What follows belongs to an exercise in optimizing a design on an open flow for a short achievable clock period and few clock cycles; a production flow would make more cautious choices. RTL that was checked went through simulation tests only; none was proved equivalent to the original. The series may have gaps, and a smaller design here may also do less where the tests do not look. Only the layout flow was run in runs 2 and 3; the RTL was not checked for function there.

==> flow/run.sh <==
#!/bin/bash
# synth_recipe.tcl (not shown) runs the flow's synth.tcl, then flattens the netlist and writes it again
# the make line also repeats each setting of config.mk as NAME=value (left out here)
make -C /OpenROAD-flow-scripts/flow DESIGN_CONFIG=/design/flow/config.mk WORK_HOME=/design/flow/orfs CLKGATE_MAP_FILE= SYNTH_SCRIPT=/design/flow/synth_recipe.tcl finish
==> flow/constraint.sdc <==
create_clock -name core_clock -period 11.0 [get_ports {clk}]
set_input_delay 2.2000 -clock core_clock [delete_from_list [all_inputs] [get_ports {clk}]]
set_output_delay 2.2000 -clock core_clock [all_outputs]
set_load 0.01 [all_outputs]
==> flow/design.v <==
module cpu (
    input           clk,
    input           rst,
    output          imem_en,
    output          imem_wen,
    output  [31:0]  imem_addr,
    output  [31:0]  imem_wdata,
    input   [31:0]  imem_rdata,
    output          dmem_en,
    output          dmem_wen,
    output  [31:0]  dmem_addr,
    output  [31:0]  dmem_wdata,
    input   [31:0]  dmem_rdata
);
    function [31:0] bswap(input [31:0] v);
        bswap = {v[7:0], v[15:8], v[23:16], v[31:24]};
    endfunction
    assign imem_en    = 1'b1;
    assign imem_wen   = 1'b0;
    assign imem_wdata = 32'h0;
    wire        flush;           
    wire [31:2] redirect;        
    wire        stall;           
    reg  [31:2] f_pc;
    assign imem_addr = {f_pc, 2'b00};
    reg  [15:0] btb_v;
    reg  [ 9:0] btb_tag [0:15];
    reg  [31:2] btb_tgt [0:15];
    reg  [ 1:0] btb_ctr [0:15];
    wire [ 3:0] f_idx    = f_pc[5:2];
    wire        f_hit    = btb_v[f_idx] && btb_tag[f_idx] == f_pc[15:6];
    wire        f_ptaken = f_hit && btb_ctr[f_idx][1];
    wire [31:2] f_pc4    = f_pc + 30'd1;
    wire [31:2] f_pred   = f_ptaken ? btb_tgt[f_idx] : f_pc4;
    always @(posedge clk) begin
        if (rst)
            f_pc <= 30'h400;
        else if (flush)
            f_pc <= redirect;
        else if (!stall)
            f_pc <= f_pred;
    end
    reg         d_valid;
    reg  [31:0] d_ir;
    reg  [31:2] d_pc;
    reg  [31:2] d_pred;
    always @(posedge clk) begin
        if (rst || flush)
            d_valid <= 1'b0;
        else if (!stall)
            d_valid <= 1'b1;
        if (!stall) begin
            d_ir   <= bswap(imem_rdata);
            d_pc   <= f_pc;
            d_pred <= f_pred;
        end
    end
    wire [6:0] d_op  = d_ir[6:0];
    wire [2:0] d_f3  = d_ir[14:12];
    wire [4:0] d_rs1 = d_ir[19:15];
    wire [4:0] d_rs2 = d_ir[24:20];
    wire [4:0] d_rd  = d_ir[11:7];
    wire d_lui   = d_op == 7'b0110111;
    wire d_auipc = d_op == 7'b0010111;
    wire d_jal   = d_op == 7'b1101111;
    wire d_jalr  = d_op == 7'b1100111;
    wire d_br    = d_op == 7'b1100011;
    wire d_ld    = d_op == 7'b0000011;
    wire d_st    = d_op == 7'b0100011;
    wire d_iop   = d_op == 7'b0010011;
    wire d_rop   = d_op == 7'b0110011;
    wire d_wr      = (d_lui | d_auipc | d_jal | d_jalr | d_ld | d_iop | d_rop) && d_rd != 5'd0;
    wire d_use1    = d_jalr | d_br | d_ld | d_st | d_iop | d_rop;
    wire d_use2    = d_br | d_st | d_rop;
    wire [31:0] d_immI = {{20{d_ir[31]}}, d_ir[31:20]};
    wire [31:0] d_immS = {{20{d_ir[31]}}, d_ir[31:25], d_ir[11:7]};
    wire [31:0] d_immB = {{20{d_ir[31]}}, d_ir[7], d_ir[30:25], d_ir[11:8], 1'b0};
    wire [31:0] d_immU = {d_ir[31:12], 12'b0};
    wire [31:0] d_immJ = {{12{d_ir[31]}}, d_ir[19:12], d_ir[20], d_ir[30:21], 1'b0};
    wire [31:0] d_imm = d_st            ? d_immS :
                        (d_lui|d_auipc) ? d_immU :
                        d_jal           ? 32'd4  :
                                          d_immI;
    wire [31:2] d_tgt = d_pc + (d_jal ? d_immJ[31:2] : d_immB[31:2]);
    wire [31:2] d_pc4 = d_pc + 30'd1;
    reg  [31:0] rf [0:31];
    reg         w_valid;
    reg         w_wr;
    reg  [ 4:0] w_rd;
    reg  [31:0] w_data;
    wire        w_we = w_valid && w_wr;
    always @(posedge clk) begin
        if (w_we)
            rf[w_rd] <= w_data;
    end
    wire [31:0] d_ra = d_rs1 == 5'd0 ? 32'h0 : (w_we && w_rd == d_rs1) ? w_data : rf[d_rs1];
    wire [31:0] d_rb = d_rs2 == 5'd0 ? 32'h0 : (w_we && w_rd == d_rs2) ? w_data : rf[d_rs2];
    reg         e_valid;
    reg         e_wr;
    reg  [ 4:0] e_rd;
    reg         e_ld;
    reg         m_valid;
    reg         m_wr;
    reg  [ 4:0] m_rd;
    wire d_fa_m = e_valid && e_wr && e_rd == d_rs1;
    wire d_fa_w = m_valid && m_wr && m_rd == d_rs1;
    wire d_fb_m = e_valid && e_wr && e_rd == d_rs2;
    wire d_fb_w = m_valid && m_wr && m_rd == d_rs2;
    assign stall = d_valid && e_ld && !d_br &&
                   ((d_fa_m && d_use1) || (d_fb_m && d_use2));
    reg  [31:2] e_pc4;
    reg  [31:2] e_pc;
    reg  [31:2] e_pred;
    reg  [31:2] e_tgt;
    reg  [31:0] e_ra;
    reg  [31:0] e_rb;
    reg  [31:0] e_imm;
    reg         e_bimm;
    reg         e_fa_m, e_fa_w, e_fb_m, e_fb_w;
    reg         e_late_a, e_late_b;
    reg         e_st, e_br, e_jal, e_jalr;
    reg  [ 2:0] e_f3;
    reg  [ 3:0] e_aluop;
    always @(posedge clk) begin
        if (rst || flush || stall)
            e_valid <= 1'b0;
        else
            e_valid <= d_valid;
        e_wr     <= d_wr;
        e_rd     <= d_rd;
        e_ld     <= d_ld;
        e_st     <= d_st;
        e_br     <= d_br;
        e_jal    <= d_jal;
        e_jalr   <= d_jalr;
        e_f3     <= d_f3;
        e_pc     <= d_pc;
        e_pc4    <= d_pc4;
        e_pred   <= d_pred;
        e_tgt    <= d_tgt;
        e_ra     <= d_auipc | d_jal ? {d_pc, 2'b00} : d_lui ? 32'h0 : d_ra;
        e_rb     <= d_rb;
        e_imm    <= d_imm;
        e_bimm   <= !(d_rop | d_br);
        e_fa_m   <= d_fa_m && d_use1;
        e_fa_w   <= d_fa_w && d_use1;
        e_fb_m   <= d_fb_m && d_use2;
        e_fb_w   <= d_fb_w && d_use2;
        e_late_a <= d_fa_m && d_br && e_ld;
        e_late_b <= d_fb_m && d_br && e_ld;
        e_aluop  <= d_rop ? {d_ir[30], d_f3} :
                    d_iop ? {d_f3 == 3'b101 && d_ir[30], d_f3} : 4'b0000;
    end
    reg  [31:0] m_res;
    wire [31:0] e_a  = e_fa_m ? m_res : e_fa_w ? w_data : e_ra;
    wire [31:0] e_b  = e_fb_m ? m_res : e_fb_w ? w_data : e_rb;
    wire [31:0] e_ob = e_bimm ? e_imm : e_b;
    wire [ 4:0] e_sh = e_ob[4:0];
    reg  [31:0] e_alu;
    always @(*) begin
        case (e_aluop)
            4'b0000: e_alu = e_a + e_ob;
            4'b1000: e_alu = e_a - e_ob;
            4'b0001: e_alu = e_a << e_sh;
            4'b0010: e_alu = {31'b0, $signed(e_a) < $signed(e_ob)};
            4'b0011: e_alu = {31'b0, e_a < e_ob};
            4'b0100: e_alu = e_a ^ e_ob;
            4'b0101: e_alu = e_a >> e_sh;
            4'b1101: e_alu = $signed(e_a) >>> e_sh;
            4'b0110: e_alu = e_a | e_ob;
            4'b0111: e_alu = e_a & e_ob;
            default: e_alu = e_a + e_ob;
        endcase
    end
    reg         m_ld, m_br, m_jalr, m_taken_always;
    reg  [ 2:0] m_f3;
    reg  [31:0] m_a, m_b;
    reg         m_late_a, m_late_b;
    reg  [31:2] m_pc, m_pc4, m_tgt;
    reg         m_t_bad, m_nt_bad;
    reg         m_jal;
    reg         m_den, m_dwen;
    reg  [31:0] m_sdata;
    always @(posedge clk) begin
        if (rst || flush) begin
            m_valid <= 1'b0;
            m_den   <= 1'b0;
            m_dwen  <= 1'b0;
        end else begin
            m_valid <= e_valid;
            m_den   <= e_valid && (e_ld || e_st);
            m_dwen  <= e_valid && e_st;
        end
        m_wr     <= e_wr;
        m_rd     <= e_rd;
        m_ld     <= e_ld;
        m_br     <= e_br;
        m_jal    <= e_jal;
        m_jalr   <= e_jalr;
        m_taken_always <= e_jal || e_jalr;
        m_f3     <= e_f3;
        m_a      <= e_a;
        m_b      <= e_b;
        m_late_a <= e_late_a;
        m_late_b <= e_late_b;
        m_pc     <= e_pc;
        m_pc4    <= e_pc4;
        m_tgt    <= e_tgt;
        m_t_bad  <= e_jalr || e_tgt != e_pred;
        m_nt_bad <= e_pc4 != e_pred;
        m_res    <= e_alu;
        m_sdata  <= bswap(e_b);
    end
    assign dmem_en    = m_den;
    assign dmem_wen   = m_dwen;
    assign dmem_addr  = m_res;
    assign dmem_wdata = m_sdata;
    wire [31:0] m_ca = m_late_a ? w_data : m_a;
    wire [31:0] m_cb = m_late_b ? w_data : m_b;
    wire m_eq  = m_ca == m_cb;
    wire m_lt  = $signed(m_ca) < $signed(m_cb);
    wire m_ltu = m_ca < m_cb;
    reg  m_cond;
    always @(*) begin
        case (m_f3)
            3'b000:  m_cond = m_eq;
            3'b001:  m_cond = !m_eq;
            3'b100:  m_cond = m_lt;
            3'b101:  m_cond = !m_lt;
            3'b110:  m_cond = m_ltu;
            default: m_cond = !m_ltu;
        endcase
    end
    wire m_taken = m_taken_always || (m_br && m_cond);
    assign flush    = m_valid && (m_taken ? m_t_bad : m_nt_bad);
    assign redirect = !m_taken ? m_pc4 : m_jalr ? m_res[31:2] : m_tgt;
    always @(posedge clk) begin
        if (rst)
            w_valid <= 1'b0;
        else
            w_valid <= m_valid;
        w_wr   <= m_wr;
        w_rd   <= m_rd;
        w_data <= m_jalr ? {m_pc4, 2'b00} : m_ld ? bswap(dmem_rdata) : m_res;
    end
    reg         u_valid;
    reg         u_taken;
    reg         u_jal;
    reg  [31:2] u_pc;
    reg  [31:2] u_tgt;
    always @(posedge clk) begin
        if (rst)
            u_valid <= 1'b0;
        else
            u_valid <= m_valid && (m_br || m_jal);
        u_taken <= m_taken;
        u_jal   <= m_jal;
        u_pc    <= m_pc;
        u_tgt   <= m_tgt;
    end
    wire [3:0] u_idx = u_pc[5:2];
    wire       u_hit = btb_v[u_idx] && btb_tag[u_idx] == u_pc[15:6];
    wire [1:0] u_ctr = btb_ctr[u_idx];
    always @(posedge clk) begin
        if (rst)
            btb_v <= 16'h0;
        else if (u_valid && u_taken)
            btb_v[u_idx] <= 1'b1;
        if (u_valid) begin
            if (u_taken) begin
                btb_tag[u_idx] <= u_pc[15:6];
                btb_tgt[u_idx] <= u_tgt;
                btb_ctr[u_idx] <= u_jal ? 2'b11 : !u_hit ? 2'b10 : u_ctr == 2'b11 ? 2'b11 : u_ctr + 2'b01;
            end else if (u_hit) begin
                btb_ctr[u_idx] <= u_ctr == 2'b00 ? 2'b00 : u_ctr - 2'b01;
            end
        end
    end
endmodule
==> flow/config.mk <==
export PLATFORM = sky130hd
export DESIGN_NAME = cpu
export DESIGN_NICKNAME = cpu
export VERILOG_FILES = /design/flow/design.v
export SDC_FILE = /design/flow/constraint.sdc
export NUM_CORES = 4
export LEC_CHECK = 0
export CAP_MARGIN = 20
export CORE_MARGIN = 2
export CORE_UTILIZATION = 40
export SLEW_MARGIN = 20
### Placed standard cells, run 1

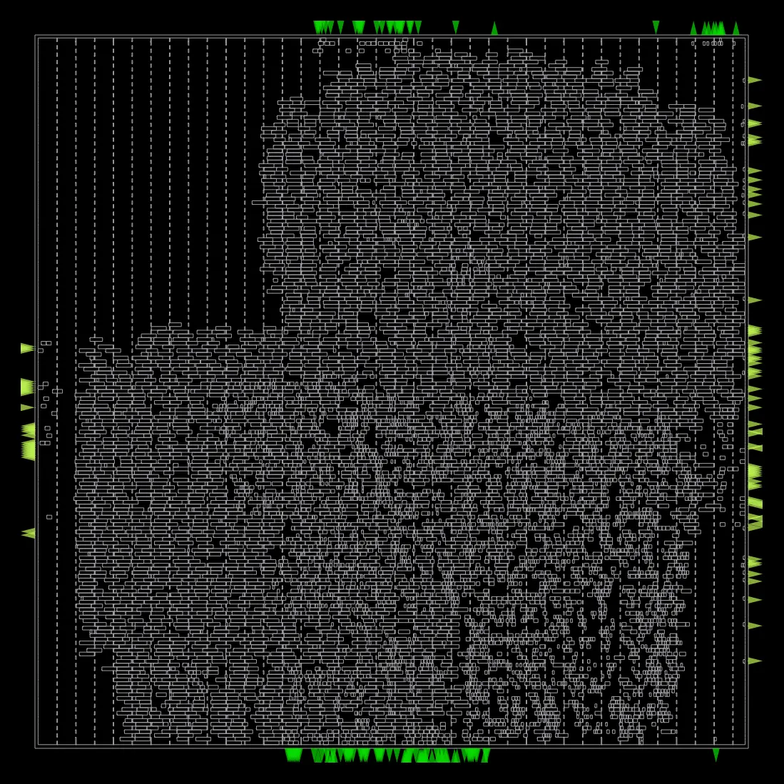
number of fill cells: 23231
placeable core region: 270000 sq um
number of non-filler instances in the completed layout: 10796
total number of placement rows: 191

### Gate families picked out, run 1

(1.5 px per um)
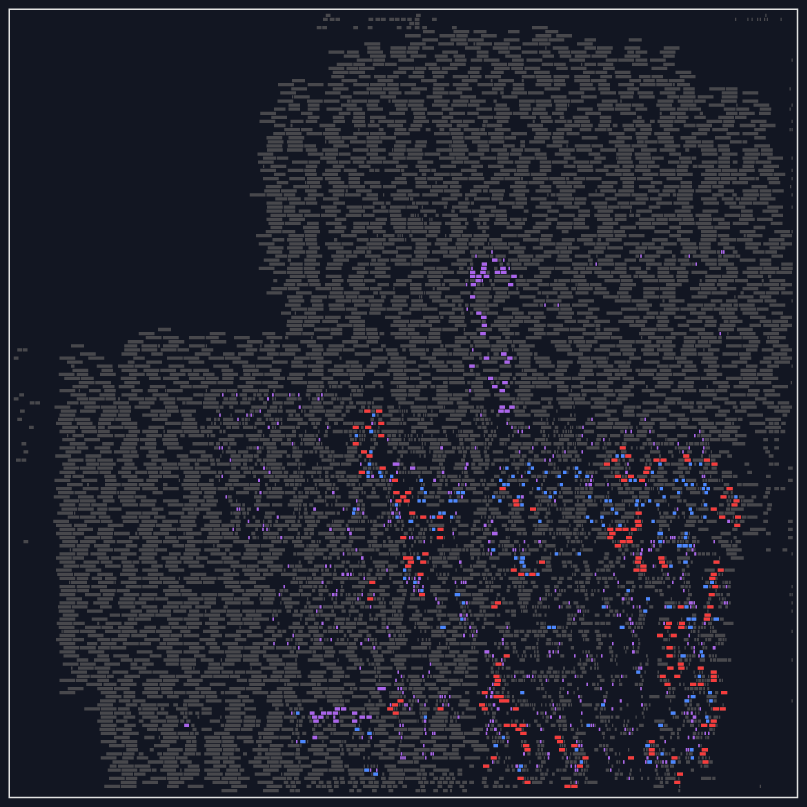
colour	family	cells
purple	NOR gates	501
red	adder and majority cells	168
blue	AND-OR and OR-AND gates	173
multi-input gate share of the layout cell area: 0.336
most common cell after layout, fill and taps aside: edfxtp_1

### Routing congestion map, run 1

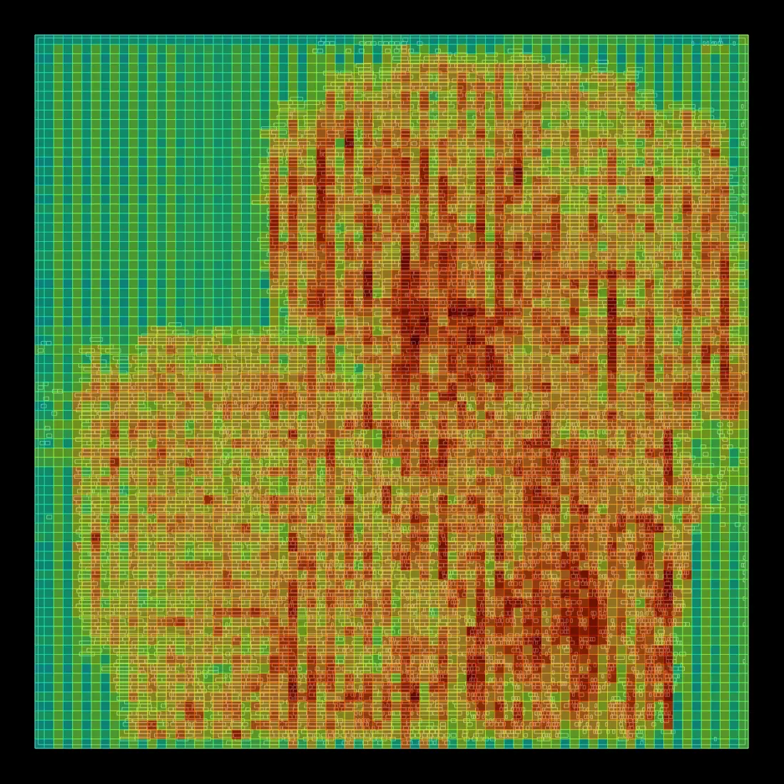
met2 usage: 0.407
gr usage total: 0.265
grt met3 use: 0.0452
grt peak-use layer: met2

### Wires at chosen ports, followed through buffers, run 1

(1 px per um)
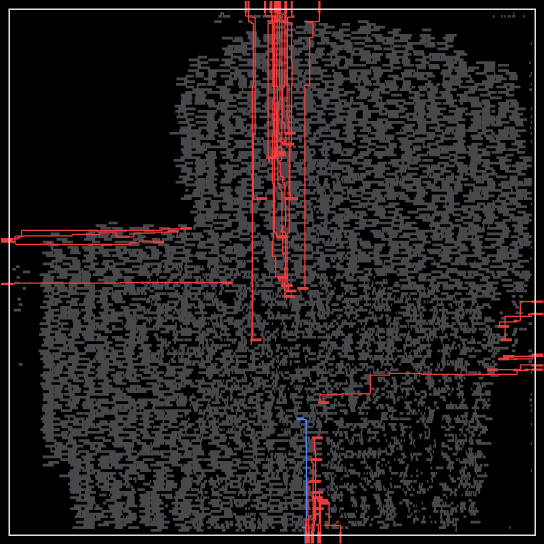
colour	port	bits	direction	end cells	buffers	wire
blue	`dmem_en`	1	output	1	1	122 um
red	`imem_rdata`	32	input	37	32	4930 um
port buffer count: 161
Ports: 198

==> metrics.log, run 1 <==
[metrics] Post-synth EDFFs: 1788
[metrics] share of the synthesized area in the top cell type: 0.496
[metrics] startpoint of the worst register-to-register path: e_fb_m
[metrics] least setup slack across all paths after layout: 4680 ps
[metrics] Buffers & Inverters on Critical Path: 4
[metrics] number of global-route vias before repair: 65620
[metrics] count of antenna diodes in the layout: 13
[metrics] tap cell count: 3570
[metrics] worst flop-to-flop path endpoint: m_res[30]
[metrics] layout cell share with drive strength beyond 1: 0.235
[metrics] Worst Tran Pin Value: 1200 ps
[metrics] Synth Area in Compound Gates: 0.0601
[metrics] CP Class: reg2reg
[metrics] fraction of area in registers: 0.530
[metrics] Post-CTS Hold Fix Bufs: 0
[metrics] worst-case clock buffer depth: 3
[metrics] relative slew slack: 0.176
[metrics] commonest cells in the netlist: 1788 x edfxtp_1, 900 x mux4_2, 559 x dfxtp_1
[metrics] Layout Skew: 63.3 ps
[metrics] Die W: 524 um
[metrics] average instance area after synthesis: 15.8 sq um
[metrics] non-clock inverter count in the final layout: 163
[metrics] top-count cell post-synth: edfxtp_1
[metrics] CP Capture Point: m_res[30]
[metrics] cell type of the slowest stage on the worst timing path: a31oi_1
[metrics] Data buffer area share: 0.0272
[metrics] Post-Synth Adder-Cell Area: 0.0196
[metrics] Critical path origin: e_fb_m
[metrics] clock network latency to the later pin of the worst-skew pair: 910 ps
[metrics] placed standard-cell area: 115000 sq um
[metrics] worst min path class: reg2reg
[metrics] clock-pin transition on the worst setup and hold timing paths: 60 ps
[metrics] placed wire-length estimate: 238 mm
[metrics] share of flip-flops with an asynchronous set or reset: 0
[metrics] WL met3: 33.6 mm
[metrics] clock sink count: 2347
[metrics] leftover overflow at the end of global routing: 0
[metrics] antenna violations before repair: 17
[metrics] final std cell area, no fill: 123000 sq um
[metrics] result of the run: complete, no violations
[metrics] endpoint class of the critical path: flop
[metrics] final sum of negative setup slack: 0 ps
[metrics] Data arrival, critical path: 7130 ps
[metrics] placed cell count: 10331
[metrics] Clock Tree Root: clkbuf_16
[metrics] final hold violations: 0
[metrics] primary flip-flop cell chosen by synthesis mapping: edfxtp_1
[metrics] final count of pins violating max slew: 0
[metrics] critical path fanouts, max: 61
[metrics] non-clock buffer count in the final layout: 377
[metrics] Seq cells post-synth: 2347
Testbench counts for the RTL of run 1, summed over its fixed seeds: cycles 136,935.
### Power grid, run 1

Pins as bars on the die edge.
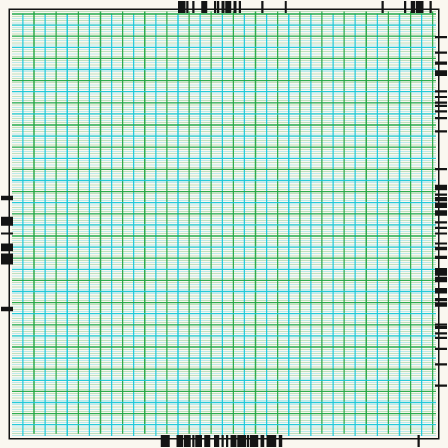

==> run 2, diff against run 1 <==
--- a/flow/design.v
+++ b/flow/design.v
@@ -25,10 +25,12 @@
     assign imem_addr = {f_pc, 2'b00};
     reg  [15:0] btb_v;
-    reg  [ 9:0] btb_tag [0:15];
+    reg  [15:0] btb_fold;
+    reg  [31:6] btb_tag [0:15];
     reg  [31:2] btb_tgt [0:15];
     reg  [ 1:0] btb_ctr [0:15];
     wire [ 3:0] f_idx    = f_pc[5:2];
-    wire        f_hit    = btb_v[f_idx] && btb_tag[f_idx] == f_pc[15:6];
+    wire        f_hit    = btb_v[f_idx] && btb_tag[f_idx] == f_pc[31:6];
     wire        f_ptaken = f_hit && btb_ctr[f_idx][1];
+    wire        f_fold   = f_hit && btb_fold[f_idx];
     wire [31:2] f_pc4    = f_pc + 30'd1;
     wire [31:2] f_pred   = f_ptaken ? btb_tgt[f_idx] : f_pc4;
@@ -45,4 +47,5 @@
     reg  [31:2] d_pc;
     reg  [31:2] d_pred;
+    reg         d_fold;
     always @(posedge clk) begin
         if (rst || flush)
@@ -54,4 +57,5 @@
             d_pc   <= f_pc;
             d_pred <= f_pred;
+            d_fold <= f_fold;
         end
     end
@@ -112,4 +116,5 @@
     reg  [31:2] e_pc;
     reg  [31:2] e_pred;
+    reg         e_fold;
     reg  [31:2] e_tgt;
     reg  [31:0] e_ra;
@@ -138,4 +143,5 @@
         e_pc4    <= d_pc4;
         e_pred   <= d_pred;
+        e_fold   <= d_fold;
         e_tgt    <= d_tgt;
         e_ra     <= d_auipc | d_jal ? {d_pc, 2'b00} : d_lui ? 32'h0 : d_ra;
@@ -208,5 +214,5 @@
         m_tgt    <= e_tgt;
         m_t_bad  <= e_jalr || e_tgt != e_pred;
-        m_nt_bad <= e_pc4 != e_pred;
+        m_nt_bad <= (e_br || !e_fold) && e_pc4 != e_pred;
         m_res    <= e_alu;
         m_sdata  <= bswap(e_b);
@@ -235,4 +241,6 @@
     assign flush    = m_valid && (m_taken ? m_t_bad : m_nt_bad);
     assign redirect = !m_taken ? m_pc4 : m_jalr ? m_res[31:2] : m_tgt;
+    reg  [31:2] w_pc;
+    reg         w_ctrl;
     always @(posedge clk) begin
         if (rst)
@@ -242,4 +250,6 @@
         w_wr   <= m_wr;
         w_rd   <= m_rd;
+        w_pc   <= m_pc;
+        w_ctrl <= m_br || m_jal || m_jalr;
         w_data <= m_jalr ? {m_pc4, 2'b00} : m_ld ? bswap(dmem_rdata) : m_res;
     end
@@ -249,4 +259,6 @@
     reg  [31:2] u_pc;
     reg  [31:2] u_tgt;
+    reg         u_fold;
+    reg  [31:2] u_ppc;
     always @(posedge clk) begin
         if (rst)
@@ -258,7 +270,10 @@
         u_pc    <= m_pc;
         u_tgt   <= m_tgt;
-    end
-    wire [3:0] u_idx = u_pc[5:2];
-    wire       u_hit = btb_v[u_idx] && btb_tag[u_idx] == u_pc[15:6];
+        u_fold  <= m_jal && !m_wr && w_valid && !w_ctrl && w_pc + 30'd1 == m_pc;
+        u_ppc   <= w_pc;
+    end
+    wire [31:2] u_epc = u_fold ? u_ppc : u_pc;
+    wire [3:0] u_idx = u_epc[5:2];
+    wire       u_hit = btb_v[u_idx] && !btb_fold[u_idx] && btb_tag[u_idx] == u_epc[31:6];
     wire [1:0] u_ctr = btb_ctr[u_idx];
     always @(posedge clk) begin
@@ -269,5 +284,6 @@
         if (u_valid) begin
             if (u_taken) begin
-                btb_tag[u_idx] <= u_pc[15:6];
+                btb_fold[u_idx] <= u_fold;
+                btb_tag[u_idx] <= u_epc[31:6];
                 btb_tgt[u_idx] <= u_tgt;
                 btb_ctr[u_idx] <= u_jal ? 2'b11 : !u_hit ? 2'b10 : u_ctr == 2'b11 ? 2'b11 : u_ctr + 2'b01;
--- a/flow/config.mk
+++ b/flow/config.mk
@@ -9,3 +9,4 @@
 export CORE_MARGIN = 2
 export CORE_UTILIZATION = 40
+export SETUP_SLACK_MARGIN = 5
 export SLEW_MARGIN = 20
### Power grid, run 2

(0.5 px per um) Pins as bars on the die edge.
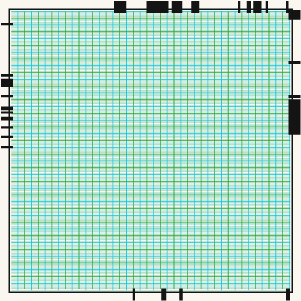
colour	net
cyan	VSS
green	VDD
met4 straps	41
met1 rails	206
signal pins	198
rows	205

### Gate families picked out, run 2

(1.5 px per um)
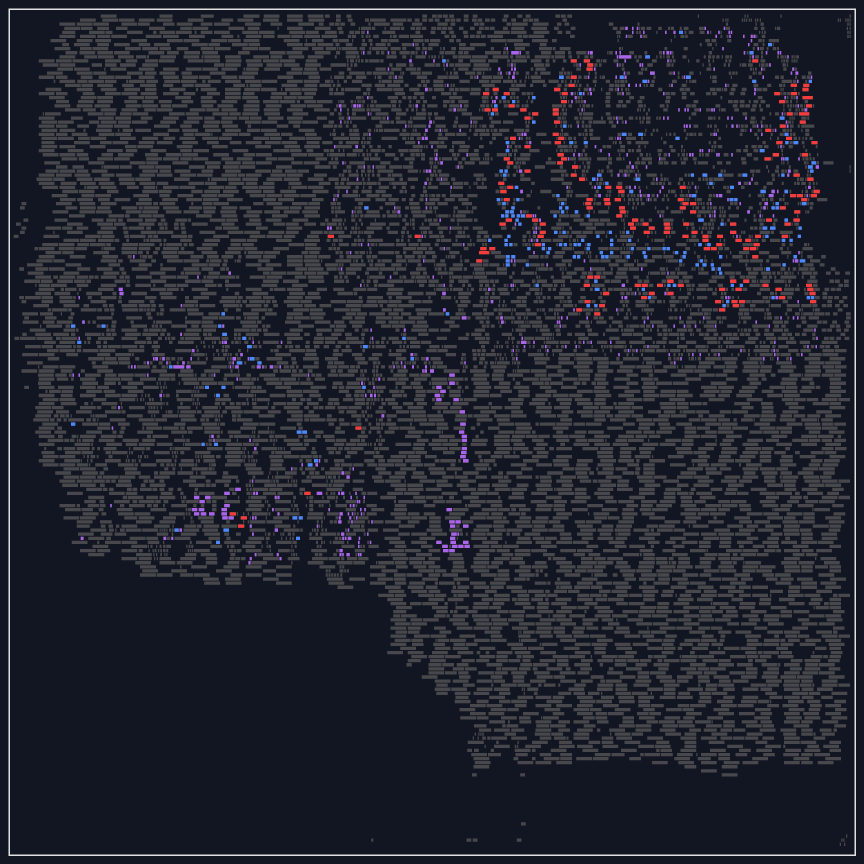
colour	family	cells
blue	AND-OR and OR-AND gates	203
red	adder and majority cells	168
purple	NOR gates	569
multi-input gate share of the layout cell area: 0.337
number of non-filler instances in the completed layout: 12751

### Sequential cells coloured by netlist name, run 2

(1 px per um) Other sequential cells in the stronger grey, the rest of the logic in the fainter grey.
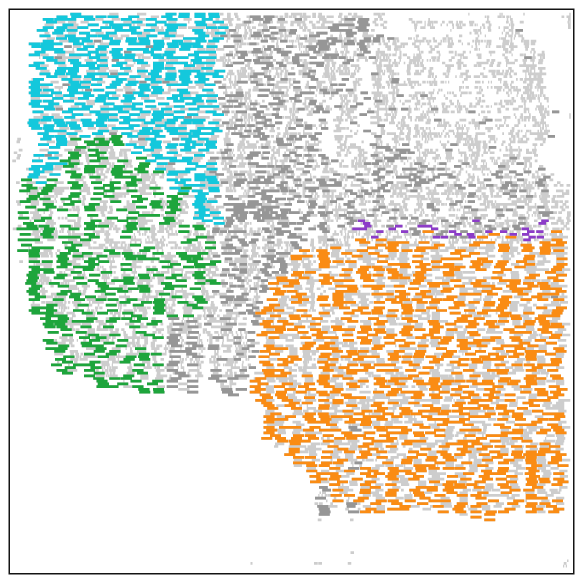
colour	netlist name	sequential cells
orange	`rf`	1024
cyan	`btb_tgt`	480
purple	`e_rb`	32
green	`btb_tag`	416
not coloured	749
sequential standard cell area: 74700 sq um
final design utilization: 0.454

==> run 2 against run 1 <==
  * Sequential cell count up 354
  * Still clean
  * Routed wire length up 14%
  * Global-route usage decreased by 0.29 points
  * Largest cell class unchanged
  * Highest routed layer unchanged
==> metrics.log, run 2 <==
[metrics] result of the run: complete, no violations
[metrics] final count of pins violating max slew: 0 (unchanged)
[metrics] fraction of area in registers: 0.528 (-0.00161)
[metrics] average instance area after synthesis: 15.2 sq um (-3.9%)
[metrics] tap cell count: 4140 (+16%)
[metrics] most common cell after layout, fill and taps aside: edfxtp_1
[metrics] placeable core region: 311000 sq um (+15%)
[metrics] Layout Skew: 84.4 ps (+21.1 ps)
[metrics] Post-CTS Hold Fix Bufs: 0 (unchanged)
[metrics] cell type of the slowest stage on the worst timing path: or4_1
[metrics] final std cell area, no fill: 141000 sq um (+15%)
[metrics] met2 usage: 0.410 (+0.00376)
[metrics] grt peak-use layer: met2
[metrics] count of antenna diodes in the layout: 10 (-3)
[metrics] placed standard-cell area: 132000 sq um (+15%)
[metrics] grt met3 use: 0.0451 (-0.0000838)
[metrics] port buffer count: 161 (unchanged)
[metrics] final sum of negative setup slack: 0 ps (unchanged)
[metrics] number of global-route vias before repair: 78277 (+19%)
[metrics] non-clock buffer count in the final layout: 407 (+8.0%)
[metrics] clock sink count: 2701 (+15%)
[metrics] Buffers & Inverters on Critical Path: 3 (-1)
[metrics] least setup slack across all paths after layout: 5160 ps (+486 ps)
[metrics] relative slew slack: 0.130 (-0.0467)
[metrics] share of flip-flops with an asynchronous set or reset: 0 (unchanged)
[metrics] Post-synth EDFFs: 2061 (+15%)
[metrics] placed wire-length estimate: 270 mm (+13%)
[metrics] Data arrival, critical path: 6550 ps (-580 ps)
[metrics] share of the synthesized area in the top cell type: 0.495 (about the same)
[metrics] final hold violations: 0 (unchanged)
[metrics] clock network latency to the later pin of the worst-skew pair: 880 ps (-30 ps)
[metrics] placed cell count: 12209 (+18%)
[metrics] total number of placement rows: 205 (+7.3%)
[metrics] top-count cell post-synth: edfxtp_1
[metrics] CP Capture Point: m_res[30]
[metrics] Clock Tree Root: clkbuf_16
[metrics] gr usage total: 0.262 (-0.00295)
[metrics] Post-Synth Adder-Cell Area: 0.0170 (-0.00261)
[metrics] Die W: 563 um (+7.3%)
### Wires at chosen ports, followed through buffers, run 2

(1 px per um)
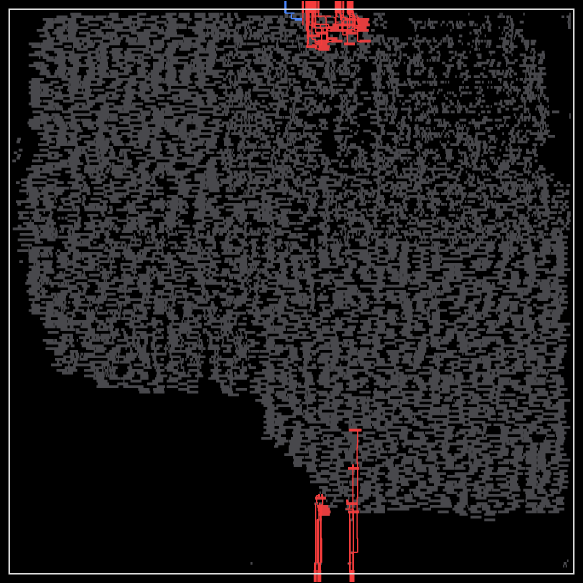

==> run 3, diff against run 2 <==
==> flow/flow/run.sh (new file) <==
#!/bin/bash
# Standard layout, with timing repair aimed at a shorter period than the
# 11 ns constraint (the constraint itself is unchanged).
set -euo pipefail
bash standard.sh SETUP_SLACK_MARGIN=7.5 finish > standard_flow.log 2>&1
==> flow/standard.sh (new file) <==
#!/bin/bash
# synth_recipe.tcl (not shown) runs the flow's synth.tcl, then flattens the netlist and writes it again
# the make line also repeats each setting of config.mk as NAME=value (left out here)
make -C /OpenROAD-flow-scripts/flow DESIGN_CONFIG=/design/flow/config.mk WORK_HOME=/design/flow/orfs CLKGATE_MAP_FILE= SYNTH_SCRIPT=/design/flow/synth_recipe.tcl "${@:-finish}"
--- a/flow/config.mk
+++ b/flow/config.mk
@@ -9,4 +9,3 @@
 export CORE_MARGIN = 2
 export CORE_UTILIZATION = 40
-export SETUP_SLACK_MARGIN = 5
 export SLEW_MARGIN = 20
removed: flow/run.sh
### Wires at chosen ports, followed through buffers, run 3

(1 px per um)
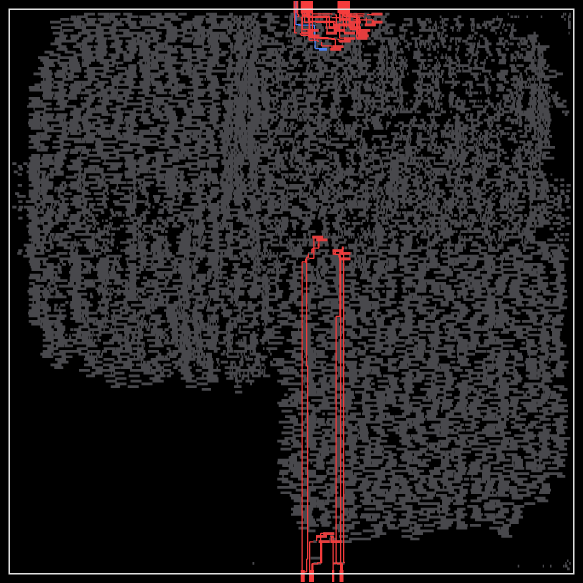
colour	port	bits	direction	end cells	buffers	wire
red	`imem_rdata`	32	input	37	32	2720 um
blue	`dmem_en`	1	output	1	1	70.1 um

### Gate families picked out, run 3

(1.5 px per um)
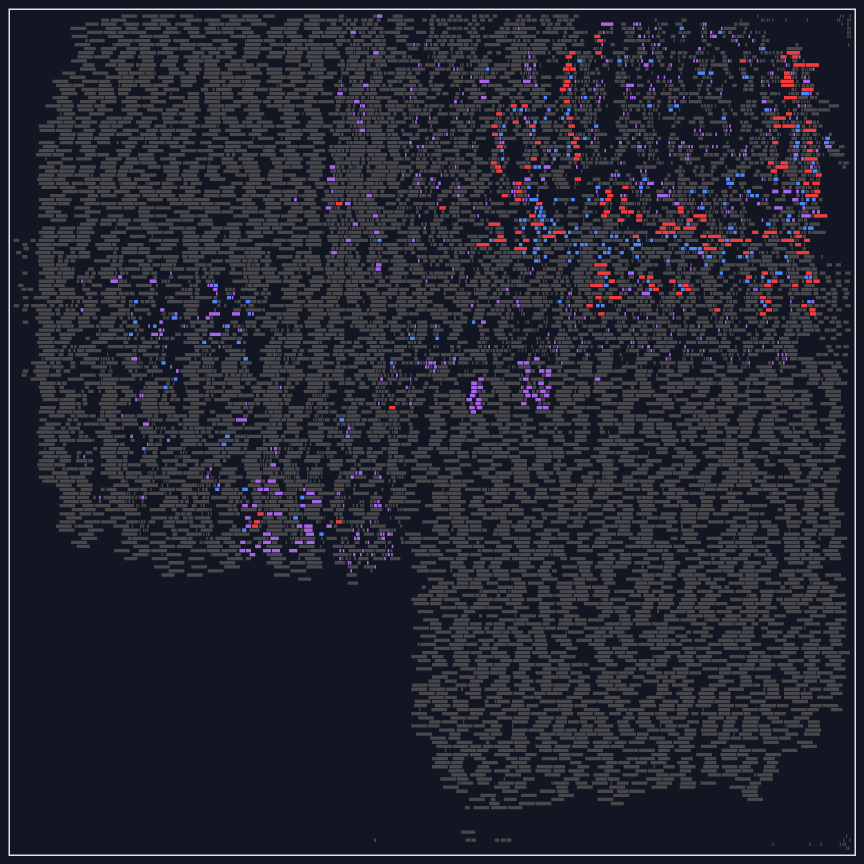
colour	family	cells
purple	NOR gates	573
blue	AND-OR and OR-AND gates	204
red	adder and majority cells	168

### Power grid, run 3

(0.5 px per um) Pins as bars on the die edge.
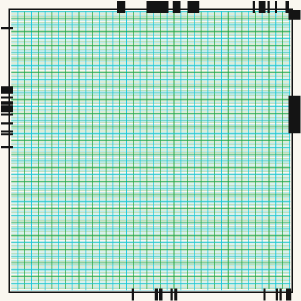
vertical die dimension: 563 um
Die W: 563 um
placeable core region: 311000 sq um

==> run 3 against run 2 <==
  * Clock-buffer cell count up 15
  * Critical path depth up 2
  * Largest cell class unchanged
  * Non-clock buffer count up 417
  * Clock skew down 24 ps
  * Setup slack better by 1500 ps
  * Global-route usage up 2.8 points
  * Worst hold slack better by 49 ps
==> metrics.log, run 3 <==
[metrics] total number of placement rows: 205 (unchanged)
[metrics] Clock Tree Root: clkbuf_16
[metrics] Post-Synth Adder-Cell Area: 0.0170 (unchanged)
[metrics] most common cell after layout, fill and taps aside: edfxtp_1
[metrics] number of non-filler instances in the completed layout: 13192 (+3.5%)
[metrics] number of global-route vias before repair: 81828 (+4.5%)
[metrics] final hold violations: 0 (unchanged)
[metrics] placed standard-cell area: 133000 sq um (+0.61%)
[metrics] multi-input gate share of the layout cell area: 0.337 (-0.000609)
[metrics] Post-CTS Hold Fix Bufs: 0 (unchanged)
[metrics] share of the synthesized area in the top cell type: 0.495 (unchanged)
[metrics] share of flip-flops with an asynchronous set or reset: 0 (unchanged)
[metrics] final design utilization: 0.489 (+0.0344)
[metrics] clock network latency to the later pin of the worst-skew pair: 930 ps (+50 ps)
[metrics] grt peak-use layer: met2
[metrics] cell type of the slowest stage on the worst timing path: nor3b_1
[metrics] result of the run: complete, no violations
[metrics] placed cell count: 12185 (-0.20%)
[metrics] gr usage total: 0.289 (+0.0278)
[metrics] relative slew slack: 0.139 (+0.00921)
[metrics] tap cell count: 4140 (unchanged)
[metrics] Buffers & Inverters on Critical Path: 4 (+1)
[metrics] final count of pins violating max slew: 0 (unchanged)
[metrics] average instance area after synthesis: 15.2 sq um (unchanged)
### Routing congestion map, run 3

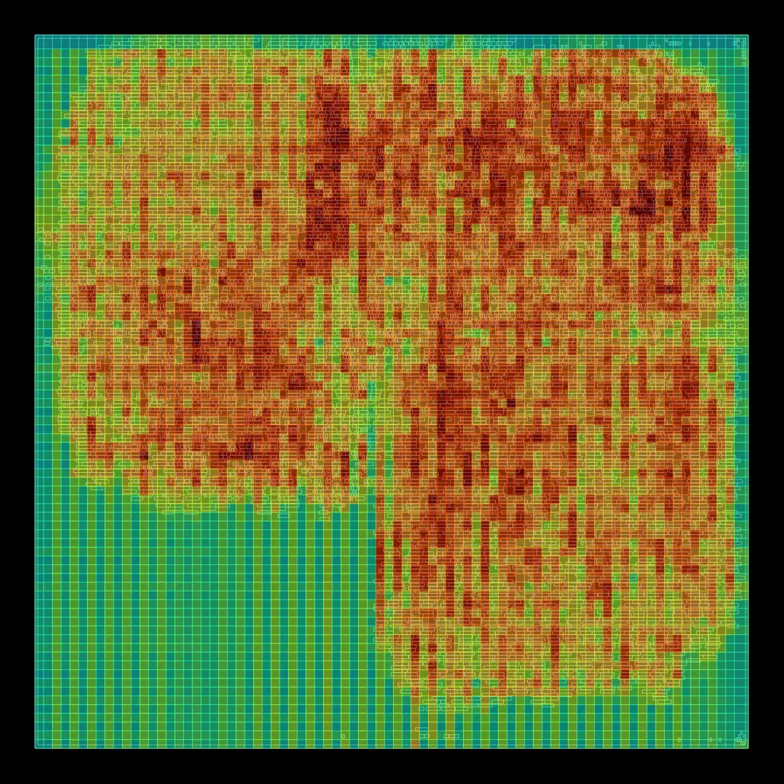

==> run 4: a larger rewrite; changed files in full <==
==> flow/design.v <==
module cpu (
    input           clk,
    input           rst,
    output          imem_en,
    output          imem_wen,
    output  [31:0]  imem_addr,
    output  [31:0]  imem_wdata,
    input   [31:0]  imem_rdata,
    output          dmem_en,
    output          dmem_wen,
    output  [31:0]  dmem_addr,
    output  [31:0]  dmem_wdata,
    input   [31:0]  dmem_rdata
);
    function [31:0] bswap(input [31:0] v);
        bswap = {v[7:0], v[15:8], v[23:16], v[31:24]};
    endfunction
    function cond(input [2:0] f3, input [31:0] a, input [31:0] b);
        case (f3)
            3'b000:  cond = a == b;
            3'b001:  cond = a != b;
            3'b100:  cond = $signed(a) < $signed(b);
            3'b101:  cond = $signed(a) >= $signed(b);
            3'b110:  cond = a < b;
            default: cond = a >= b;
        endcase
    endfunction
    assign imem_en    = 1'b1;
    assign imem_wen   = 1'b0;
    assign imem_wdata = 32'h0;
    wire        flush;           
    wire [31:2] redirect;        
    wire        stall;           
    reg  [31:2] f_pc;
    assign imem_addr = {f_pc, 2'b00};
    reg  [15:0] btb_v;
    reg  [15:0] btb_fold;
    reg  [15:0] btb_br;          
    reg  [31:6] btb_tag [0:15];
    reg  [31:2] btb_t   [0:15];  
    reg  [31:2] btb_nt  [0:15];  
    reg  [ 1:0] btb_ctr [0:15];
    reg  [ 2:0] btb_f3  [0:15];
    reg  [ 4:0] btb_rs1 [0:15];
    reg  [ 4:0] btb_rs2 [0:15];
    wire [ 3:0] f_idx    = f_pc[5:2];
    wire        f_hit    = btb_v[f_idx] && btb_tag[f_idx] == f_pc[31:6];
    wire        f_ptaken = btb_ctr[f_idx][1];
    wire [31:2] f_pc4    = f_pc + 30'd1;
    wire [31:2] f_pred   = !f_hit ? f_pc4 : f_ptaken ? btb_t[f_idx] : btb_nt[f_idx];
    always @(posedge clk) begin
        if (rst)
            f_pc <= 30'h400;
        else if (flush)
            f_pc <= redirect;
        else if (!stall)
            f_pc <= f_pred;
    end
    reg         d_valid;
    reg  [31:0] d_ir;
    reg  [31:2] d_pc;
    reg  [31:2] d_pred;
    reg         d_fold;          
    reg         d_bf;            
    reg         d_bf_pt;         
    reg  [31:2] d_bf_alt;        
    reg  [ 2:0] d_bf_f3;
    reg  [ 4:0] d_bf_rs1;
    reg  [ 4:0] d_bf_rs2;
    always @(posedge clk) begin
        if (rst || flush)
            d_valid <= 1'b0;
        else if (!stall)
            d_valid <= 1'b1;
        if (!stall) begin
            d_ir     <= bswap(imem_rdata);
            d_pc     <= f_pc;
            d_pred   <= f_pred;
            d_fold   <= f_hit && btb_fold[f_idx];
            d_bf     <= f_hit && btb_fold[f_idx] && btb_br[f_idx];
            d_bf_pt  <= f_ptaken;
            d_bf_alt <= f_ptaken ? btb_nt[f_idx] : btb_t[f_idx];
            d_bf_f3  <= btb_f3[f_idx];
            d_bf_rs1 <= btb_rs1[f_idx];
            d_bf_rs2 <= btb_rs2[f_idx];
        end
    end
    wire [6:0] d_op  = d_ir[6:0];
    wire [2:0] d_f3  = d_ir[14:12];
    wire [4:0] d_rs1 = d_ir[19:15];
    wire [4:0] d_rs2 = d_ir[24:20];
    wire [4:0] d_rd  = d_ir[11:7];
    wire d_lui   = d_op == 7'b0110111;
    wire d_auipc = d_op == 7'b0010111;
    wire d_jal   = d_op == 7'b1101111;
    wire d_jalr  = d_op == 7'b1100111;
    wire d_br    = d_op == 7'b1100011;
    wire d_ld    = d_op == 7'b0000011;
    wire d_st    = d_op == 7'b0100011;
    wire d_iop   = d_op == 7'b0010011;
    wire d_rop   = d_op == 7'b0110011;
    wire d_wr      = (d_lui | d_auipc | d_jal | d_jalr | d_ld | d_iop | d_rop) && d_rd != 5'd0;
    wire d_use1    = d_jalr | d_br | d_ld | d_st | d_iop | d_rop;
    wire d_use2    = d_br | d_st | d_rop;
    wire [31:0] d_immI = {{20{d_ir[31]}}, d_ir[31:20]};
    wire [31:0] d_immS = {{20{d_ir[31]}}, d_ir[31:25], d_ir[11:7]};
    wire [31:0] d_immB = {{20{d_ir[31]}}, d_ir[7], d_ir[30:25], d_ir[11:8], 1'b0};
    wire [31:0] d_immU = {d_ir[31:12], 12'b0};
    wire [31:0] d_immJ = {{12{d_ir[31]}}, d_ir[19:12], d_ir[20], d_ir[30:21], 1'b0};
    wire [31:0] d_imm = d_st            ? d_immS :
                        (d_lui|d_auipc) ? d_immU :
                        d_jal           ? 32'd4  :
                                          d_immI;
    wire [31:2] d_tgt = d_pc + (d_jal ? d_immJ[31:2] : d_immB[31:2]);
    wire [31:2] d_pc4 = d_pc + 30'd1;
    reg  [31:0] rf [0:31];
    reg         w_valid;
    reg         w_wr;
    reg  [ 4:0] w_rd;
    reg  [31:0] w_data;
    wire        w_we = w_valid && w_wr;
    always @(posedge clk) begin
        if (w_we)
            rf[w_rd] <= w_data;
    end
    function [31:0] rd_reg(input [4:0] r);
        rd_reg = r == 5'd0 ? 32'h0 : (w_we && w_rd == r) ? w_data : rf[r];
    endfunction
    wire [31:0] d_ra = rd_reg(d_rs1);
    wire [31:0] d_rb = rd_reg(d_rs2);
    wire [31:0] d_rx = rd_reg(d_bf_rs1);
    wire [31:0] d_ry = rd_reg(d_bf_rs2);
    reg         e_valid;
    reg         e_wr;
    reg  [ 4:0] e_rd;
    reg         e_ld;
    reg         m_valid;
    reg         m_wr;
    reg  [ 4:0] m_rd;
    wire d_fa_m = e_valid && e_wr && e_rd == d_rs1;
    wire d_fa_w = m_valid && m_wr && m_rd == d_rs1;
    wire d_fb_m = e_valid && e_wr && e_rd == d_rs2;
    wire d_fb_w = m_valid && m_wr && m_rd == d_rs2;
    wire d_fx_m = e_valid && e_wr && e_rd == d_bf_rs1;
    wire d_fx_w = m_valid && m_wr && m_rd == d_bf_rs1;
    wire d_fy_m = e_valid && e_wr && e_rd == d_bf_rs2;
    wire d_fy_w = m_valid && m_wr && m_rd == d_bf_rs2;
    assign stall = d_valid && e_ld && !d_br &&
                   ((d_fa_m && d_use1) || (d_fb_m && d_use2));
    reg  [31:2] e_pc4;
    reg  [31:2] e_pc;
    reg  [31:2] e_pred;
    reg  [31:2] e_tgt;
    reg  [31:0] e_ra;
    reg  [31:0] e_rb;
    reg  [31:0] e_rx;
    reg  [31:0] e_ry;
    reg  [31:0] e_imm;
    reg         e_bimm;
    reg         e_fa_m, e_fa_w, e_fb_m, e_fb_w;
    reg         e_fx_m, e_fx_w, e_fy_m, e_fy_w;
    reg         e_late_a, e_late_b, e_late_x, e_late_y;
    reg         e_self_x, e_self_y;
    reg         e_st, e_br, e_jal, e_jalr;
    reg  [ 2:0] e_f3;
    reg  [ 4:0] e_rs1, e_rs2;
    reg  [ 3:0] e_aluop;
    reg         e_fold;
    reg         e_bf;
    reg         e_bf_pt;
    reg  [31:2] e_bf_alt;
    reg  [ 2:0] e_bf_f3;
    always @(posedge clk) begin
        if (rst || flush || stall)
            e_valid <= 1'b0;
        else
            e_valid <= d_valid;
        e_wr     <= d_wr;
        e_rd     <= d_rd;
        e_ld     <= d_ld;
        e_st     <= d_st;
        e_br     <= d_br;
        e_jal    <= d_jal;
        e_jalr   <= d_jalr;
        e_f3     <= d_f3;
        e_rs1    <= d_rs1;
        e_rs2    <= d_rs2;
        e_pc     <= d_pc;
        e_pc4    <= d_pc4;
        e_pred   <= d_pred;
        e_tgt    <= d_tgt;
        e_ra     <= d_auipc | d_jal ? {d_pc, 2'b00} : d_lui ? 32'h0 : d_ra;
        e_rb     <= d_rb;
        e_rx     <= d_rx;
        e_ry     <= d_ry;
        e_imm    <= d_imm;
        e_bimm   <= !(d_rop | d_br);
        e_fa_m   <= d_fa_m && d_use1;
        e_fa_w   <= d_fa_w && d_use1;
        e_fb_m   <= d_fb_m && d_use2;
        e_fb_w   <= d_fb_w && d_use2;
        e_fx_m   <= d_fx_m;
        e_fx_w   <= d_fx_w;
        e_fy_m   <= d_fy_m;
        e_fy_w   <= d_fy_w;
        e_late_a <= d_fa_m && d_br && e_ld;
        e_late_b <= d_fb_m && d_br && e_ld;
        e_late_x <= d_fx_m && e_ld;
        e_late_y <= d_fy_m && e_ld;
        e_self_x <= d_wr && d_rd == d_bf_rs1;
        e_self_y <= d_wr && d_rd == d_bf_rs2;
        e_fold   <= d_fold;
        e_bf     <= d_bf;
        e_bf_pt  <= d_bf_pt;
        e_bf_alt <= d_bf_alt;
        e_bf_f3  <= d_bf_f3;
        e_aluop  <= d_rop ? {d_ir[30], d_f3} :
                    d_iop ? {d_f3 == 3'b101 && d_ir[30], d_f3} : 4'b0000;
    end
    reg  [31:0] m_res;
    wire [31:0] e_a  = e_fa_m ? m_res : e_fa_w ? w_data : e_ra;
    wire [31:0] e_b  = e_fb_m ? m_res : e_fb_w ? w_data : e_rb;
    wire [31:0] e_x  = e_fx_m ? m_res : e_fx_w ? w_data : e_rx;
    wire [31:0] e_y  = e_fy_m ? m_res : e_fy_w ? w_data : e_ry;
    wire [31:0] e_ob = e_bimm ? e_imm : e_b;
    wire [ 4:0] e_sh = e_ob[4:0];
    reg  [31:0] e_alu;
    always @(*) begin
        case (e_aluop)
            4'b0000: e_alu = e_a + e_ob;
            4'b1000: e_alu = e_a - e_ob;
            4'b0001: e_alu = e_a << e_sh;
            4'b0010: e_alu = {31'b0, $signed(e_a) < $signed(e_ob)};
            4'b0011: e_alu = {31'b0, e_a < e_ob};
            4'b0100: e_alu = e_a ^ e_ob;
            4'b0101: e_alu = e_a >> e_sh;
            4'b1101: e_alu = $signed(e_a) >>> e_sh;
            4'b0110: e_alu = e_a | e_ob;
            4'b0111: e_alu = e_a & e_ob;
            default: e_alu = e_a + e_ob;
        endcase
    end
    reg         m_ld, m_br, m_jalr, m_taken_always;
    reg  [ 2:0] m_f3;
    reg  [ 4:0] m_rs1, m_rs2;
    reg  [31:0] m_a, m_b;
    reg         m_late_a, m_late_b;
    reg  [31:2] m_pc, m_pc4, m_tgt;
    reg         m_t_bad, m_nt_bad;
    reg         m_jal;
    reg         m_den, m_dwen;
    reg  [31:0] m_sdata;
    reg         m_self_a, m_self_b;
    reg         m_fold, m_bf, m_bf_pt;
    reg  [31:2] m_bf_alt;
    reg  [ 2:0] m_cf3;
    always @(posedge clk) begin
        if (rst || flush) begin
            m_valid <= 1'b0;
            m_den   <= 1'b0;
            m_dwen  <= 1'b0;
        end else begin
            m_valid <= e_valid;
            m_den   <= e_valid && (e_ld || e_st);
            m_dwen  <= e_valid && e_st;
        end
        m_wr     <= e_wr;
        m_rd     <= e_rd;
        m_ld     <= e_ld;
        m_br     <= e_br;
        m_jal    <= e_jal;
        m_jalr   <= e_jalr;
        m_taken_always <= e_jal || e_jalr;
        m_f3     <= e_f3;
        m_rs1    <= e_rs1;
        m_rs2    <= e_rs2;
        m_cf3    <= e_bf ? e_bf_f3 : e_f3;
        m_a      <= e_bf ? e_x : e_a;
        m_b      <= e_bf ? e_y : e_b;
        m_late_a <= e_bf ? e_late_x : e_late_a;
        m_late_b <= e_bf ? e_late_y : e_late_b;
        m_self_a <= e_bf && e_self_x;
        m_self_b <= e_bf && e_self_y;
        m_pc     <= e_pc;
        m_pc4    <= e_pc4;
        m_tgt    <= e_tgt;
        m_t_bad  <= e_jalr || e_tgt != e_pred;
        m_nt_bad <= (e_br || !e_fold) && e_pc4 != e_pred;
        m_res    <= e_alu;
        m_sdata  <= bswap(e_b);
        m_fold   <= e_fold;
        m_bf     <= e_bf;
        m_bf_pt  <= e_bf_pt;
        m_bf_alt <= e_bf_alt;
    end
    assign dmem_en    = m_den;
    assign dmem_wen   = m_dwen;
    assign dmem_addr  = m_res;
    assign dmem_wdata = m_sdata;
    wire [31:0] m_host = m_ld ? bswap(dmem_rdata) : m_res;
    wire [31:0] m_ca = m_self_a ? m_host : m_late_a ? w_data : m_a;
    wire [31:0] m_cb = m_self_b ? m_host : m_late_b ? w_data : m_b;
    wire        m_cond  = cond(m_cf3, m_ca, m_cb);
    wire        m_taken = m_taken_always || (m_br && m_cond);
    assign flush    = m_valid && (m_bf ? m_cond != m_bf_pt : m_taken ? m_t_bad : m_nt_bad);
    assign redirect = m_bf ? m_bf_alt : !m_taken ? m_pc4 : m_jalr ? m_res[31:2] : m_tgt;
    reg  [31:2] w_pc;
    reg         w_ctrl;
    reg         w_bf;
    always @(posedge clk) begin
        if (rst)
            w_valid <= 1'b0;
        else
            w_valid <= m_valid;
        w_wr     <= m_wr;
        w_rd     <= m_rd;
        w_data   <= m_jalr ? {m_pc4, 2'b00} : m_ld ? bswap(dmem_rdata) : m_res;
        w_pc     <= m_pc;
        w_ctrl   <= m_br || m_jal || m_jalr;
        w_bf     <= m_bf;
    end
    reg         u_valid;
    reg         u_taken;
    reg         u_jal;
    reg         u_fold;
    reg  [31:2] u_pc;
    reg  [31:2] u_tgt;
    reg  [31:2] u_pc4;
    reg  [ 2:0] u_f3;
    reg  [ 4:0] u_rs1, u_rs2;
    reg         v_valid;
    reg         v_taken;
    reg  [31:2] v_pc;
    wire m_host_ok = w_valid && !w_ctrl && !w_bf;
    always @(posedge clk) begin
        if (rst)
            u_valid <= 1'b0;
        else
            u_valid <= m_valid && (m_br || m_jal);
        u_taken <= m_taken;
        u_jal   <= m_jal;
        u_fold  <= m_host_ok && (m_br || !m_wr);
        u_pc    <= (m_host_ok && (m_br || !m_wr)) ? w_pc : m_pc;
        u_tgt   <= m_tgt;
        u_pc4   <= m_pc4;
        u_f3    <= m_f3;
        u_rs1   <= m_rs1;
        u_rs2   <= m_rs2;
        if (rst)
            v_valid <= 1'b0;
        else
            v_valid <= m_valid && m_bf;
        v_taken <= m_cond;
        v_pc    <= m_pc;
    end
    wire [3:0] u_idx = u_pc[5:2];
    wire       u_hit = btb_v[u_idx] && !btb_fold[u_idx] && btb_tag[u_idx] == u_pc[31:6];
    wire [1:0] u_ctr = btb_ctr[u_idx];
    wire [3:0] v_idx = v_pc[5:2];
    wire       v_hit = btb_v[v_idx] && btb_fold[v_idx] && btb_br[v_idx] && btb_tag[v_idx] == v_pc[31:6];
    wire [1:0] v_ctr = btb_ctr[v_idx];
    wire       v_do  = v_valid && v_hit;
    always @(posedge clk) begin
        if (rst)
            btb_v <= 16'h0;
        else if (u_valid && (u_taken || u_fold))
            btb_v[u_idx] <= 1'b1;
        if (u_valid) begin
            if (u_fold) begin
                btb_fold[u_idx] <= 1'b1;
                btb_br[u_idx]   <= !u_jal;
                btb_tag[u_idx]  <= u_pc[31:6];
                btb_rs1[u_idx]  <= u_rs1;
                btb_rs2[u_idx]  <= u_rs2;
                btb_f3[u_idx]   <= u_f3;
                if (u_jal) begin
                    btb_nt[u_idx]  <= u_tgt;
                    btb_ctr[u_idx] <= 2'b00;
                end else begin
                    btb_t[u_idx]   <= u_tgt;
                    btb_nt[u_idx]  <= u_pc4;
                    btb_ctr[u_idx] <= u_taken ? 2'b10 : 2'b01;
                end
            end else if (u_taken) begin
                btb_fold[u_idx] <= 1'b0;
                btb_tag[u_idx]  <= u_pc[31:6];
                btb_t[u_idx]    <= u_tgt;
                btb_nt[u_idx]   <= u_pc4;
                btb_ctr[u_idx]  <= u_jal ? 2'b11 : !u_hit ? 2'b10 : u_ctr == 2'b11 ? 2'b11 : u_ctr + 2'b01;
            end else if (u_hit) begin
                btb_ctr[u_idx]  <= u_ctr == 2'b00 ? 2'b00 : u_ctr - 2'b01;
            end
        end
        if (v_do) begin
            if (v_taken)
                btb_ctr[v_idx] <= v_ctr == 2'b11 ? 2'b11 : v_ctr + 2'b01;
            else
                btb_ctr[v_idx] <= v_ctr == 2'b00 ? 2'b00 : v_ctr - 2'b01;
        end
    end
endmodule
### Routing congestion map, run 4

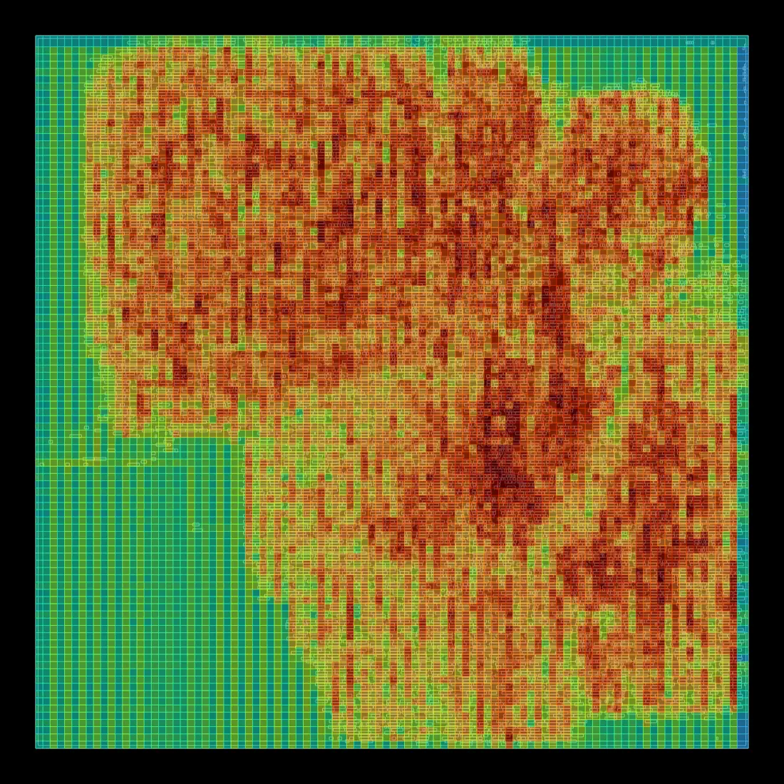
post-DR wirelength/cell: 40.4 um
final design utilization: 0.483

### Wires at chosen ports, followed through buffers, run 4

(1 px per um)
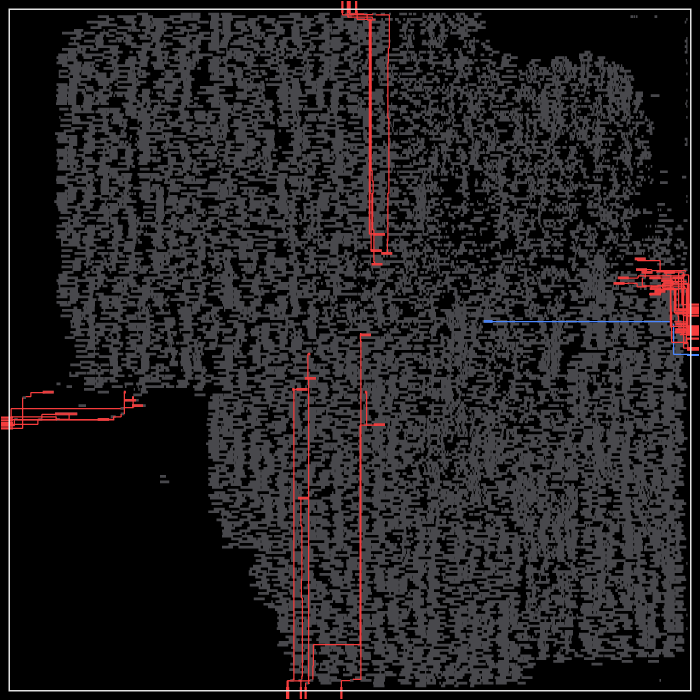
colour	port	bits	direction	end cells	buffers	wire
blue	`dmem_en`	1	output	1	1	229 um
red	`imem_rdata`	32	input	37	32	4540 um

==> run 4 against run 3 <==
  * Still clean
  * Sequential cell count grew 991
  * Clock-buffer cell count is 118 higher
  * Routed wire length is 60% higher
  * Synthesized area rose by 46%
  * Setup slack got worse by 750 ps
  * Largest cell class unchanged
==> metrics.log, run 4 <==
[metrics] result of the run: complete, no violations
[metrics] period utilization: 0.467
[metrics] WL met1: 270 mm
[metrics] Area contributors post-synth: edfxtp_1 46%, mux4_2 22%, dfxtp_1 9.7%, mux2i_1 4.3%, mux2_2 1.6%
[metrics] Post-CTS Hold Fix Bufs: 0 (unchanged)
[metrics] max capacitance violation total: 0
[metrics] most common cell after layout, fill and taps aside: edfxtp_1
[metrics] Data buffer area share: 0.0644
[metrics] sequential standard cell area: 102000 sq um
[metrics] wire length of the first global-routing pass: 1020 mm
[metrics] clock network latency to the later pin of the worst-skew pair: 1060 ps (+130 ps)
[metrics] grt met3 use: 0.0884
[metrics] worst min path class: reg2reg
[metrics] gr usage total: 0.316 (+0.0267)
[metrics] Clock Tree Root: clkbuf_16
[metrics] cell-by-cell listing of the critical path: buf_12, mux2_4, nand2_2, o21ai_2, ha_4, nand4_1, or4_4, a31oi_4, o31a_1, nand4_1, buf_6, a31oi_4, buf_12, buf_6, mux2i_4, buf_6, buf_12, o211ai_1, o221a_1
[metrics] H-tree level count: 5
[metrics] relative slew slack: 0.154 (+0.0148)
[metrics] number of global-route vias before repair: 121844 (+49%)
[metrics] multi-input combinational cell count: 6854
[metrics] number of cells on the worst reg-to-reg path: 20
[metrics] via count of the routed design: 125854
[metrics] setup violators final: 0
[metrics] delay of the slowest cell on the worst path: 610 ps
[metrics] instance count on the critical path: 19
[metrics] Buffers & Inverters on Critical Path: 6 (+2)
[metrics] largest class: registers
[metrics] share of the synthesized area in the top cell type: 0.462 (-0.0334)
[metrics] tap cell count: 6000 (+45%)
[metrics] kind of start point of the critical path: input port
[metrics] endpoint class of the critical path: flop
[metrics] average instance area after synthesis: 15.6 sq um (+2.9%)
[metrics] flip-flop and latch count: 3692
[metrics] Worst Hold Path EP: m_pc[30]
[metrics] grt peak-use layer: met2
[metrics] final hold violations: 0 (unchanged)
[metrics] clock-pin transition on the worst setup and hold timing paths: 60 ps
[metrics] count of antenna diodes in the layout: 35
[metrics] critical hold path startpoint: e_pc[30]
[metrics] share of flip-flops with an asynchronous set or reset: 0 (unchanged)
[metrics] register with the most flip-flops: rf
[metrics] final count of pins violating max slew: 0 (unchanged)
[metrics] count of antenna-violating nets left after detailed routing: 0
[metrics] placed standard-cell area: 193000 sq um (+45%)
[metrics] Data arrival, critical path: 6060 ps
[metrics] cell type of the slowest stage on the worst timing path: or4_4
[metrics] Post-Synth Adder-Cell Area: 0.0117 (-0.00533)
[metrics] multi-input gate share of the layout cell area: 0.371 (+0.0343)
[metrics] number of non-filler instances in the completed layout: 18660 (+41%)
[metrics] area of combinational cells with multiple inputs: 81700 sq um
[metrics] total number of placement rows: 248 (+21%)
[metrics] placed cell count: 17289 (+42%)
[metrics] commonest cells in the netlist: 2810 x edfxtp_1, 1811 x mux4_2, 882 x dfxtp_1
Testbench counts for the RTL of run 4, summed over its fixed seeds: cycles 92,093.
### Power grid, run 4

(0.5 px per um) Pins as bars on the die edge.
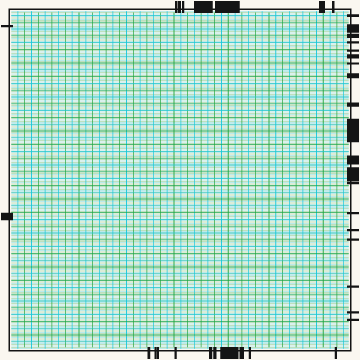
placeable core region: 456000 sq um
vertical die dimension: 680 um
Die W: 680 um

### Placed standard cells, run 4

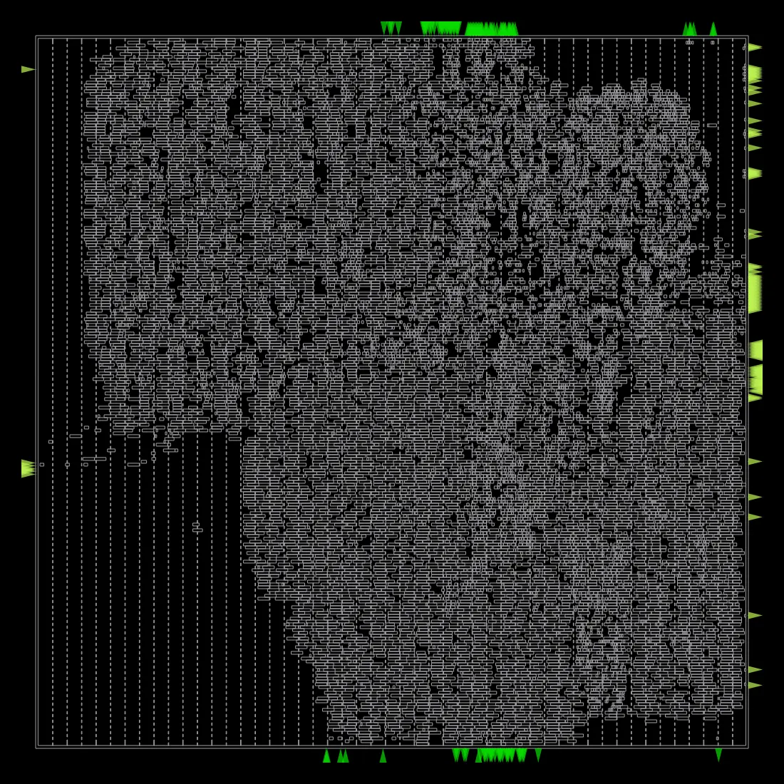

--- run 5 (changed files replaced; the others as in run 4) ---
==> flow/design.v <==
module cpu (
    input           clk,
    input           rst,
    output          imem_en,
    output          imem_wen,
    output  [31:0]  imem_addr,
    output  [31:0]  imem_wdata,
    input   [31:0]  imem_rdata,
    output          dmem_en,
    output          dmem_wen,
    output  [31:0]  dmem_addr,
    output  [31:0]  dmem_wdata,
    input   [31:0]  dmem_rdata
);
    function [31:0] bswap(input [31:0] v);
        bswap = {v[7:0], v[15:8], v[23:16], v[31:24]};
    endfunction
    function ltu32(input [31:0] a, input [31:0] b);
        reg [31:0] p, g, gn;
        integer i, d;
        begin
            p = ~(a ^ b);
            g = a & ~b;
            g[0] = g[0] | p[0];
            for (d = 1; d < 32; d = d * 2) begin
                gn = g;
                for (i = d; i < 32; i = i + 1) begin
                    gn[i] = g[i] | (p[i] & g[i-d]);
                end
                for (i = 31; i >= d; i = i - 1) begin
                    p[i] = p[i] & p[i-d];
                end
                g = gn;
            end
            ltu32 = !g[31];
        end
    endfunction
    function [32:0] add32(input [31:0] a, input [31:0] b, input ci);
        reg [31:0] p, g, gn, pn;
        integer i, d;
        begin
            p = a ^ b;
            g = a & b;
            g[0] = g[0] | (p[0] & ci);
            pn = p;
            for (d = 1; d < 32; d = d * 2) begin
                gn = g;
                for (i = d; i < 32; i = i + 1) begin
                    gn[i] = g[i] | (pn[i] & g[i-d]);
                end
                for (i = 31; i >= d; i = i - 1) begin
                    pn[i] = pn[i] & pn[i-d];
                end
                g = gn;
            end
            add32 = {g[31], p ^ {g[30:0], ci}};
        end
    endfunction
    assign imem_en    = 1'b1;
    assign imem_wen   = 1'b0;
    assign imem_wdata = 32'h0;
    wire        flush;           
    wire [31:2] redirect;        
    wire        stall;           
    reg  [31:2] f_pc;
    assign imem_addr = {f_pc, 2'b00};
    reg  [15:0] btb_v;
    reg  [15:0] btb_fold;
    reg  [15:0] btb_br;          
    reg  [31:6] btb_tag [0:15];
    reg  [31:2] btb_t   [0:15];  
    reg  [31:2] btb_nt  [0:15];  
    reg  [ 1:0] btb_ctr [0:15];
    reg  [ 2:0] btb_f3  [0:15];
    reg  [ 4:0] btb_rs1 [0:15];
    reg  [ 4:0] btb_rs2 [0:15];
    wire [ 3:0] f_idx    = f_pc[5:2];
    wire        f_hit    = btb_v[f_idx] && btb_tag[f_idx] == f_pc[31:6];
    wire        f_ptaken = btb_ctr[f_idx][1];
    wire [31:2] f_pc4    = f_pc + 30'd1;
    wire [31:2] f_pred   = !f_hit ? f_pc4 : f_ptaken ? btb_t[f_idx] : btb_nt[f_idx];
    reg  [15:0] ic_v;
    reg  [31:6] ic_tag  [0:15];
    reg  [31:0] ic_word [0:15];
    reg         f_fill;
    always @(posedge clk) begin
        if (rst)
            ic_v <= 16'h0;
        else if (f_fill)
            ic_v[f_idx] <= 1'b1;
        if (f_fill) begin
            ic_tag[f_idx]  <= f_pc[31:6];
            ic_word[f_idx] <= bswap(imem_rdata);
        end
    end
    reg  [31:2] m_bf_alt;
    wire [ 3:0] a_idx    = m_bf_alt[5:2];
    wire        a_ic     = ic_v[a_idx] && ic_tag[a_idx] == m_bf_alt[31:6];
    wire        a_hit    = btb_v[a_idx] && btb_tag[a_idx] == m_bf_alt[31:6];
    wire        a_ptaken = btb_ctr[a_idx][1];
    wire [31:2] a_pc4    = m_bf_alt + 30'd1;
    wire [31:2] a_pred   = !a_hit ? a_pc4 : a_ptaken ? btb_t[a_idx] : btb_nt[a_idx];
    reg         m_bf;
    wire        ic_ok    = m_bf && a_ic;
    wire        use_ic   = flush && ic_ok;
    always @(posedge clk) begin
        if (rst)
            f_pc <= 30'h400;
        else if (flush)
            f_pc <= use_ic ? a_pred : redirect;
        else if (!stall)
            f_pc <= f_pred;
        f_fill <= !rst && flush && !use_ic;
    end
    reg         d_valid;
    reg  [31:0] d_ir;
    reg  [31:2] d_pc;
    reg  [31:2] d_pred;
    reg         d_fold;          
    reg         d_bf;            
    reg         d_bf_pt;         
    reg  [31:2] d_bf_alt;        
    reg  [ 2:0] d_bf_f3;
    reg  [ 4:0] d_bf_rs1;
    reg  [ 4:0] d_bf_rs2;
    always @(posedge clk) begin
        if (rst)
            d_valid <= 1'b0;
        else if (flush)
            d_valid <= use_ic;
        else if (!stall)
            d_valid <= 1'b1;
        if (use_ic) begin
            d_ir     <= ic_word[a_idx];
            d_pc     <= m_bf_alt;
            d_pred   <= a_pred;
            d_fold   <= a_hit && btb_fold[a_idx];
            d_bf     <= a_hit && btb_fold[a_idx] && btb_br[a_idx];
            d_bf_pt  <= a_ptaken;
            d_bf_alt <= a_ptaken ? btb_nt[a_idx] : btb_t[a_idx];
            d_bf_f3  <= btb_f3[a_idx];
            d_bf_rs1 <= btb_rs1[a_idx];
            d_bf_rs2 <= btb_rs2[a_idx];
        end else if (!stall) begin
            d_ir     <= bswap(imem_rdata);
            d_pc     <= f_pc;
            d_pred   <= f_pred;
            d_fold   <= f_hit && btb_fold[f_idx];
            d_bf     <= f_hit && btb_fold[f_idx] && btb_br[f_idx];
            d_bf_pt  <= f_ptaken;
            d_bf_alt <= f_ptaken ? btb_nt[f_idx] : btb_t[f_idx];
            d_bf_f3  <= btb_f3[f_idx];
            d_bf_rs1 <= btb_rs1[f_idx];
            d_bf_rs2 <= btb_rs2[f_idx];
        end
    end
    wire [6:0] d_op  = d_ir[6:0];
    wire [2:0] d_f3  = d_ir[14:12];
    wire [4:0] d_rs1 = d_ir[19:15];
    wire [4:0] d_rs2 = d_ir[24:20];
    wire [4:0] d_rd  = d_ir[11:7];
    wire d_lui   = d_op == 7'b0110111;
    wire d_auipc = d_op == 7'b0010111;
    wire d_jal   = d_op == 7'b1101111;
    wire d_jalr  = d_op == 7'b1100111;
    wire d_br    = d_op == 7'b1100011;
    wire d_ld    = d_op == 7'b0000011;
    wire d_st    = d_op == 7'b0100011;
    wire d_iop   = d_op == 7'b0010011;
    wire d_rop   = d_op == 7'b0110011;
    wire d_wr      = (d_lui | d_auipc | d_jal | d_jalr | d_ld | d_iop | d_rop) && d_rd != 5'd0;
    wire d_use1    = d_jalr | d_br | d_ld | d_st | d_iop | d_rop;
    wire d_use2    = d_br | d_st | d_rop;
    wire [31:0] d_immI = {{20{d_ir[31]}}, d_ir[31:20]};
    wire [31:0] d_immS = {{20{d_ir[31]}}, d_ir[31:25], d_ir[11:7]};
    wire [31:0] d_immB = {{20{d_ir[31]}}, d_ir[7], d_ir[30:25], d_ir[11:8], 1'b0};
    wire [31:0] d_immU = {d_ir[31:12], 12'b0};
    wire [31:0] d_immJ = {{12{d_ir[31]}}, d_ir[19:12], d_ir[20], d_ir[30:21], 1'b0};
    wire [31:0] d_imm = d_st            ? d_immS :
                        (d_lui|d_auipc) ? d_immU :
                        d_jal           ? 32'd4  :
                                          d_immI;
    wire [31:2] d_tgt = d_pc + (d_jal ? d_immJ[31:2] : d_immB[31:2]);
    wire [31:2] d_pc4 = d_pc + 30'd1;
    reg  [31:0] rf [0:31];
    reg         w_valid;
    reg         w_wr;
    reg  [ 4:0] w_rd;
    reg  [31:0] w_data;
    wire        w_we = w_valid && w_wr;
    always @(posedge clk) begin
        if (w_we)
            rf[w_rd] <= w_data;
    end
    function [31:0] rd_reg(input [4:0] r);
        rd_reg = r == 5'd0 ? 32'h0 : (w_we && w_rd == r) ? w_data : rf[r];
    endfunction
    wire [31:0] d_ra = rd_reg(d_rs1);
    wire [31:0] d_rb = rd_reg(d_rs2);
    wire [31:0] d_rx = rd_reg(d_bf_rs1);
    wire [31:0] d_ry = rd_reg(d_bf_rs2);
    reg         e_valid;
    reg         e_wr;
    reg  [ 4:0] e_rd;
    reg         e_ld;
    reg         m_valid;
    reg         m_wr;
    reg  [ 4:0] m_rd;
    wire d_fa_m = e_valid && e_wr && e_rd == d_rs1;
    wire d_fa_w = m_valid && m_wr && m_rd == d_rs1;
    wire d_fb_m = e_valid && e_wr && e_rd == d_rs2;
    wire d_fb_w = m_valid && m_wr && m_rd == d_rs2;
    wire d_fx_m = e_valid && e_wr && e_rd == d_bf_rs1;
    wire d_fx_w = m_valid && m_wr && m_rd == d_bf_rs1;
    wire d_fy_m = e_valid && e_wr && e_rd == d_bf_rs2;
    wire d_fy_w = m_valid && m_wr && m_rd == d_bf_rs2;
    assign stall = d_valid && e_ld && !d_br &&
                   ((d_fa_m && d_use1) || (d_fb_m && d_rop));
    reg  [31:2] e_pc4;
    reg  [31:2] e_pc;
    reg  [31:2] e_pred;
    reg  [31:2] e_tgt;
    reg  [31:0] e_ra;
    reg  [31:0] e_rb;
    reg  [31:0] e_rx;
    reg  [31:0] e_ry;
    reg  [31:0] e_sv;
    reg         e_fs_m, e_fs_w;
    reg         e_sub;
    reg         e_sel_add, e_sel_sll, e_sel_sr, e_sel_sra, e_sel_slt, e_sel_sltu;
    reg         e_sel_xor, e_sel_or, e_sel_and;
    reg         e_fa_m, e_fa_w, e_fb_m, e_fb_w;
    reg         e_fx_m, e_fx_w, e_fy_m, e_fy_w;
    reg         e_late_a, e_late_b, e_late_x, e_late_y;
    reg         e_late_s;
    reg         e_self_x, e_self_y;
    reg         e_st, e_br, e_jal, e_jalr;
    reg  [ 2:0] e_f3;
    reg  [ 4:0] e_rs1, e_rs2;
    reg         e_fold;
    reg         e_bf;
    reg         e_bf_pt;
    reg  [31:2] e_bf_alt;
    reg  [ 2:0] e_bf_f3;
    always @(posedge clk) begin
        if (rst || flush || stall)
            e_valid <= 1'b0;
        else
            e_valid <= d_valid;
        e_wr     <= d_wr;
        e_rd     <= d_rd;
        e_ld     <= d_ld;
        e_st     <= d_st;
        e_br     <= d_br;
        e_jal    <= d_jal;
        e_jalr   <= d_jalr;
        e_f3     <= d_f3;
        e_rs1    <= d_rs1;
        e_rs2    <= d_rs2;
        e_pc     <= d_pc;
        e_pc4    <= d_pc4;
        e_pred   <= d_pred;
        e_tgt    <= d_tgt;
        e_ra     <= d_auipc | d_jal ? {d_pc, 2'b00} : d_lui ? 32'h0 : d_ra;
        e_rb     <= (d_rop | d_br) ? d_rb : d_imm;
        e_sv     <= d_rb;
        e_fs_m   <= d_fb_m && d_st;
        e_fs_w   <= d_fb_w && d_st;
        e_rx     <= d_rx;
        e_ry     <= d_ry;
        e_fa_m   <= d_fa_m && d_use1;
        e_fa_w   <= d_fa_w && d_use1;
        e_fb_m   <= d_fb_m && (d_rop | d_br);
        e_fb_w   <= d_fb_w && (d_rop | d_br);
        e_fx_m   <= d_fx_m;
        e_fx_w   <= d_fx_w;
        e_fy_m   <= d_fy_m;
        e_fy_w   <= d_fy_w;
        e_late_a <= d_fa_m && d_br && e_ld;
        e_late_b <= d_fb_m && d_br && e_ld;
        e_late_s <= d_fb_m && d_st && e_ld;
        e_late_x <= d_fx_m && e_ld;
        e_late_y <= d_fy_m && e_ld;
        e_self_x <= d_wr && d_rd == d_bf_rs1;
        e_self_y <= d_wr && d_rd == d_bf_rs2;
        e_fold   <= d_fold;
        e_bf     <= d_bf;
        e_bf_pt  <= d_bf_pt;
        e_bf_alt <= d_bf_alt;
        e_bf_f3  <= d_bf_f3;
        e_sub      <= (d_rop && d_ir[30] && d_f3 == 3'b000) ||
                      ((d_rop | d_iop) && (d_f3 == 3'b010 || d_f3 == 3'b011));
        e_sel_add  <= !(d_rop | d_iop) || d_f3 == 3'b000;
        e_sel_sll  <= (d_rop | d_iop) && d_f3 == 3'b001;
        e_sel_slt  <= (d_rop | d_iop) && d_f3 == 3'b010;
        e_sel_sltu <= (d_rop | d_iop) && d_f3 == 3'b011;
        e_sel_xor  <= (d_rop | d_iop) && d_f3 == 3'b100;
        e_sel_sr   <= (d_rop | d_iop) && d_f3 == 3'b101;
        e_sel_sra  <= d_ir[30];
        e_sel_or   <= (d_rop | d_iop) && d_f3 == 3'b110;
        e_sel_and  <= (d_rop | d_iop) && d_f3 == 3'b111;
    end
    reg  [31:0] m_res;
    wire [31:0] e_a  = e_fa_m ? m_res : e_fa_w ? w_data : e_ra;
    wire [31:0] e_b  = e_fb_m ? m_res : e_fb_w ? w_data : e_rb;
    wire [31:0] e_s  = e_fs_m ? m_res : e_fs_w ? w_data : e_sv;
    wire [31:0] e_x  = e_fx_m ? m_res : e_fx_w ? w_data : e_rx;
    wire [31:0] e_y  = e_fy_m ? m_res : e_fy_w ? w_data : e_ry;
    wire [ 2:0] e_cf3    = e_bf ? e_bf_f3 : e_f3;
    wire        e_t_bad  = e_jalr || e_tgt != e_pred;
    wire        e_nt_bad = (e_br || !e_fold) && e_pc4 != e_pred;
    wire [ 4:0] e_sh  = e_b[4:0];
    wire [32:0] e_sum = add32(e_a, e_b ^ {32{e_sub}}, e_sub);
    wire        e_ltu = !e_sum[32];
    wire        e_lt  = e_a[31] != e_b[31] ? e_a[31] : e_sum[31];
    wire [31:0] e_srx = $signed({e_sel_sra & e_a[31], e_a}) >>> e_sh;
    wire [31:0] e_alu = ({32{e_sel_add}} & e_sum[31:0]) |
                        ({32{e_sel_sll}} & (e_a << e_sh)) |
                        ({32{e_sel_sr}}  & e_srx) |
                        ({32{e_sel_slt}} & {31'b0, e_lt}) |
                        ({32{e_sel_sltu}} & {31'b0, e_ltu}) |
                        ({32{e_sel_xor}} & (e_a ^ e_b)) |
                        ({32{e_sel_or}}  & (e_a | e_b)) |
                        ({32{e_sel_and}} & (e_a & e_b));
    reg         m_ld, m_br, m_jalr, m_taken_always;
    reg  [ 2:0] m_f3;
    reg  [ 4:0] m_rs1, m_rs2;
    reg  [31:0] m_a, m_b;
    reg         m_late_a, m_late_b;
    reg  [31:2] m_pc, m_pc4, m_tgt;
    reg         m_jal;
    reg         m_den, m_dwen;
    reg  [31:0] m_sdata;
    reg  [31:0] m_addr;
    reg         m_res_a, m_res_b;    
    reg         m_in_a, m_in_b;      
    reg         m_fold, m_bf_pt;
    reg         m_c_eq, m_c_lt, m_c_ltu, m_c_inv;
    reg         m_fl_t, m_fl_nt, m_fl;
    reg  [31:2] m_redir;
    always @(posedge clk) begin
        if (rst || flush) begin
            m_valid <= 1'b0;
            m_den   <= 1'b0;
            m_dwen  <= 1'b0;
        end else begin
            m_valid <= e_valid;
            m_den   <= e_valid && (e_ld || e_st);
            m_dwen  <= e_valid && e_st;
        end
        m_wr     <= e_wr;
        m_rd     <= e_rd;
        m_ld     <= e_ld;
        m_br     <= e_br;
        m_jal    <= e_jal;
        m_jalr   <= e_jalr;
        m_taken_always <= e_jal || e_jalr;
        m_f3     <= e_f3;
        m_rs1    <= e_rs1;
        m_rs2    <= e_rs2;
        m_c_eq   <= !e_cf3[2];
        m_c_lt   <= e_cf3[2:1] == 2'b10;
        m_c_ltu  <= e_cf3[2:1] == 2'b11;
        m_c_inv  <= e_cf3[0];
        m_a      <= e_bf ? e_x : e_a;
        m_b      <= e_bf ? e_y : e_b;
        m_late_a <= e_bf ? e_late_x : e_late_a;
        m_late_b <= e_bf ? e_late_y : e_late_b;
        m_res_a  <= e_bf && e_self_x && !e_ld;
        m_res_b  <= e_bf && e_self_y && !e_ld;
        m_in_a   <= e_bf && e_self_x && e_ld;
        m_in_b   <= e_bf && e_self_y && e_ld;
        m_fl_t   <= (e_bf && !e_bf_pt) || (e_br && e_t_bad);
        m_fl_nt  <= (e_bf && e_bf_pt) || (e_br && e_nt_bad);
        m_fl     <= !e_bf && !e_br && ((e_jal || e_jalr) ? e_t_bad : e_nt_bad);
        m_redir  <= e_bf ? e_bf_alt : (e_jal || (e_br && e_t_bad)) ? e_tgt : e_pc4;
        m_pc     <= e_pc;
        m_pc4    <= e_pc4;
        m_tgt    <= e_tgt;
        m_res    <= e_alu;
        if (e_ld || e_st)
            m_addr <= e_alu;
        m_sdata  <= e_late_s ? dmem_rdata : bswap(e_s);
        m_fold   <= e_fold;
        m_bf     <= e_bf;
        m_bf_pt  <= e_bf_pt;
        m_bf_alt <= e_bf_alt;
    end
    assign dmem_en    = m_den;
    assign dmem_wen   = m_dwen;
    assign dmem_addr  = m_addr;
    assign dmem_wdata = m_sdata;
    wire [31:0] m_ra = m_res_a ? m_res : m_late_a ? w_data : m_a;
    wire [31:0] m_rb = m_res_b ? m_res : m_late_b ? w_data : m_b;
    wire [31:0] m_ca = m_in_a ? bswap(dmem_rdata) : m_ra;
    wire [31:0] m_cb = m_in_b ? bswap(dmem_rdata) : m_rb;
    wire        m_eq    = m_ca == m_cb;
    wire        m_ltu   = ltu32(m_ca, m_cb);
    wire        m_lt    = ltu32({!m_ca[31], m_ca[30:0]}, {!m_cb[31], m_cb[30:0]});
    wire        m_cond  = m_c_inv ^ ((m_c_eq & m_eq) | (m_c_lt & m_lt) | (m_c_ltu & m_ltu));
    wire        m_taken = m_taken_always || (m_br && m_cond);
    assign flush    = m_valid && (m_fl || (m_cond ? m_fl_t : m_fl_nt));
    assign redirect = m_jalr ? m_res[31:2] : m_redir;
    reg  [31:2] w_pc;
    reg         w_ctrl;
    reg         w_bf;
    always @(posedge clk) begin
        if (rst)
            w_valid <= 1'b0;
        else
            w_valid <= m_valid;
        w_wr     <= m_wr;
        w_rd     <= m_rd;
        w_data   <= m_jalr ? {m_pc4, 2'b00} : m_ld ? bswap(dmem_rdata) : m_res;
        w_pc     <= m_pc;
        w_ctrl   <= m_br || m_jal || m_jalr;
        w_bf     <= m_bf;
    end
    reg         u_valid;
    reg         u_taken;
    reg         u_jal;
    reg         u_fold;
    reg  [31:2] u_pc;
    reg  [31:2] u_tgt;
    reg  [31:2] u_pc4;
    reg  [ 2:0] u_f3;
    reg  [ 4:0] u_rs1, u_rs2;
    reg         v_valid;
    reg         v_taken;
    reg  [31:2] v_pc;
    wire m_host_ok = w_valid && !w_ctrl && !w_bf;
    always @(posedge clk) begin
        if (rst)
            u_valid <= 1'b0;
        else
            u_valid <= m_valid && (m_br || m_jal);
        u_taken <= m_taken;
        u_jal   <= m_jal;
        u_fold  <= m_host_ok && (m_br || !m_wr);
        u_pc    <= (m_host_ok && (m_br || !m_wr)) ? w_pc : m_pc;
        u_tgt   <= m_tgt;
        u_pc4   <= m_pc4;
        u_f3    <= m_f3;
        u_rs1   <= m_rs1;
        u_rs2   <= m_rs2;
        if (rst)
            v_valid <= 1'b0;
        else
            v_valid <= m_valid && m_bf;
        v_taken <= m_cond;
        v_pc    <= m_pc;
    end
    wire [3:0] u_idx = u_pc[5:2];
    wire       u_hit = btb_v[u_idx] && !btb_fold[u_idx] && btb_tag[u_idx] == u_pc[31:6];
    wire [1:0] u_ctr = btb_ctr[u_idx];
    wire [3:0] v_idx = v_pc[5:2];
    wire       v_hit = btb_v[v_idx] && btb_fold[v_idx] && btb_br[v_idx] && btb_tag[v_idx] == v_pc[31:6];
    wire [1:0] v_ctr = btb_ctr[v_idx];
    wire       v_do  = v_valid && v_hit;
    always @(posedge clk) begin
        if (rst)
            btb_v <= 16'h0;
        else if (u_valid && (u_taken || u_fold))
            btb_v[u_idx] <= 1'b1;
        if (u_valid) begin
            if (u_fold) begin
                btb_fold[u_idx] <= 1'b1;
                btb_br[u_idx]   <= !u_jal;
                btb_tag[u_idx]  <= u_pc[31:6];
                btb_rs1[u_idx]  <= u_rs1;
                btb_rs2[u_idx]  <= u_rs2;
                btb_f3[u_idx]   <= u_f3;
                if (u_jal) begin
                    btb_nt[u_idx]  <= u_tgt;
                    btb_ctr[u_idx] <= 2'b00;
                end else begin
                    btb_t[u_idx]   <= u_tgt;
                    btb_nt[u_idx]  <= u_pc4;
                    btb_ctr[u_idx] <= u_taken ? 2'b10 : 2'b01;
                end
            end else if (u_taken) begin
                btb_fold[u_idx] <= 1'b0;
                btb_tag[u_idx]  <= u_pc[31:6];
                btb_t[u_idx]    <= u_tgt;
                btb_nt[u_idx]   <= u_pc4;
                btb_ctr[u_idx]  <= u_jal ? 2'b11 : !u_hit ? 2'b10 : u_ctr == 2'b11 ? 2'b11 : u_ctr + 2'b01;
            end else if (u_hit) begin
                btb_ctr[u_idx]  <= u_ctr == 2'b00 ? 2'b00 : u_ctr - 2'b01;
            end
        end
        if (v_do) begin
            if (v_taken)
                btb_ctr[v_idx] <= v_ctr == 2'b11 ? 2'b11 : v_ctr + 2'b01;
            else
                btb_ctr[v_idx] <= v_ctr == 2'b00 ? 2'b00 : v_ctr - 2'b01;
        end
    end
endmodule
### Placed standard cells, run 5

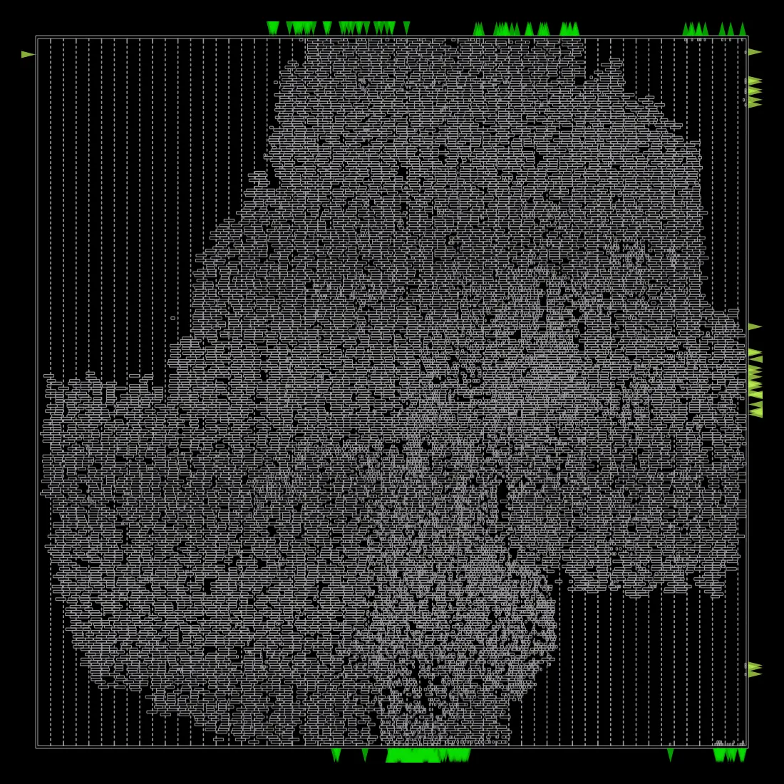
fraction of area in registers: 0.474
number of non-filler instances in the completed layout: 23330
flip-flop and latch count: 4715
total number of placement rows: 282
tap cell count: 7810

### Sequential cells coloured by netlist name, run 5

(1 px per um) Other sequential cells in the stronger grey, the rest of the logic in the fainter grey.
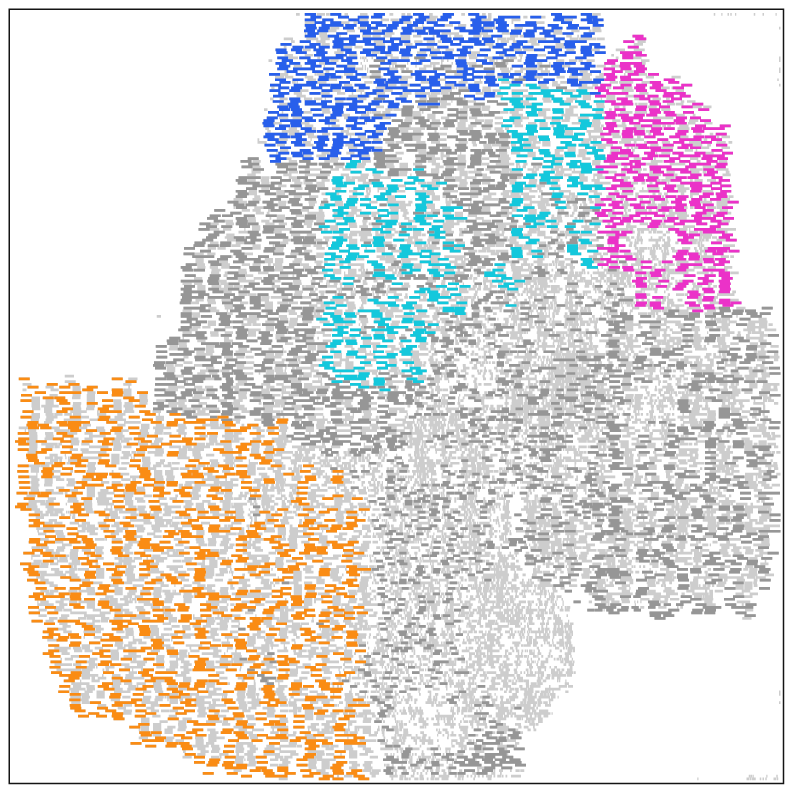
colour	netlist name	sequential cells
cyan	`btb_t`	480
magenta	`ic_tag`	416
orange	`rf`	1024
blue	`ic_word`	512
sequential standard cell area: 132000 sq um
final design utilization: 0.475

==> run 5 against run 4 <==
  * Core utilization fell by 0.88 points
  * Clock skew decreased by 28 ps
  * Final cell count is 25% higher
  * Via count up 26%
  * Highest routed layer unchanged
  * Routed wire length up 28%
  * Critical path type unchanged
  * Design area rose by 27%
  * Non-clock buffer count grew 130
  * Maximum frequency is 3.7% higher
  * Sequential cell count rose by 1023
  * Register-to-register slack improved by 100 ps
==> metrics.log, run 5 <==
[metrics] result of the run: complete, no violations
[metrics] average instance area after synthesis: 16.4 sq um (+4.9%)
[metrics] placed cell count: 21687 (+25%)
[metrics] most common cell after layout, fill and taps aside: edfxtp_1
[metrics] Area contributors post-synth: edfxtp_1 48%, mux4_2 26%, dfxtp_1 8.0%, mux2i_1 3.7%, nand2_1 1.6%
[metrics] share of the synthesized area in the top cell type: 0.479 (+0.0170)
[metrics] number of global-route vias before repair: 149918 (+23%)
[metrics] count of antenna-violating nets left after detailed routing: 0 (unchanged)
[metrics] critical hold path startpoint: e_pc[23]
[metrics] grt peak-use layer: met2
[metrics] cell type of the slowest stage on the worst timing path: ha_1
[metrics] final hold violations: 0 (unchanged)
[metrics] placed standard-cell area: 248000 sq um (+29%)
[metrics] Data buffer area share: 0.0569 (-0.00749)
[metrics] placeable core region: 589000 sq um (+29%)
[metrics] largest class: registers
[metrics] count of antenna diodes in the layout: 64 (+83%)
[metrics] clock network latency to the later pin of the worst-skew pair: 1170 ps (+110 ps)
[metrics] Post-Synth Adder-Cell Area: 0.00925 (-0.00242)
[metrics] H-tree level count: 6 (+1)
[metrics] gr usage total: 0.312 (-0.00425)
[metrics] wire length of the first global-routing pass: 1290 mm (+27%)
[metrics] number of cells on the worst reg-to-reg path: 15 (-25%)
[metrics] Buffers & Inverters on Critical Path: 6 (unchanged)
[metrics] relative slew slack: 0.114 (-0.0396)
[metrics] period utilization: 0.450 (-0.0165)
[metrics] final count of pins violating max slew: 0 (unchanged)
[metrics] WL met1: 334 mm (+24%)
[metrics] setup violators final: 0 (unchanged)
[metrics] max capacitance violation total: 0 (unchanged)
[metrics] worst min path class: reg2reg
[metrics] cell-by-cell listing of the critical path: buf_2, nand2_1, o21ai_0, ha_1, nand3_4, o21bai_4, a211oi_2, a2111o_1, buf_6, a211oi_2, a31o_4, o41ai_4, buf_12, buf_4, nor2_4, buf_12, buf_16, a211oi_2, a21oi_1
[metrics] kind of start point of the critical path: input port
[metrics] multi-input gate share of the layout cell area: 0.368 (-0.00347)
[metrics] Data arrival, critical path: 5820 ps (-240 ps)
[metrics] clock-pin transition on the worst setup and hold timing paths: 60 ps (about the same)
[metrics] endpoint class of the critical path: flop
[metrics] multi-input combinational cell count: 8337 (+22%)
[metrics] share of flip-flops with an asynchronous set or reset: 0 (unchanged)
[metrics] Die W: 773 um (+14%)
[metrics] vertical die dimension: 773 um (+14%)
Testbench counts for the RTL of run 5, summed over its fixed seeds: cycles 80,939.
### Wires at chosen ports, followed through buffers, run 5

(1 px per um)
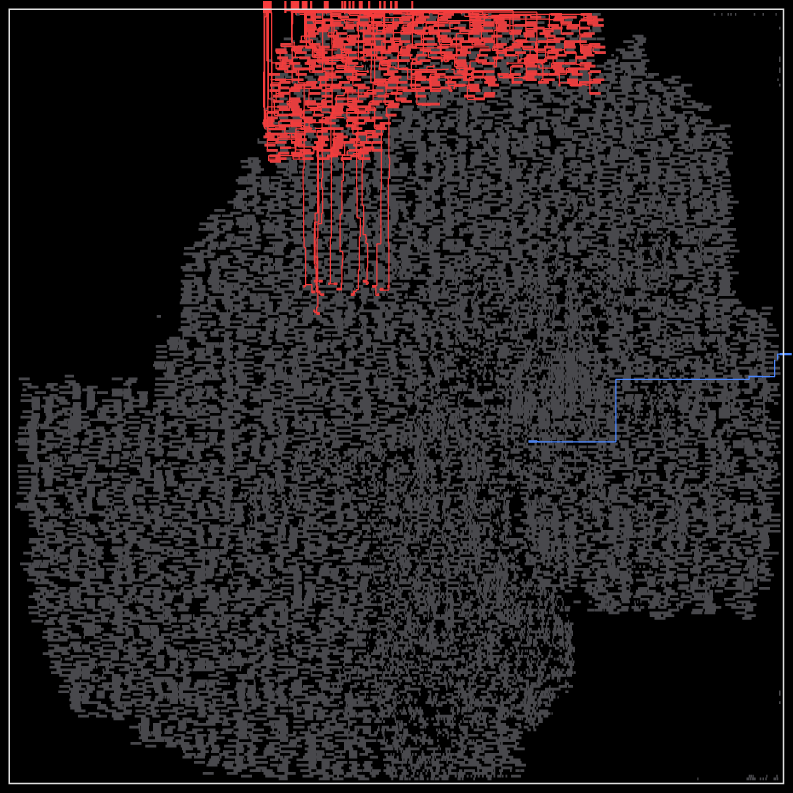
colour	port	bits	direction	end cells	buffers	wire
red	`imem_rdata`	32	input	554	32	10400 um
blue	`dmem_en`	1	output	1	1	330 um

### Routing congestion map, run 5

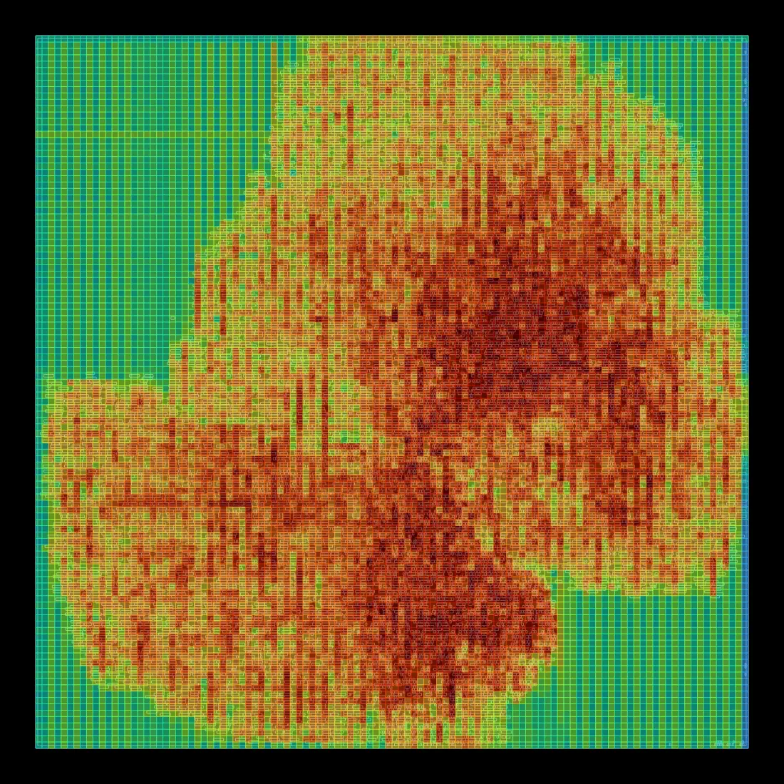

==> run 6, diff against run 5 <==
--- a/flow/design.v
+++ b/flow/design.v
@@ -80,79 +80,25 @@
     wire [31:2] f_pc4    = f_pc + 30'd1;
     wire [31:2] f_pred   = !f_hit ? f_pc4 : f_ptaken ? btb_t[f_idx] : btb_nt[f_idx];
-    reg  [15:0] ic_v;
-    reg  [31:6] ic_tag  [0:15];
-    reg  [31:0] ic_word [0:15];
-    reg         f_fill;
-    always @(posedge clk) begin
-        if (rst)
-            ic_v <= 16'h0;
-        else if (f_fill)
-            ic_v[f_idx] <= 1'b1;
-        if (f_fill) begin
-            ic_tag[f_idx]  <= f_pc[31:6];
-            ic_word[f_idx] <= bswap(imem_rdata);
-        end
-    end
-    reg  [31:2] m_bf_alt;
-    wire [ 3:0] a_idx    = m_bf_alt[5:2];
-    wire        a_ic     = ic_v[a_idx] && ic_tag[a_idx] == m_bf_alt[31:6];
-    wire        a_hit    = btb_v[a_idx] && btb_tag[a_idx] == m_bf_alt[31:6];
-    wire        a_ptaken = btb_ctr[a_idx][1];
-    wire [31:2] a_pc4    = m_bf_alt + 30'd1;
-    wire [31:2] a_pred   = !a_hit ? a_pc4 : a_ptaken ? btb_t[a_idx] : btb_nt[a_idx];
     reg         m_bf;
-    wire        ic_ok    = m_bf && a_ic;
-    wire        use_ic   = flush && ic_ok;
+    reg  [31:2] m_bf_alt;
     always @(posedge clk) begin
         if (rst)
             f_pc <= 30'h400;
         else if (flush)
-            f_pc <= use_ic ? a_pred : redirect;
+            f_pc <= redirect;
         else if (!stall)
             f_pc <= f_pred;
-        f_fill <= !rst && flush && !use_ic;
-    end
-    reg         d_valid;
-    reg  [31:0] d_ir;
-    reg  [31:2] d_pc;
-    reg  [31:2] d_pred;
-    reg         d_fold;          
-    reg         d_bf;            
-    reg         d_bf_pt;         
-    reg  [31:2] d_bf_alt;        
-    reg  [ 2:0] d_bf_f3;
-    reg  [ 4:0] d_bf_rs1;
-    reg  [ 4:0] d_bf_rs2;
-    always @(posedge clk) begin
-        if (rst)
-            d_valid <= 1'b0;
-        else if (flush)
-            d_valid <= use_ic;
-        else if (!stall)
-            d_valid <= 1'b1;
-        if (use_ic) begin
-            d_ir     <= ic_word[a_idx];
-            d_pc     <= m_bf_alt;
-            d_pred   <= a_pred;
-            d_fold   <= a_hit && btb_fold[a_idx];
-            d_bf     <= a_hit && btb_fold[a_idx] && btb_br[a_idx];
-            d_bf_pt  <= a_ptaken;
-            d_bf_alt <= a_ptaken ? btb_nt[a_idx] : btb_t[a_idx];
-            d_bf_f3  <= btb_f3[a_idx];
-            d_bf_rs1 <= btb_rs1[a_idx];
-            d_bf_rs2 <= btb_rs2[a_idx];
-        end else if (!stall) begin
-            d_ir     <= bswap(imem_rdata);
-            d_pc     <= f_pc;
-            d_pred   <= f_pred;
-            d_fold   <= f_hit && btb_fold[f_idx];
-            d_bf     <= f_hit && btb_fold[f_idx] && btb_br[f_idx];
-            d_bf_pt  <= f_ptaken;
-            d_bf_alt <= f_ptaken ? btb_nt[f_idx] : btb_t[f_idx];
-            d_bf_f3  <= btb_f3[f_idx];
-            d_bf_rs1 <= btb_rs1[f_idx];
-            d_bf_rs2 <= btb_rs2[f_idx];
-        end
     end
+    wire        d_valid  = 1'b1;
+    wire [31:0] d_ir     = bswap(imem_rdata);
+    wire [31:2] d_pc     = f_pc;
+    wire [31:2] d_pred   = f_pred;
+    wire        d_fold   = f_hit && btb_fold[f_idx];             
+    wire        d_bf     = f_hit && btb_fold[f_idx] && btb_br[f_idx];
+    wire        d_bf_pt  = f_ptaken;                           
+    wire [31:2] d_bf_alt = f_ptaken ? btb_nt[f_idx] : btb_t[f_idx];
+    wire [ 2:0] d_bf_f3  = btb_f3[f_idx];
+    wire [ 4:0] d_bf_rs1 = btb_rs1[f_idx];
+    wire [ 4:0] d_bf_rs2 = btb_rs2[f_idx];
     wire [6:0] d_op  = d_ir[6:0];
     wire [2:0] d_f3  = d_ir[14:12];
@@ -181,6 +127,5 @@
                         d_jal           ? 32'd4  :
                                           d_immI;
-    wire [31:2] d_tgt = d_pc + (d_jal ? d_immJ[31:2] : d_immB[31:2]);
-    wire [31:2] d_pc4 = d_pc + 30'd1;
+    wire [31:2] d_pc4 = f_pc4;
     reg  [31:0] rf [0:31];
     reg         w_valid;
@@ -220,5 +165,6 @@
     reg  [31:2] e_pc;
     reg  [31:2] e_pred;
-    reg  [31:2] e_tgt;
+    reg  [31:2] e_boff;
+    wire [31:2] e_tgt = e_pc + e_boff;
     reg  [31:0] e_ra;
     reg  [31:0] e_rb;
@@ -261,5 +207,5 @@
         e_pc4    <= d_pc4;
         e_pred   <= d_pred;
-        e_tgt    <= d_tgt;
+        e_boff   <= d_jal ? d_immJ[31:2] : d_immB[31:2];
         e_ra     <= d_auipc | d_jal ? {d_pc, 2'b00} : d_lui ? 32'h0 : d_ra;
         e_rb     <= (d_rop | d_br) ? d_rb : d_imm;
### Routing congestion map, run 6

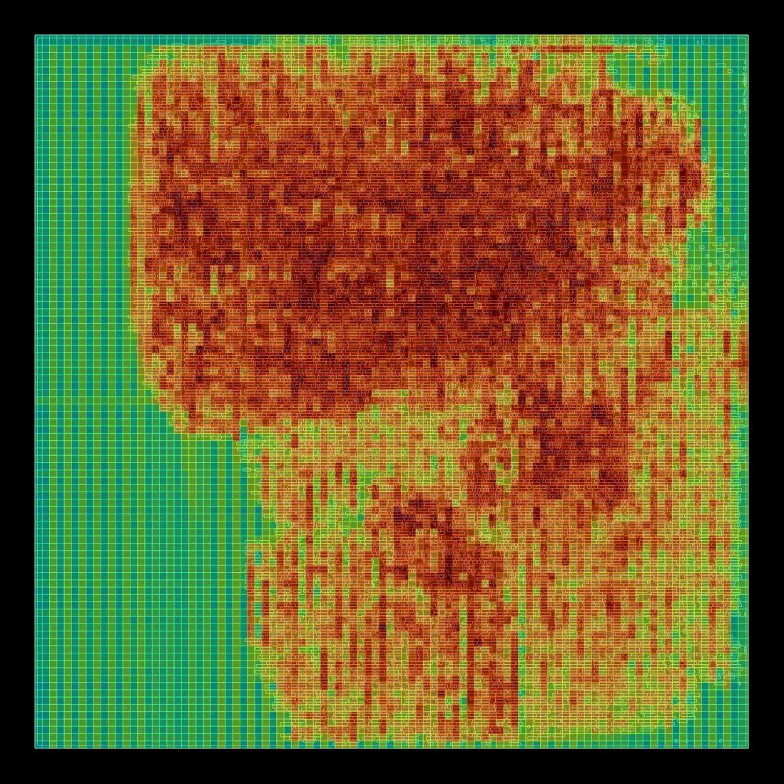
grt met3 use: 0.147
gr usage total: 0.342
final design utilization: 0.505
met2 usage: 0.485
global routing usage on met1: 0.408

### Power grid, run 6

(0.5 px per um) Pins as bars on the die edge.
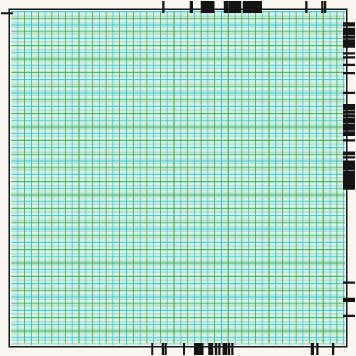
colour	net
green	VDD
cyan	VSS
signal pins	198
met1 rails	246
met5 straps	49
rows	245

==> run 6 against run 5 <==
  * Still clean on timing, DRC and antenna
  * Setup slack improved by 220 ps
  * Sequential share of layout area is 3.3 points lower
  * Critical path type unchanged
==> metrics.log, run 6 <==
[metrics] result of the run: complete, no violations
[metrics] area of combinational cells with multiple inputs: 83300 sq um
[metrics] largest class: registers
[metrics] average instance area after synthesis: 14.8 sq um (-9.5%)
[metrics] sequential standard cell area: 99000 sq um (-25%)
[metrics] Area contributors post-synth: edfxtp_1 46%, mux4_2 20%, dfxtp_1 9.8%, mux2i_1 5.6%, nand2_1 1.7%
[metrics] wire length of the first global-routing pass: 1070 mm (-17%)
[metrics] cell-by-cell listing of the critical path: dlygate4sd2_1, a21oi_1, ha_1, nand4_1, nor2_1, a21boi_1, o21ai_1, a31oi_4, buf_12, nor4b_4, nor4bb_4, buf_6, buf_6, buf_16, a211oi_2, a211oi_1
[metrics] final std cell area, no fill: 225000 sq um
[metrics] Die W: 672 um (-13%)
[metrics] worst min path class: reg2reg
[metrics] relative slew slack: 0.156 (+0.0418)
[metrics] total number of placement rows: 245 (-13%)
[metrics] instance count on the critical path: 16
[metrics] clock network latency to the later pin of the worst-skew pair: 1040 ps (-130 ps)
[metrics] share of the synthesized area in the top cell type: 0.455 (-0.0237)
[metrics] setup violators final: 0 (unchanged)
[metrics] effective utilization at floorplan: 0.401
[metrics] most common cell after layout, fill and taps aside: edfxtp_1
[metrics] Buffers & Inverters on Critical Path: 5 (-1)
[metrics] endpoint class of the critical path: flop
[metrics] number of global-route vias before repair: 126739 (-15%)
[metrics] flip-flop and latch count: 3579 (-24%)
[metrics] period utilization: 0.430 (-0.0197)
[metrics] count of antenna diodes in the layout: 70 (+9.4%)
[metrics] H-tree level count: 5 (-1)
[metrics] final count of pins violating max slew: 0 (unchanged)
[metrics] max capacitance violation total: 0 (unchanged)
[metrics] kind of start point of the critical path: input port
[metrics] Post-Synth Adder-Cell Area: 0.0118 (+0.00252)
[metrics] placeable core region: 445000 sq um (-25%)
[metrics] Data buffer area share: 0.0951 (+0.0382)
[metrics] Data arrival, critical path: 5620 ps (-200 ps)
[metrics] max FFs per register: 1024
[metrics] vertical die dimension: 672 um (-13%)
[metrics] count of antenna-violating nets left after detailed routing: 0 (unchanged)
[metrics] number of non-filler instances in the completed layout: 19176 (-18%)
[metrics] clock-pin transition on the worst setup and hold timing paths: 70 ps (about the same)
[metrics] share of flip-flops with an asynchronous set or reset: 0 (unchanged)
[metrics] number of cells on the worst reg-to-reg path: 21 (+6)
[metrics] multi-input gate share of the layout cell area: 0.371 (+0.00328)
[metrics] final hold violations: 0 (unchanged)
Testbench counts for the RTL of run 6, summed over its fixed seeds: cycles 80,859.
### Wires at chosen ports, followed through buffers, run 6

(1 px per um)
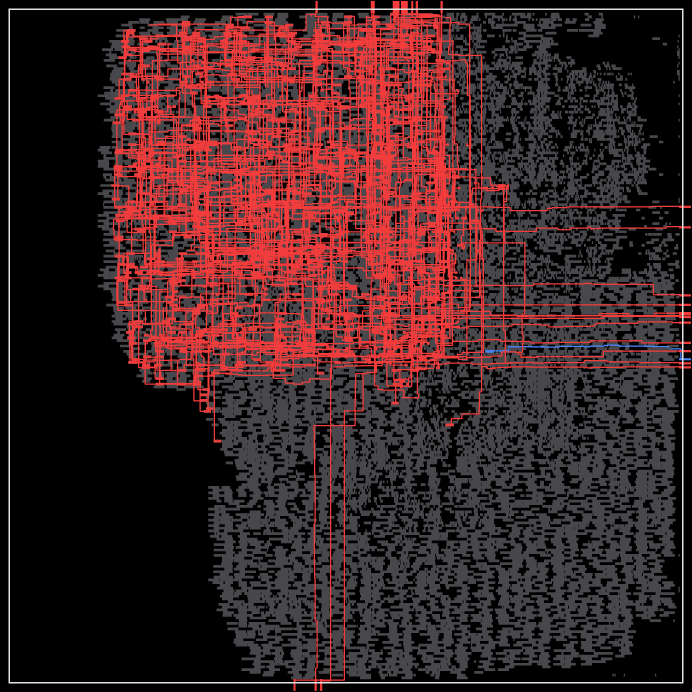
colour	port	bits	direction	end cells	buffers	wire
blue	`dmem_en`	1	output	1	1	207 um
red	`imem_rdata`	32	input	979	276	71.2 mm

### Sequential cells coloured by netlist name, run 6

(1 px per um) Other sequential cells in the stronger grey, the rest of the logic in the fainter grey.
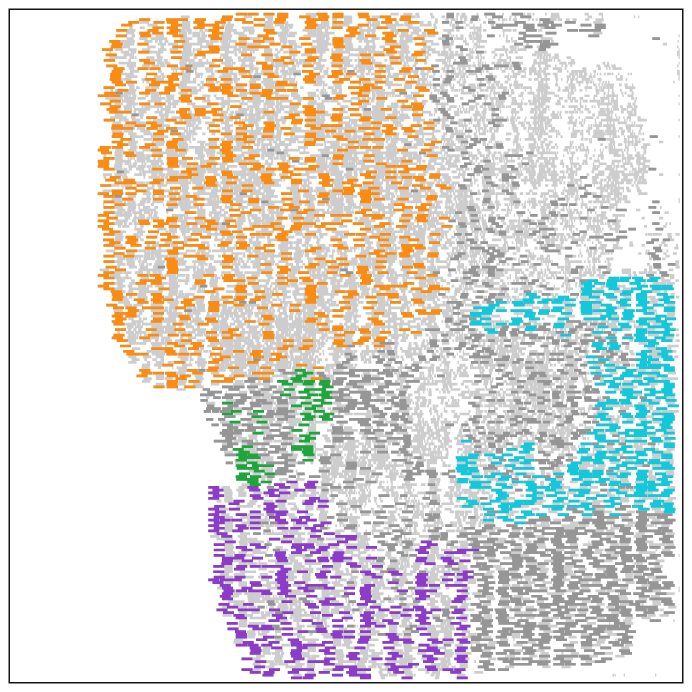

==> run 7, diff against run 6 <==
--- a/flow/design.v
+++ b/flow/design.v
@@ -16,22 +16,23 @@
         bswap = {v[7:0], v[15:8], v[23:16], v[31:24]};
     endfunction
-    function ltu32(input [31:0] a, input [31:0] b);
-        reg [31:0] p, g, gn;
-        integer i, d;
+    function [2:0] cmp3(input [31:0] a, input [31:0] b);
+        reg [31:0] l, e;
+        integer i, n;
         begin
-            p = ~(a ^ b);
-            g = a & ~b;
-            g[0] = g[0] | p[0];
-            for (d = 1; d < 32; d = d * 2) begin
-                gn = g;
-                for (i = d; i < 32; i = i + 1) begin
-                    gn[i] = g[i] | (p[i] & g[i-d]);
-                end
-                for (i = 31; i >= d; i = i - 1) begin
-                    p[i] = p[i] & p[i-d];
+            for (i = 0; i < 31; i = i + 1) begin
+                l[i] = !a[i] & b[i];
+                e[i] = !(a[i] ^ b[i]);
+            end
+            l[31] = 1'b0;
+            e[31] = 1'b1;
+            for (n = 16; n >= 1; n = n / 2) begin
+                for (i = 0; i < n; i = i + 1) begin
+                    l[i] = l[2*i+1] | (e[2*i+1] & l[2*i]);
+                    e[i] = e[2*i+1] & e[2*i];
                 end
-                g = gn;
             end
-            ltu32 = !g[31];
+            cmp3 = {e[0] & (a[31] == b[31]),
+                    (a[31] & !b[31]) | ((a[31] == b[31]) & l[0]),
+                    (!a[31] & b[31]) | ((a[31] == b[31]) & l[0])};
         end
     endfunction
@@ -65,16 +66,18 @@
     reg  [31:2] f_pc;
     assign imem_addr = {f_pc, 2'b00};
-    reg  [15:0] btb_v;
-    reg  [15:0] btb_fold;
-    reg  [15:0] btb_br;          
-    reg  [31:6] btb_tag [0:15];
-    reg  [31:2] btb_t   [0:15];  
-    reg  [31:2] btb_nt  [0:15];  
-    reg  [ 1:0] btb_ctr [0:15];
-    reg  [ 2:0] btb_f3  [0:15];
-    reg  [ 4:0] btb_rs1 [0:15];
-    reg  [ 4:0] btb_rs2 [0:15];
-    wire [ 3:0] f_idx    = f_pc[5:2];
-    wire        f_hit    = btb_v[f_idx] && btb_tag[f_idx] == f_pc[31:6];
+    localparam BI = 3;               
+    localparam BN = 1 << BI;         
+    reg  [BN-1:0] btb_v;
+    reg  [BN-1:0] btb_fold;
+    reg  [BN-1:0] btb_br;          
+    reg  [31:BI+2] btb_tag [0:BN-1];
+    reg  [31:2] btb_t   [0:BN-1];  
+    reg  [31:2] btb_nt  [0:BN-1];  
+    reg  [ 1:0] btb_ctr [0:BN-1];
+    reg  [ 2:0] btb_f3  [0:BN-1];
+    reg  [ 4:0] btb_rs1 [0:BN-1];
+    reg  [ 4:0] btb_rs2 [0:BN-1];
+    wire [BI-1:0] f_idx  = f_pc[BI+1:2];
+    wire        f_hit    = btb_v[f_idx] && btb_tag[f_idx] == f_pc[31:BI+2];
     wire        f_ptaken = btb_ctr[f_idx][1];
     wire [31:2] f_pc4    = f_pc + 30'd1;
@@ -143,6 +146,4 @@
     wire [31:0] d_ra = rd_reg(d_rs1);
     wire [31:0] d_rb = rd_reg(d_rs2);
-    wire [31:0] d_rx = rd_reg(d_bf_rs1);
-    wire [31:0] d_ry = rd_reg(d_bf_rs2);
     reg         e_valid;
     reg         e_wr;
@@ -151,4 +152,5 @@
     reg         m_valid;
     reg         m_wr;
+    reg         m_ld;
     reg  [ 4:0] m_rd;
     wire d_fa_m = e_valid && e_wr && e_rd == d_rs1;
@@ -156,8 +158,4 @@
     wire d_fb_m = e_valid && e_wr && e_rd == d_rs2;
     wire d_fb_w = m_valid && m_wr && m_rd == d_rs2;
-    wire d_fx_m = e_valid && e_wr && e_rd == d_bf_rs1;
-    wire d_fx_w = m_valid && m_wr && m_rd == d_bf_rs1;
-    wire d_fy_m = e_valid && e_wr && e_rd == d_bf_rs2;
-    wire d_fy_w = m_valid && m_wr && m_rd == d_bf_rs2;
     assign stall = d_valid && e_ld && !d_br &&
                    ((d_fa_m && d_use1) || (d_fb_m && d_rop));
@@ -169,6 +167,6 @@
     reg  [31:0] e_ra;
     reg  [31:0] e_rb;
-    reg  [31:0] e_rx;
-    reg  [31:0] e_ry;
+    reg  [ 4:0] e_bf_rs1;
+    reg  [ 4:0] e_bf_rs2;
     reg  [31:0] e_sv;
     reg         e_fs_m, e_fs_w;
@@ -177,6 +175,5 @@
     reg         e_sel_xor, e_sel_or, e_sel_and;
     reg         e_fa_m, e_fa_w, e_fb_m, e_fb_w;
-    reg         e_fx_m, e_fx_w, e_fy_m, e_fy_w;
-    reg         e_late_a, e_late_b, e_late_x, e_late_y;
+    reg         e_late_a, e_late_b;
     reg         e_late_s;
     reg         e_self_x, e_self_y;
@@ -213,19 +210,13 @@
         e_fs_m   <= d_fb_m && d_st;
         e_fs_w   <= d_fb_w && d_st;
-        e_rx     <= d_rx;
-        e_ry     <= d_ry;
+        e_bf_rs1 <= d_bf_rs1;
+        e_bf_rs2 <= d_bf_rs2;
         e_fa_m   <= d_fa_m && d_use1;
         e_fa_w   <= d_fa_w && d_use1;
         e_fb_m   <= d_fb_m && (d_rop | d_br);
         e_fb_w   <= d_fb_w && (d_rop | d_br);
-        e_fx_m   <= d_fx_m;
-        e_fx_w   <= d_fx_w;
-        e_fy_m   <= d_fy_m;
-        e_fy_w   <= d_fy_w;
         e_late_a <= d_fa_m && d_br && e_ld;
         e_late_b <= d_fb_m && d_br && e_ld;
         e_late_s <= d_fb_m && d_st && e_ld;
-        e_late_x <= d_fx_m && e_ld;
-        e_late_y <= d_fy_m && e_ld;
         e_self_x <= d_wr && d_rd == d_bf_rs1;
         e_self_y <= d_wr && d_rd == d_bf_rs2;
@@ -251,6 +242,10 @@
     wire [31:0] e_b  = e_fb_m ? m_res : e_fb_w ? w_data : e_rb;
     wire [31:0] e_s  = e_fs_m ? m_res : e_fs_w ? w_data : e_sv;
-    wire [31:0] e_x  = e_fx_m ? m_res : e_fx_w ? w_data : e_rx;
-    wire [31:0] e_y  = e_fy_m ? m_res : e_fy_w ? w_data : e_ry;
+    wire        e_fx_m   = m_valid && m_wr && m_rd == e_bf_rs1;
+    wire        e_fy_m   = m_valid && m_wr && m_rd == e_bf_rs2;
+    wire        e_late_x = e_fx_m && m_ld;
+    wire        e_late_y = e_fy_m && m_ld;
+    wire [31:0] e_x = e_fx_m ? m_res : rd_reg(e_bf_rs1);
+    wire [31:0] e_y = e_fy_m ? m_res : rd_reg(e_bf_rs2);
     wire [ 2:0] e_cf3    = e_bf ? e_bf_f3 : e_f3;
     wire        e_t_bad  = e_jalr || e_tgt != e_pred;
@@ -269,5 +264,5 @@
                         ({32{e_sel_or}}  & (e_a | e_b)) |
                         ({32{e_sel_and}} & (e_a & e_b));
-    reg         m_ld, m_br, m_jalr, m_taken_always;
+    reg         m_br, m_jalr, m_taken_always;
     reg  [ 2:0] m_f3;
     reg  [ 4:0] m_rs1, m_rs2;
@@ -339,10 +334,10 @@
     wire [31:0] m_ra = m_res_a ? m_res : m_late_a ? w_data : m_a;
     wire [31:0] m_rb = m_res_b ? m_res : m_late_b ? w_data : m_b;
-    wire [31:0] m_ca = m_in_a ? bswap(dmem_rdata) : m_ra;
-    wire [31:0] m_cb = m_in_b ? bswap(dmem_rdata) : m_rb;
-    wire        m_eq    = m_ca == m_cb;
-    wire        m_ltu   = ltu32(m_ca, m_cb);
-    wire        m_lt    = ltu32({!m_ca[31], m_ca[30:0]}, {!m_cb[31], m_cb[30:0]});
-    wire        m_cond  = m_c_inv ^ ((m_c_eq & m_eq) | (m_c_lt & m_lt) | (m_c_ltu & m_ltu));
+    wire [31:0] m_in = bswap(dmem_rdata);
+    wire [ 2:0] m_c_rr = cmp3(m_ra, m_rb);
+    wire [ 2:0] m_c_ir = cmp3(m_in, m_rb);
+    wire [ 2:0] m_c_ri = cmp3(m_ra, m_in);
+    wire [ 2:0] m_c = m_in_a ? (m_in_b ? 3'b100 : m_c_ir) : (m_in_b ? m_c_ri : m_c_rr);
+    wire        m_cond  = m_c_inv ^ ((m_c_eq & m_c[2]) | (m_c_lt & m_c[1]) | (m_c_ltu & m_c[0]));
     wire        m_taken = m_taken_always || (m_br && m_cond);
     assign flush    = m_valid && (m_fl || (m_cond ? m_fl_t : m_fl_nt));
@@ -397,14 +392,14 @@
         v_pc    <= m_pc;
     end
-    wire [3:0] u_idx = u_pc[5:2];
-    wire       u_hit = btb_v[u_idx] && !btb_fold[u_idx] && btb_tag[u_idx] == u_pc[31:6];
+    wire [BI-1:0] u_idx = u_pc[BI+1:2];
+    wire       u_hit = btb_v[u_idx] && !btb_fold[u_idx] && btb_tag[u_idx] == u_pc[31:BI+2];
     wire [1:0] u_ctr = btb_ctr[u_idx];
-    wire [3:0] v_idx = v_pc[5:2];
-    wire       v_hit = btb_v[v_idx] && btb_fold[v_idx] && btb_br[v_idx] && btb_tag[v_idx] == v_pc[31:6];
+    wire [BI-1:0] v_idx = v_pc[BI+1:2];
+    wire       v_hit = btb_v[v_idx] && btb_fold[v_idx] && btb_br[v_idx] && btb_tag[v_idx] == v_pc[31:BI+2];
     wire [1:0] v_ctr = btb_ctr[v_idx];
     wire       v_do  = v_valid && v_hit;
     always @(posedge clk) begin
         if (rst)
-            btb_v <= 16'h0;
+            btb_v <= {BN{1'b0}};
         else if (u_valid && (u_taken || u_fold))
             btb_v[u_idx] <= 1'b1;
@@ -413,5 +408,5 @@
                 btb_fold[u_idx] <= 1'b1;
                 btb_br[u_idx]   <= !u_jal;
-                btb_tag[u_idx]  <= u_pc[31:6];
+                btb_tag[u_idx]  <= u_pc[31:BI+2];
                 btb_rs1[u_idx]  <= u_rs1;
                 btb_rs2[u_idx]  <= u_rs2;
@@ -427,5 +422,5 @@
             end else if (u_taken) begin
                 btb_fold[u_idx] <= 1'b0;
-                btb_tag[u_idx]  <= u_pc[31:6];
+                btb_tag[u_idx]  <= u_pc[31:BI+2];
                 btb_t[u_idx]    <= u_tgt;
                 btb_nt[u_idx]   <= u_pc4;
==> flow/flow/run.sh (replaced) <==
#!/bin/bash
# Standard layout, with timing repair aimed at a shorter period than the
# 11 ns constraint (the constraint itself is unchanged), and plain buffers
# (not delay cells) on the ports.
set -euo pipefail
bash standard.sh SETUP_SLACK_MARGIN=7.5 \
    "BUFFER_PORTS_ARGS=-buffer_cell sky130_fd_sc_hd__buf_4" \
    finish > standard_flow.log 2>&1
### Sequential cells coloured by netlist name, run 7

(1 px per um) Other sequential cells in the stronger grey, the rest of the logic in the fainter grey.
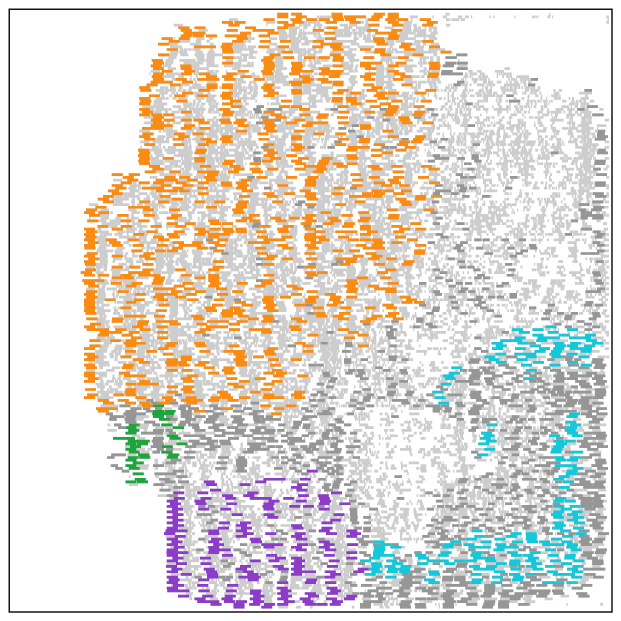
colour	netlist name	sequential cells
orange	`rf`	1024
cyan	`btb_t`	240
purple	`btb_tag`	216
green	`btb_rs2`	40

### Wires at chosen ports, followed through buffers, run 7

(1 px per um)
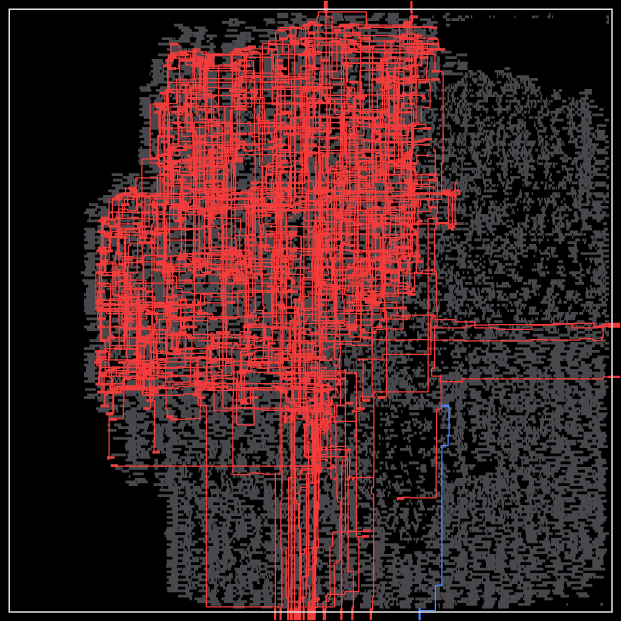
colour	port	bits	direction	end cells	buffers	wire
blue	`dmem_en`	1	output	1	1	236 um
red	`imem_rdata`	32	input	955	245	68.3 mm

### Placed standard cells, run 7

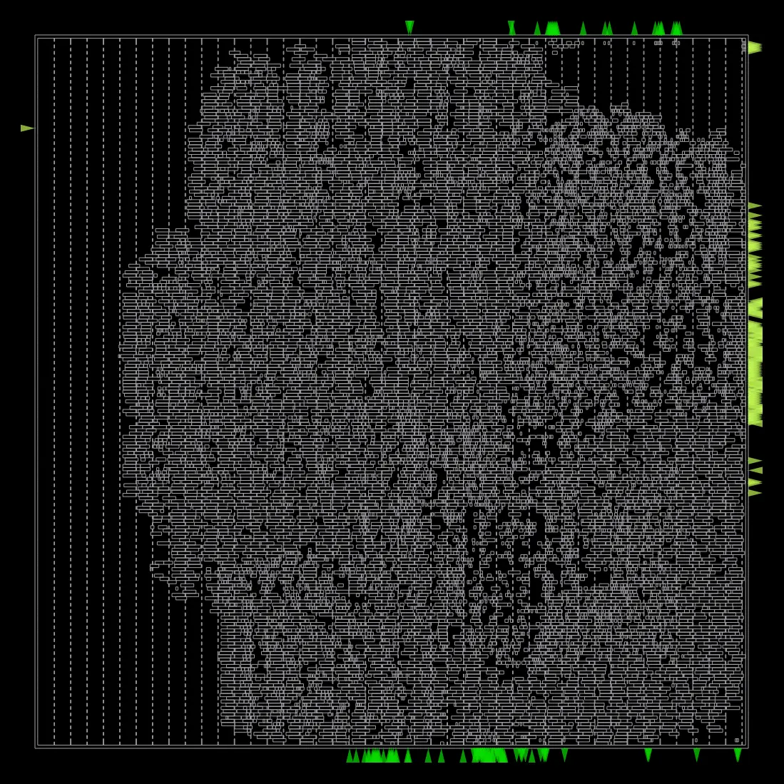
fraction of area in registers: 0.417
placeable core region: 355000 sq um

==> run 7 against run 6 <==
  * Core utilization fell by 1.2 points
  * Final cell count shrank 15%
  * First-iteration DRC count decreased by 16%
  * Design area shrank 22%
  * Critical path type is now reg2reg
  * Die area shrank 20%
  * Clock skew grew 6.9 ps
  * Non-clock buffer count fell by 319
  * Global-route usage increased by 0.93 points
==> metrics.log, run 7 <==
[metrics] flip-flop and latch count: 2694 (-25%)
[metrics] number of DRC violations after detailed routing: 0
[metrics] count of antenna-violating nets left after detailed routing: 0 (unchanged)
[metrics] endpoint class of the critical path: flop
[metrics] sequential-to-total area share from yosys stat: 0.511
[metrics] effective utilization at floorplan: 0.401 (about the same)
[metrics] total number of placement rows: 219 (-11%)
[metrics] leading cell types in the layout, fill and taps excluded: 1888 x edfxtp_1, 1077 x mux4_2, 977 x mux2i_1
[metrics] Die W: 601 um (-11%)
[metrics] cell-by-cell listing of the critical path: buf_12, mux2i_1, nor2_1, a21oi_1, ha_4, and4_1, a221oi_2, o221ai_2, a21o_1, or2_4, a22oi_2, buf_4, o2bb2ai_4, nand3_4, buf_12, buf_16, mux2_4, nor2_4
[metrics] Data buffer area share: 0.0895 (-0.00558)
[metrics] clock network latency to the later pin of the worst-skew pair: 960 ps (-80 ps)
[metrics] max capacitance violation total: 0 (unchanged)
[metrics] count of antenna diodes in the layout: 52 (-26%)
[metrics] met2 usage: 0.498 (+0.0127)
[metrics] sequential standard cell area: 73100 sq um (-26%)
[metrics] relative slew slack: 0.0445 (-0.112)
[metrics] most common cell after layout, fill and taps aside: edfxtp_1
[metrics] wire length of the first global-routing pass: 887 mm (-17%)
[metrics] vertical die dimension: 601 um (-11%)
[metrics] gr usage total: 0.352 (+0.00934)
[metrics] clock-pin transition on the worst setup and hold timing paths: 70 ps (about the same)
[metrics] share of flip-flops with an asynchronous set or reset: 0 (unchanged)
[metrics] number of cells on the worst reg-to-reg path: 18 (-14%)
[metrics] number of global-route vias before repair: 106358 (-16%)
[metrics] number of non-filler instances in the completed layout: 16387 (-15%)
[metrics] final design utilization: 0.493 (-0.0116)
[metrics] tap cell count: 4751
[metrics] final std cell area, no fill: 175000 sq um (-22%)
[metrics] grt met3 use: 0.134 (-0.0129)
[metrics] largest class: registers
[metrics] critical hold path startpoint: m_tgt[13]
[metrics] max FFs per register: 1024 (unchanged)
[metrics] H-tree level count: 5 (unchanged)
[metrics] average instance area after synthesis: 13.2 sq um (-11%)
[metrics] Data arrival, critical path: 5380 ps (-240 ps)
[metrics] final count of pins violating max slew: 0 (unchanged)
[metrics] multi-input gate share of the layout cell area: 0.399 (+0.0282)
[metrics] clock sink count: 2694
[metrics] result of the run: complete, no violations
[metrics] worst min path class: reg2reg
[metrics] Buffers & Inverters on Critical Path: 4 (-1)
[metrics] period utilization: 0.409 (-0.0212)
[metrics] instance count on the critical path: 18 (+2)
[metrics] final hold violations: 0 (unchanged)
[metrics] final sum of negative setup slack: 0 ps
[metrics] kind of start point of the critical path: flop
[metrics] global routing usage on met1: 0.442 (+0.0338)
[metrics] setup violators final: 0 (unchanged)
[metrics] Post-Synth Adder-Cell Area: 0.0205 (+0.00872)
[metrics] share of the synthesized area in the top cell type: 0.397 (-0.0576)
Testbench counts for the RTL of run 7, summed over its fixed seeds: cycles 80,859.

## afterwards: timing with drivers on the ports
In the flow no input, the clock included, has a driving cell. The finished layouts below were timed again as built, in two steps.
Step 1 sets driving cells, clkbuf_16 on the clock port and buf_2 on the other inputs (assumed; they add their load-dependent delay and slew).
Step 2 times the ports against the registers' clock, not the clock port: input delays grow and output delays shrink by t, the midpoint of the rising clock arrivals with the driver on.
a / b / c = ideal / step 1 / step 2; a / b = the first two.
run	t (ns)	setup slack, ns	hold WS [ns]	worst setup path at the end	pins driven straight from the clock port
run 1	0.974	4.678 / 4.678 / 4.678	0.326 / 0.326 / 0.326	register to register	1
run 2	0.927	5.164 / 5.164 / 5.164	0.267 / 0.267 / 0.267	register to register	1
run 3	0.995	6.618 / 6.618 / 6.618	0.316 / 0.316 / 0.316	register to register	1
run 4	1.120	5.866 / 5.925 / 4.805	0.288 / 0.288 / 0.288	input to register	1
run 5	1.233	6.048 / 5.901 / 4.668	0.325 / 0.325 / 0.325	input to register	1
run 6	1.121	6.265 / 6.348 / 5.227	0.320 / 0.320 / 0.320	input to register	1
run 7	1.041	6.498 / 6.498 / 5.579	0.322 / 0.322 / 0.322	input to register	1
After both steps every run listed still meets setup and hold. The setup slack of run 5, which loses most, moves by -0.147 ns with the drivers and by -1.380 ns with both steps.
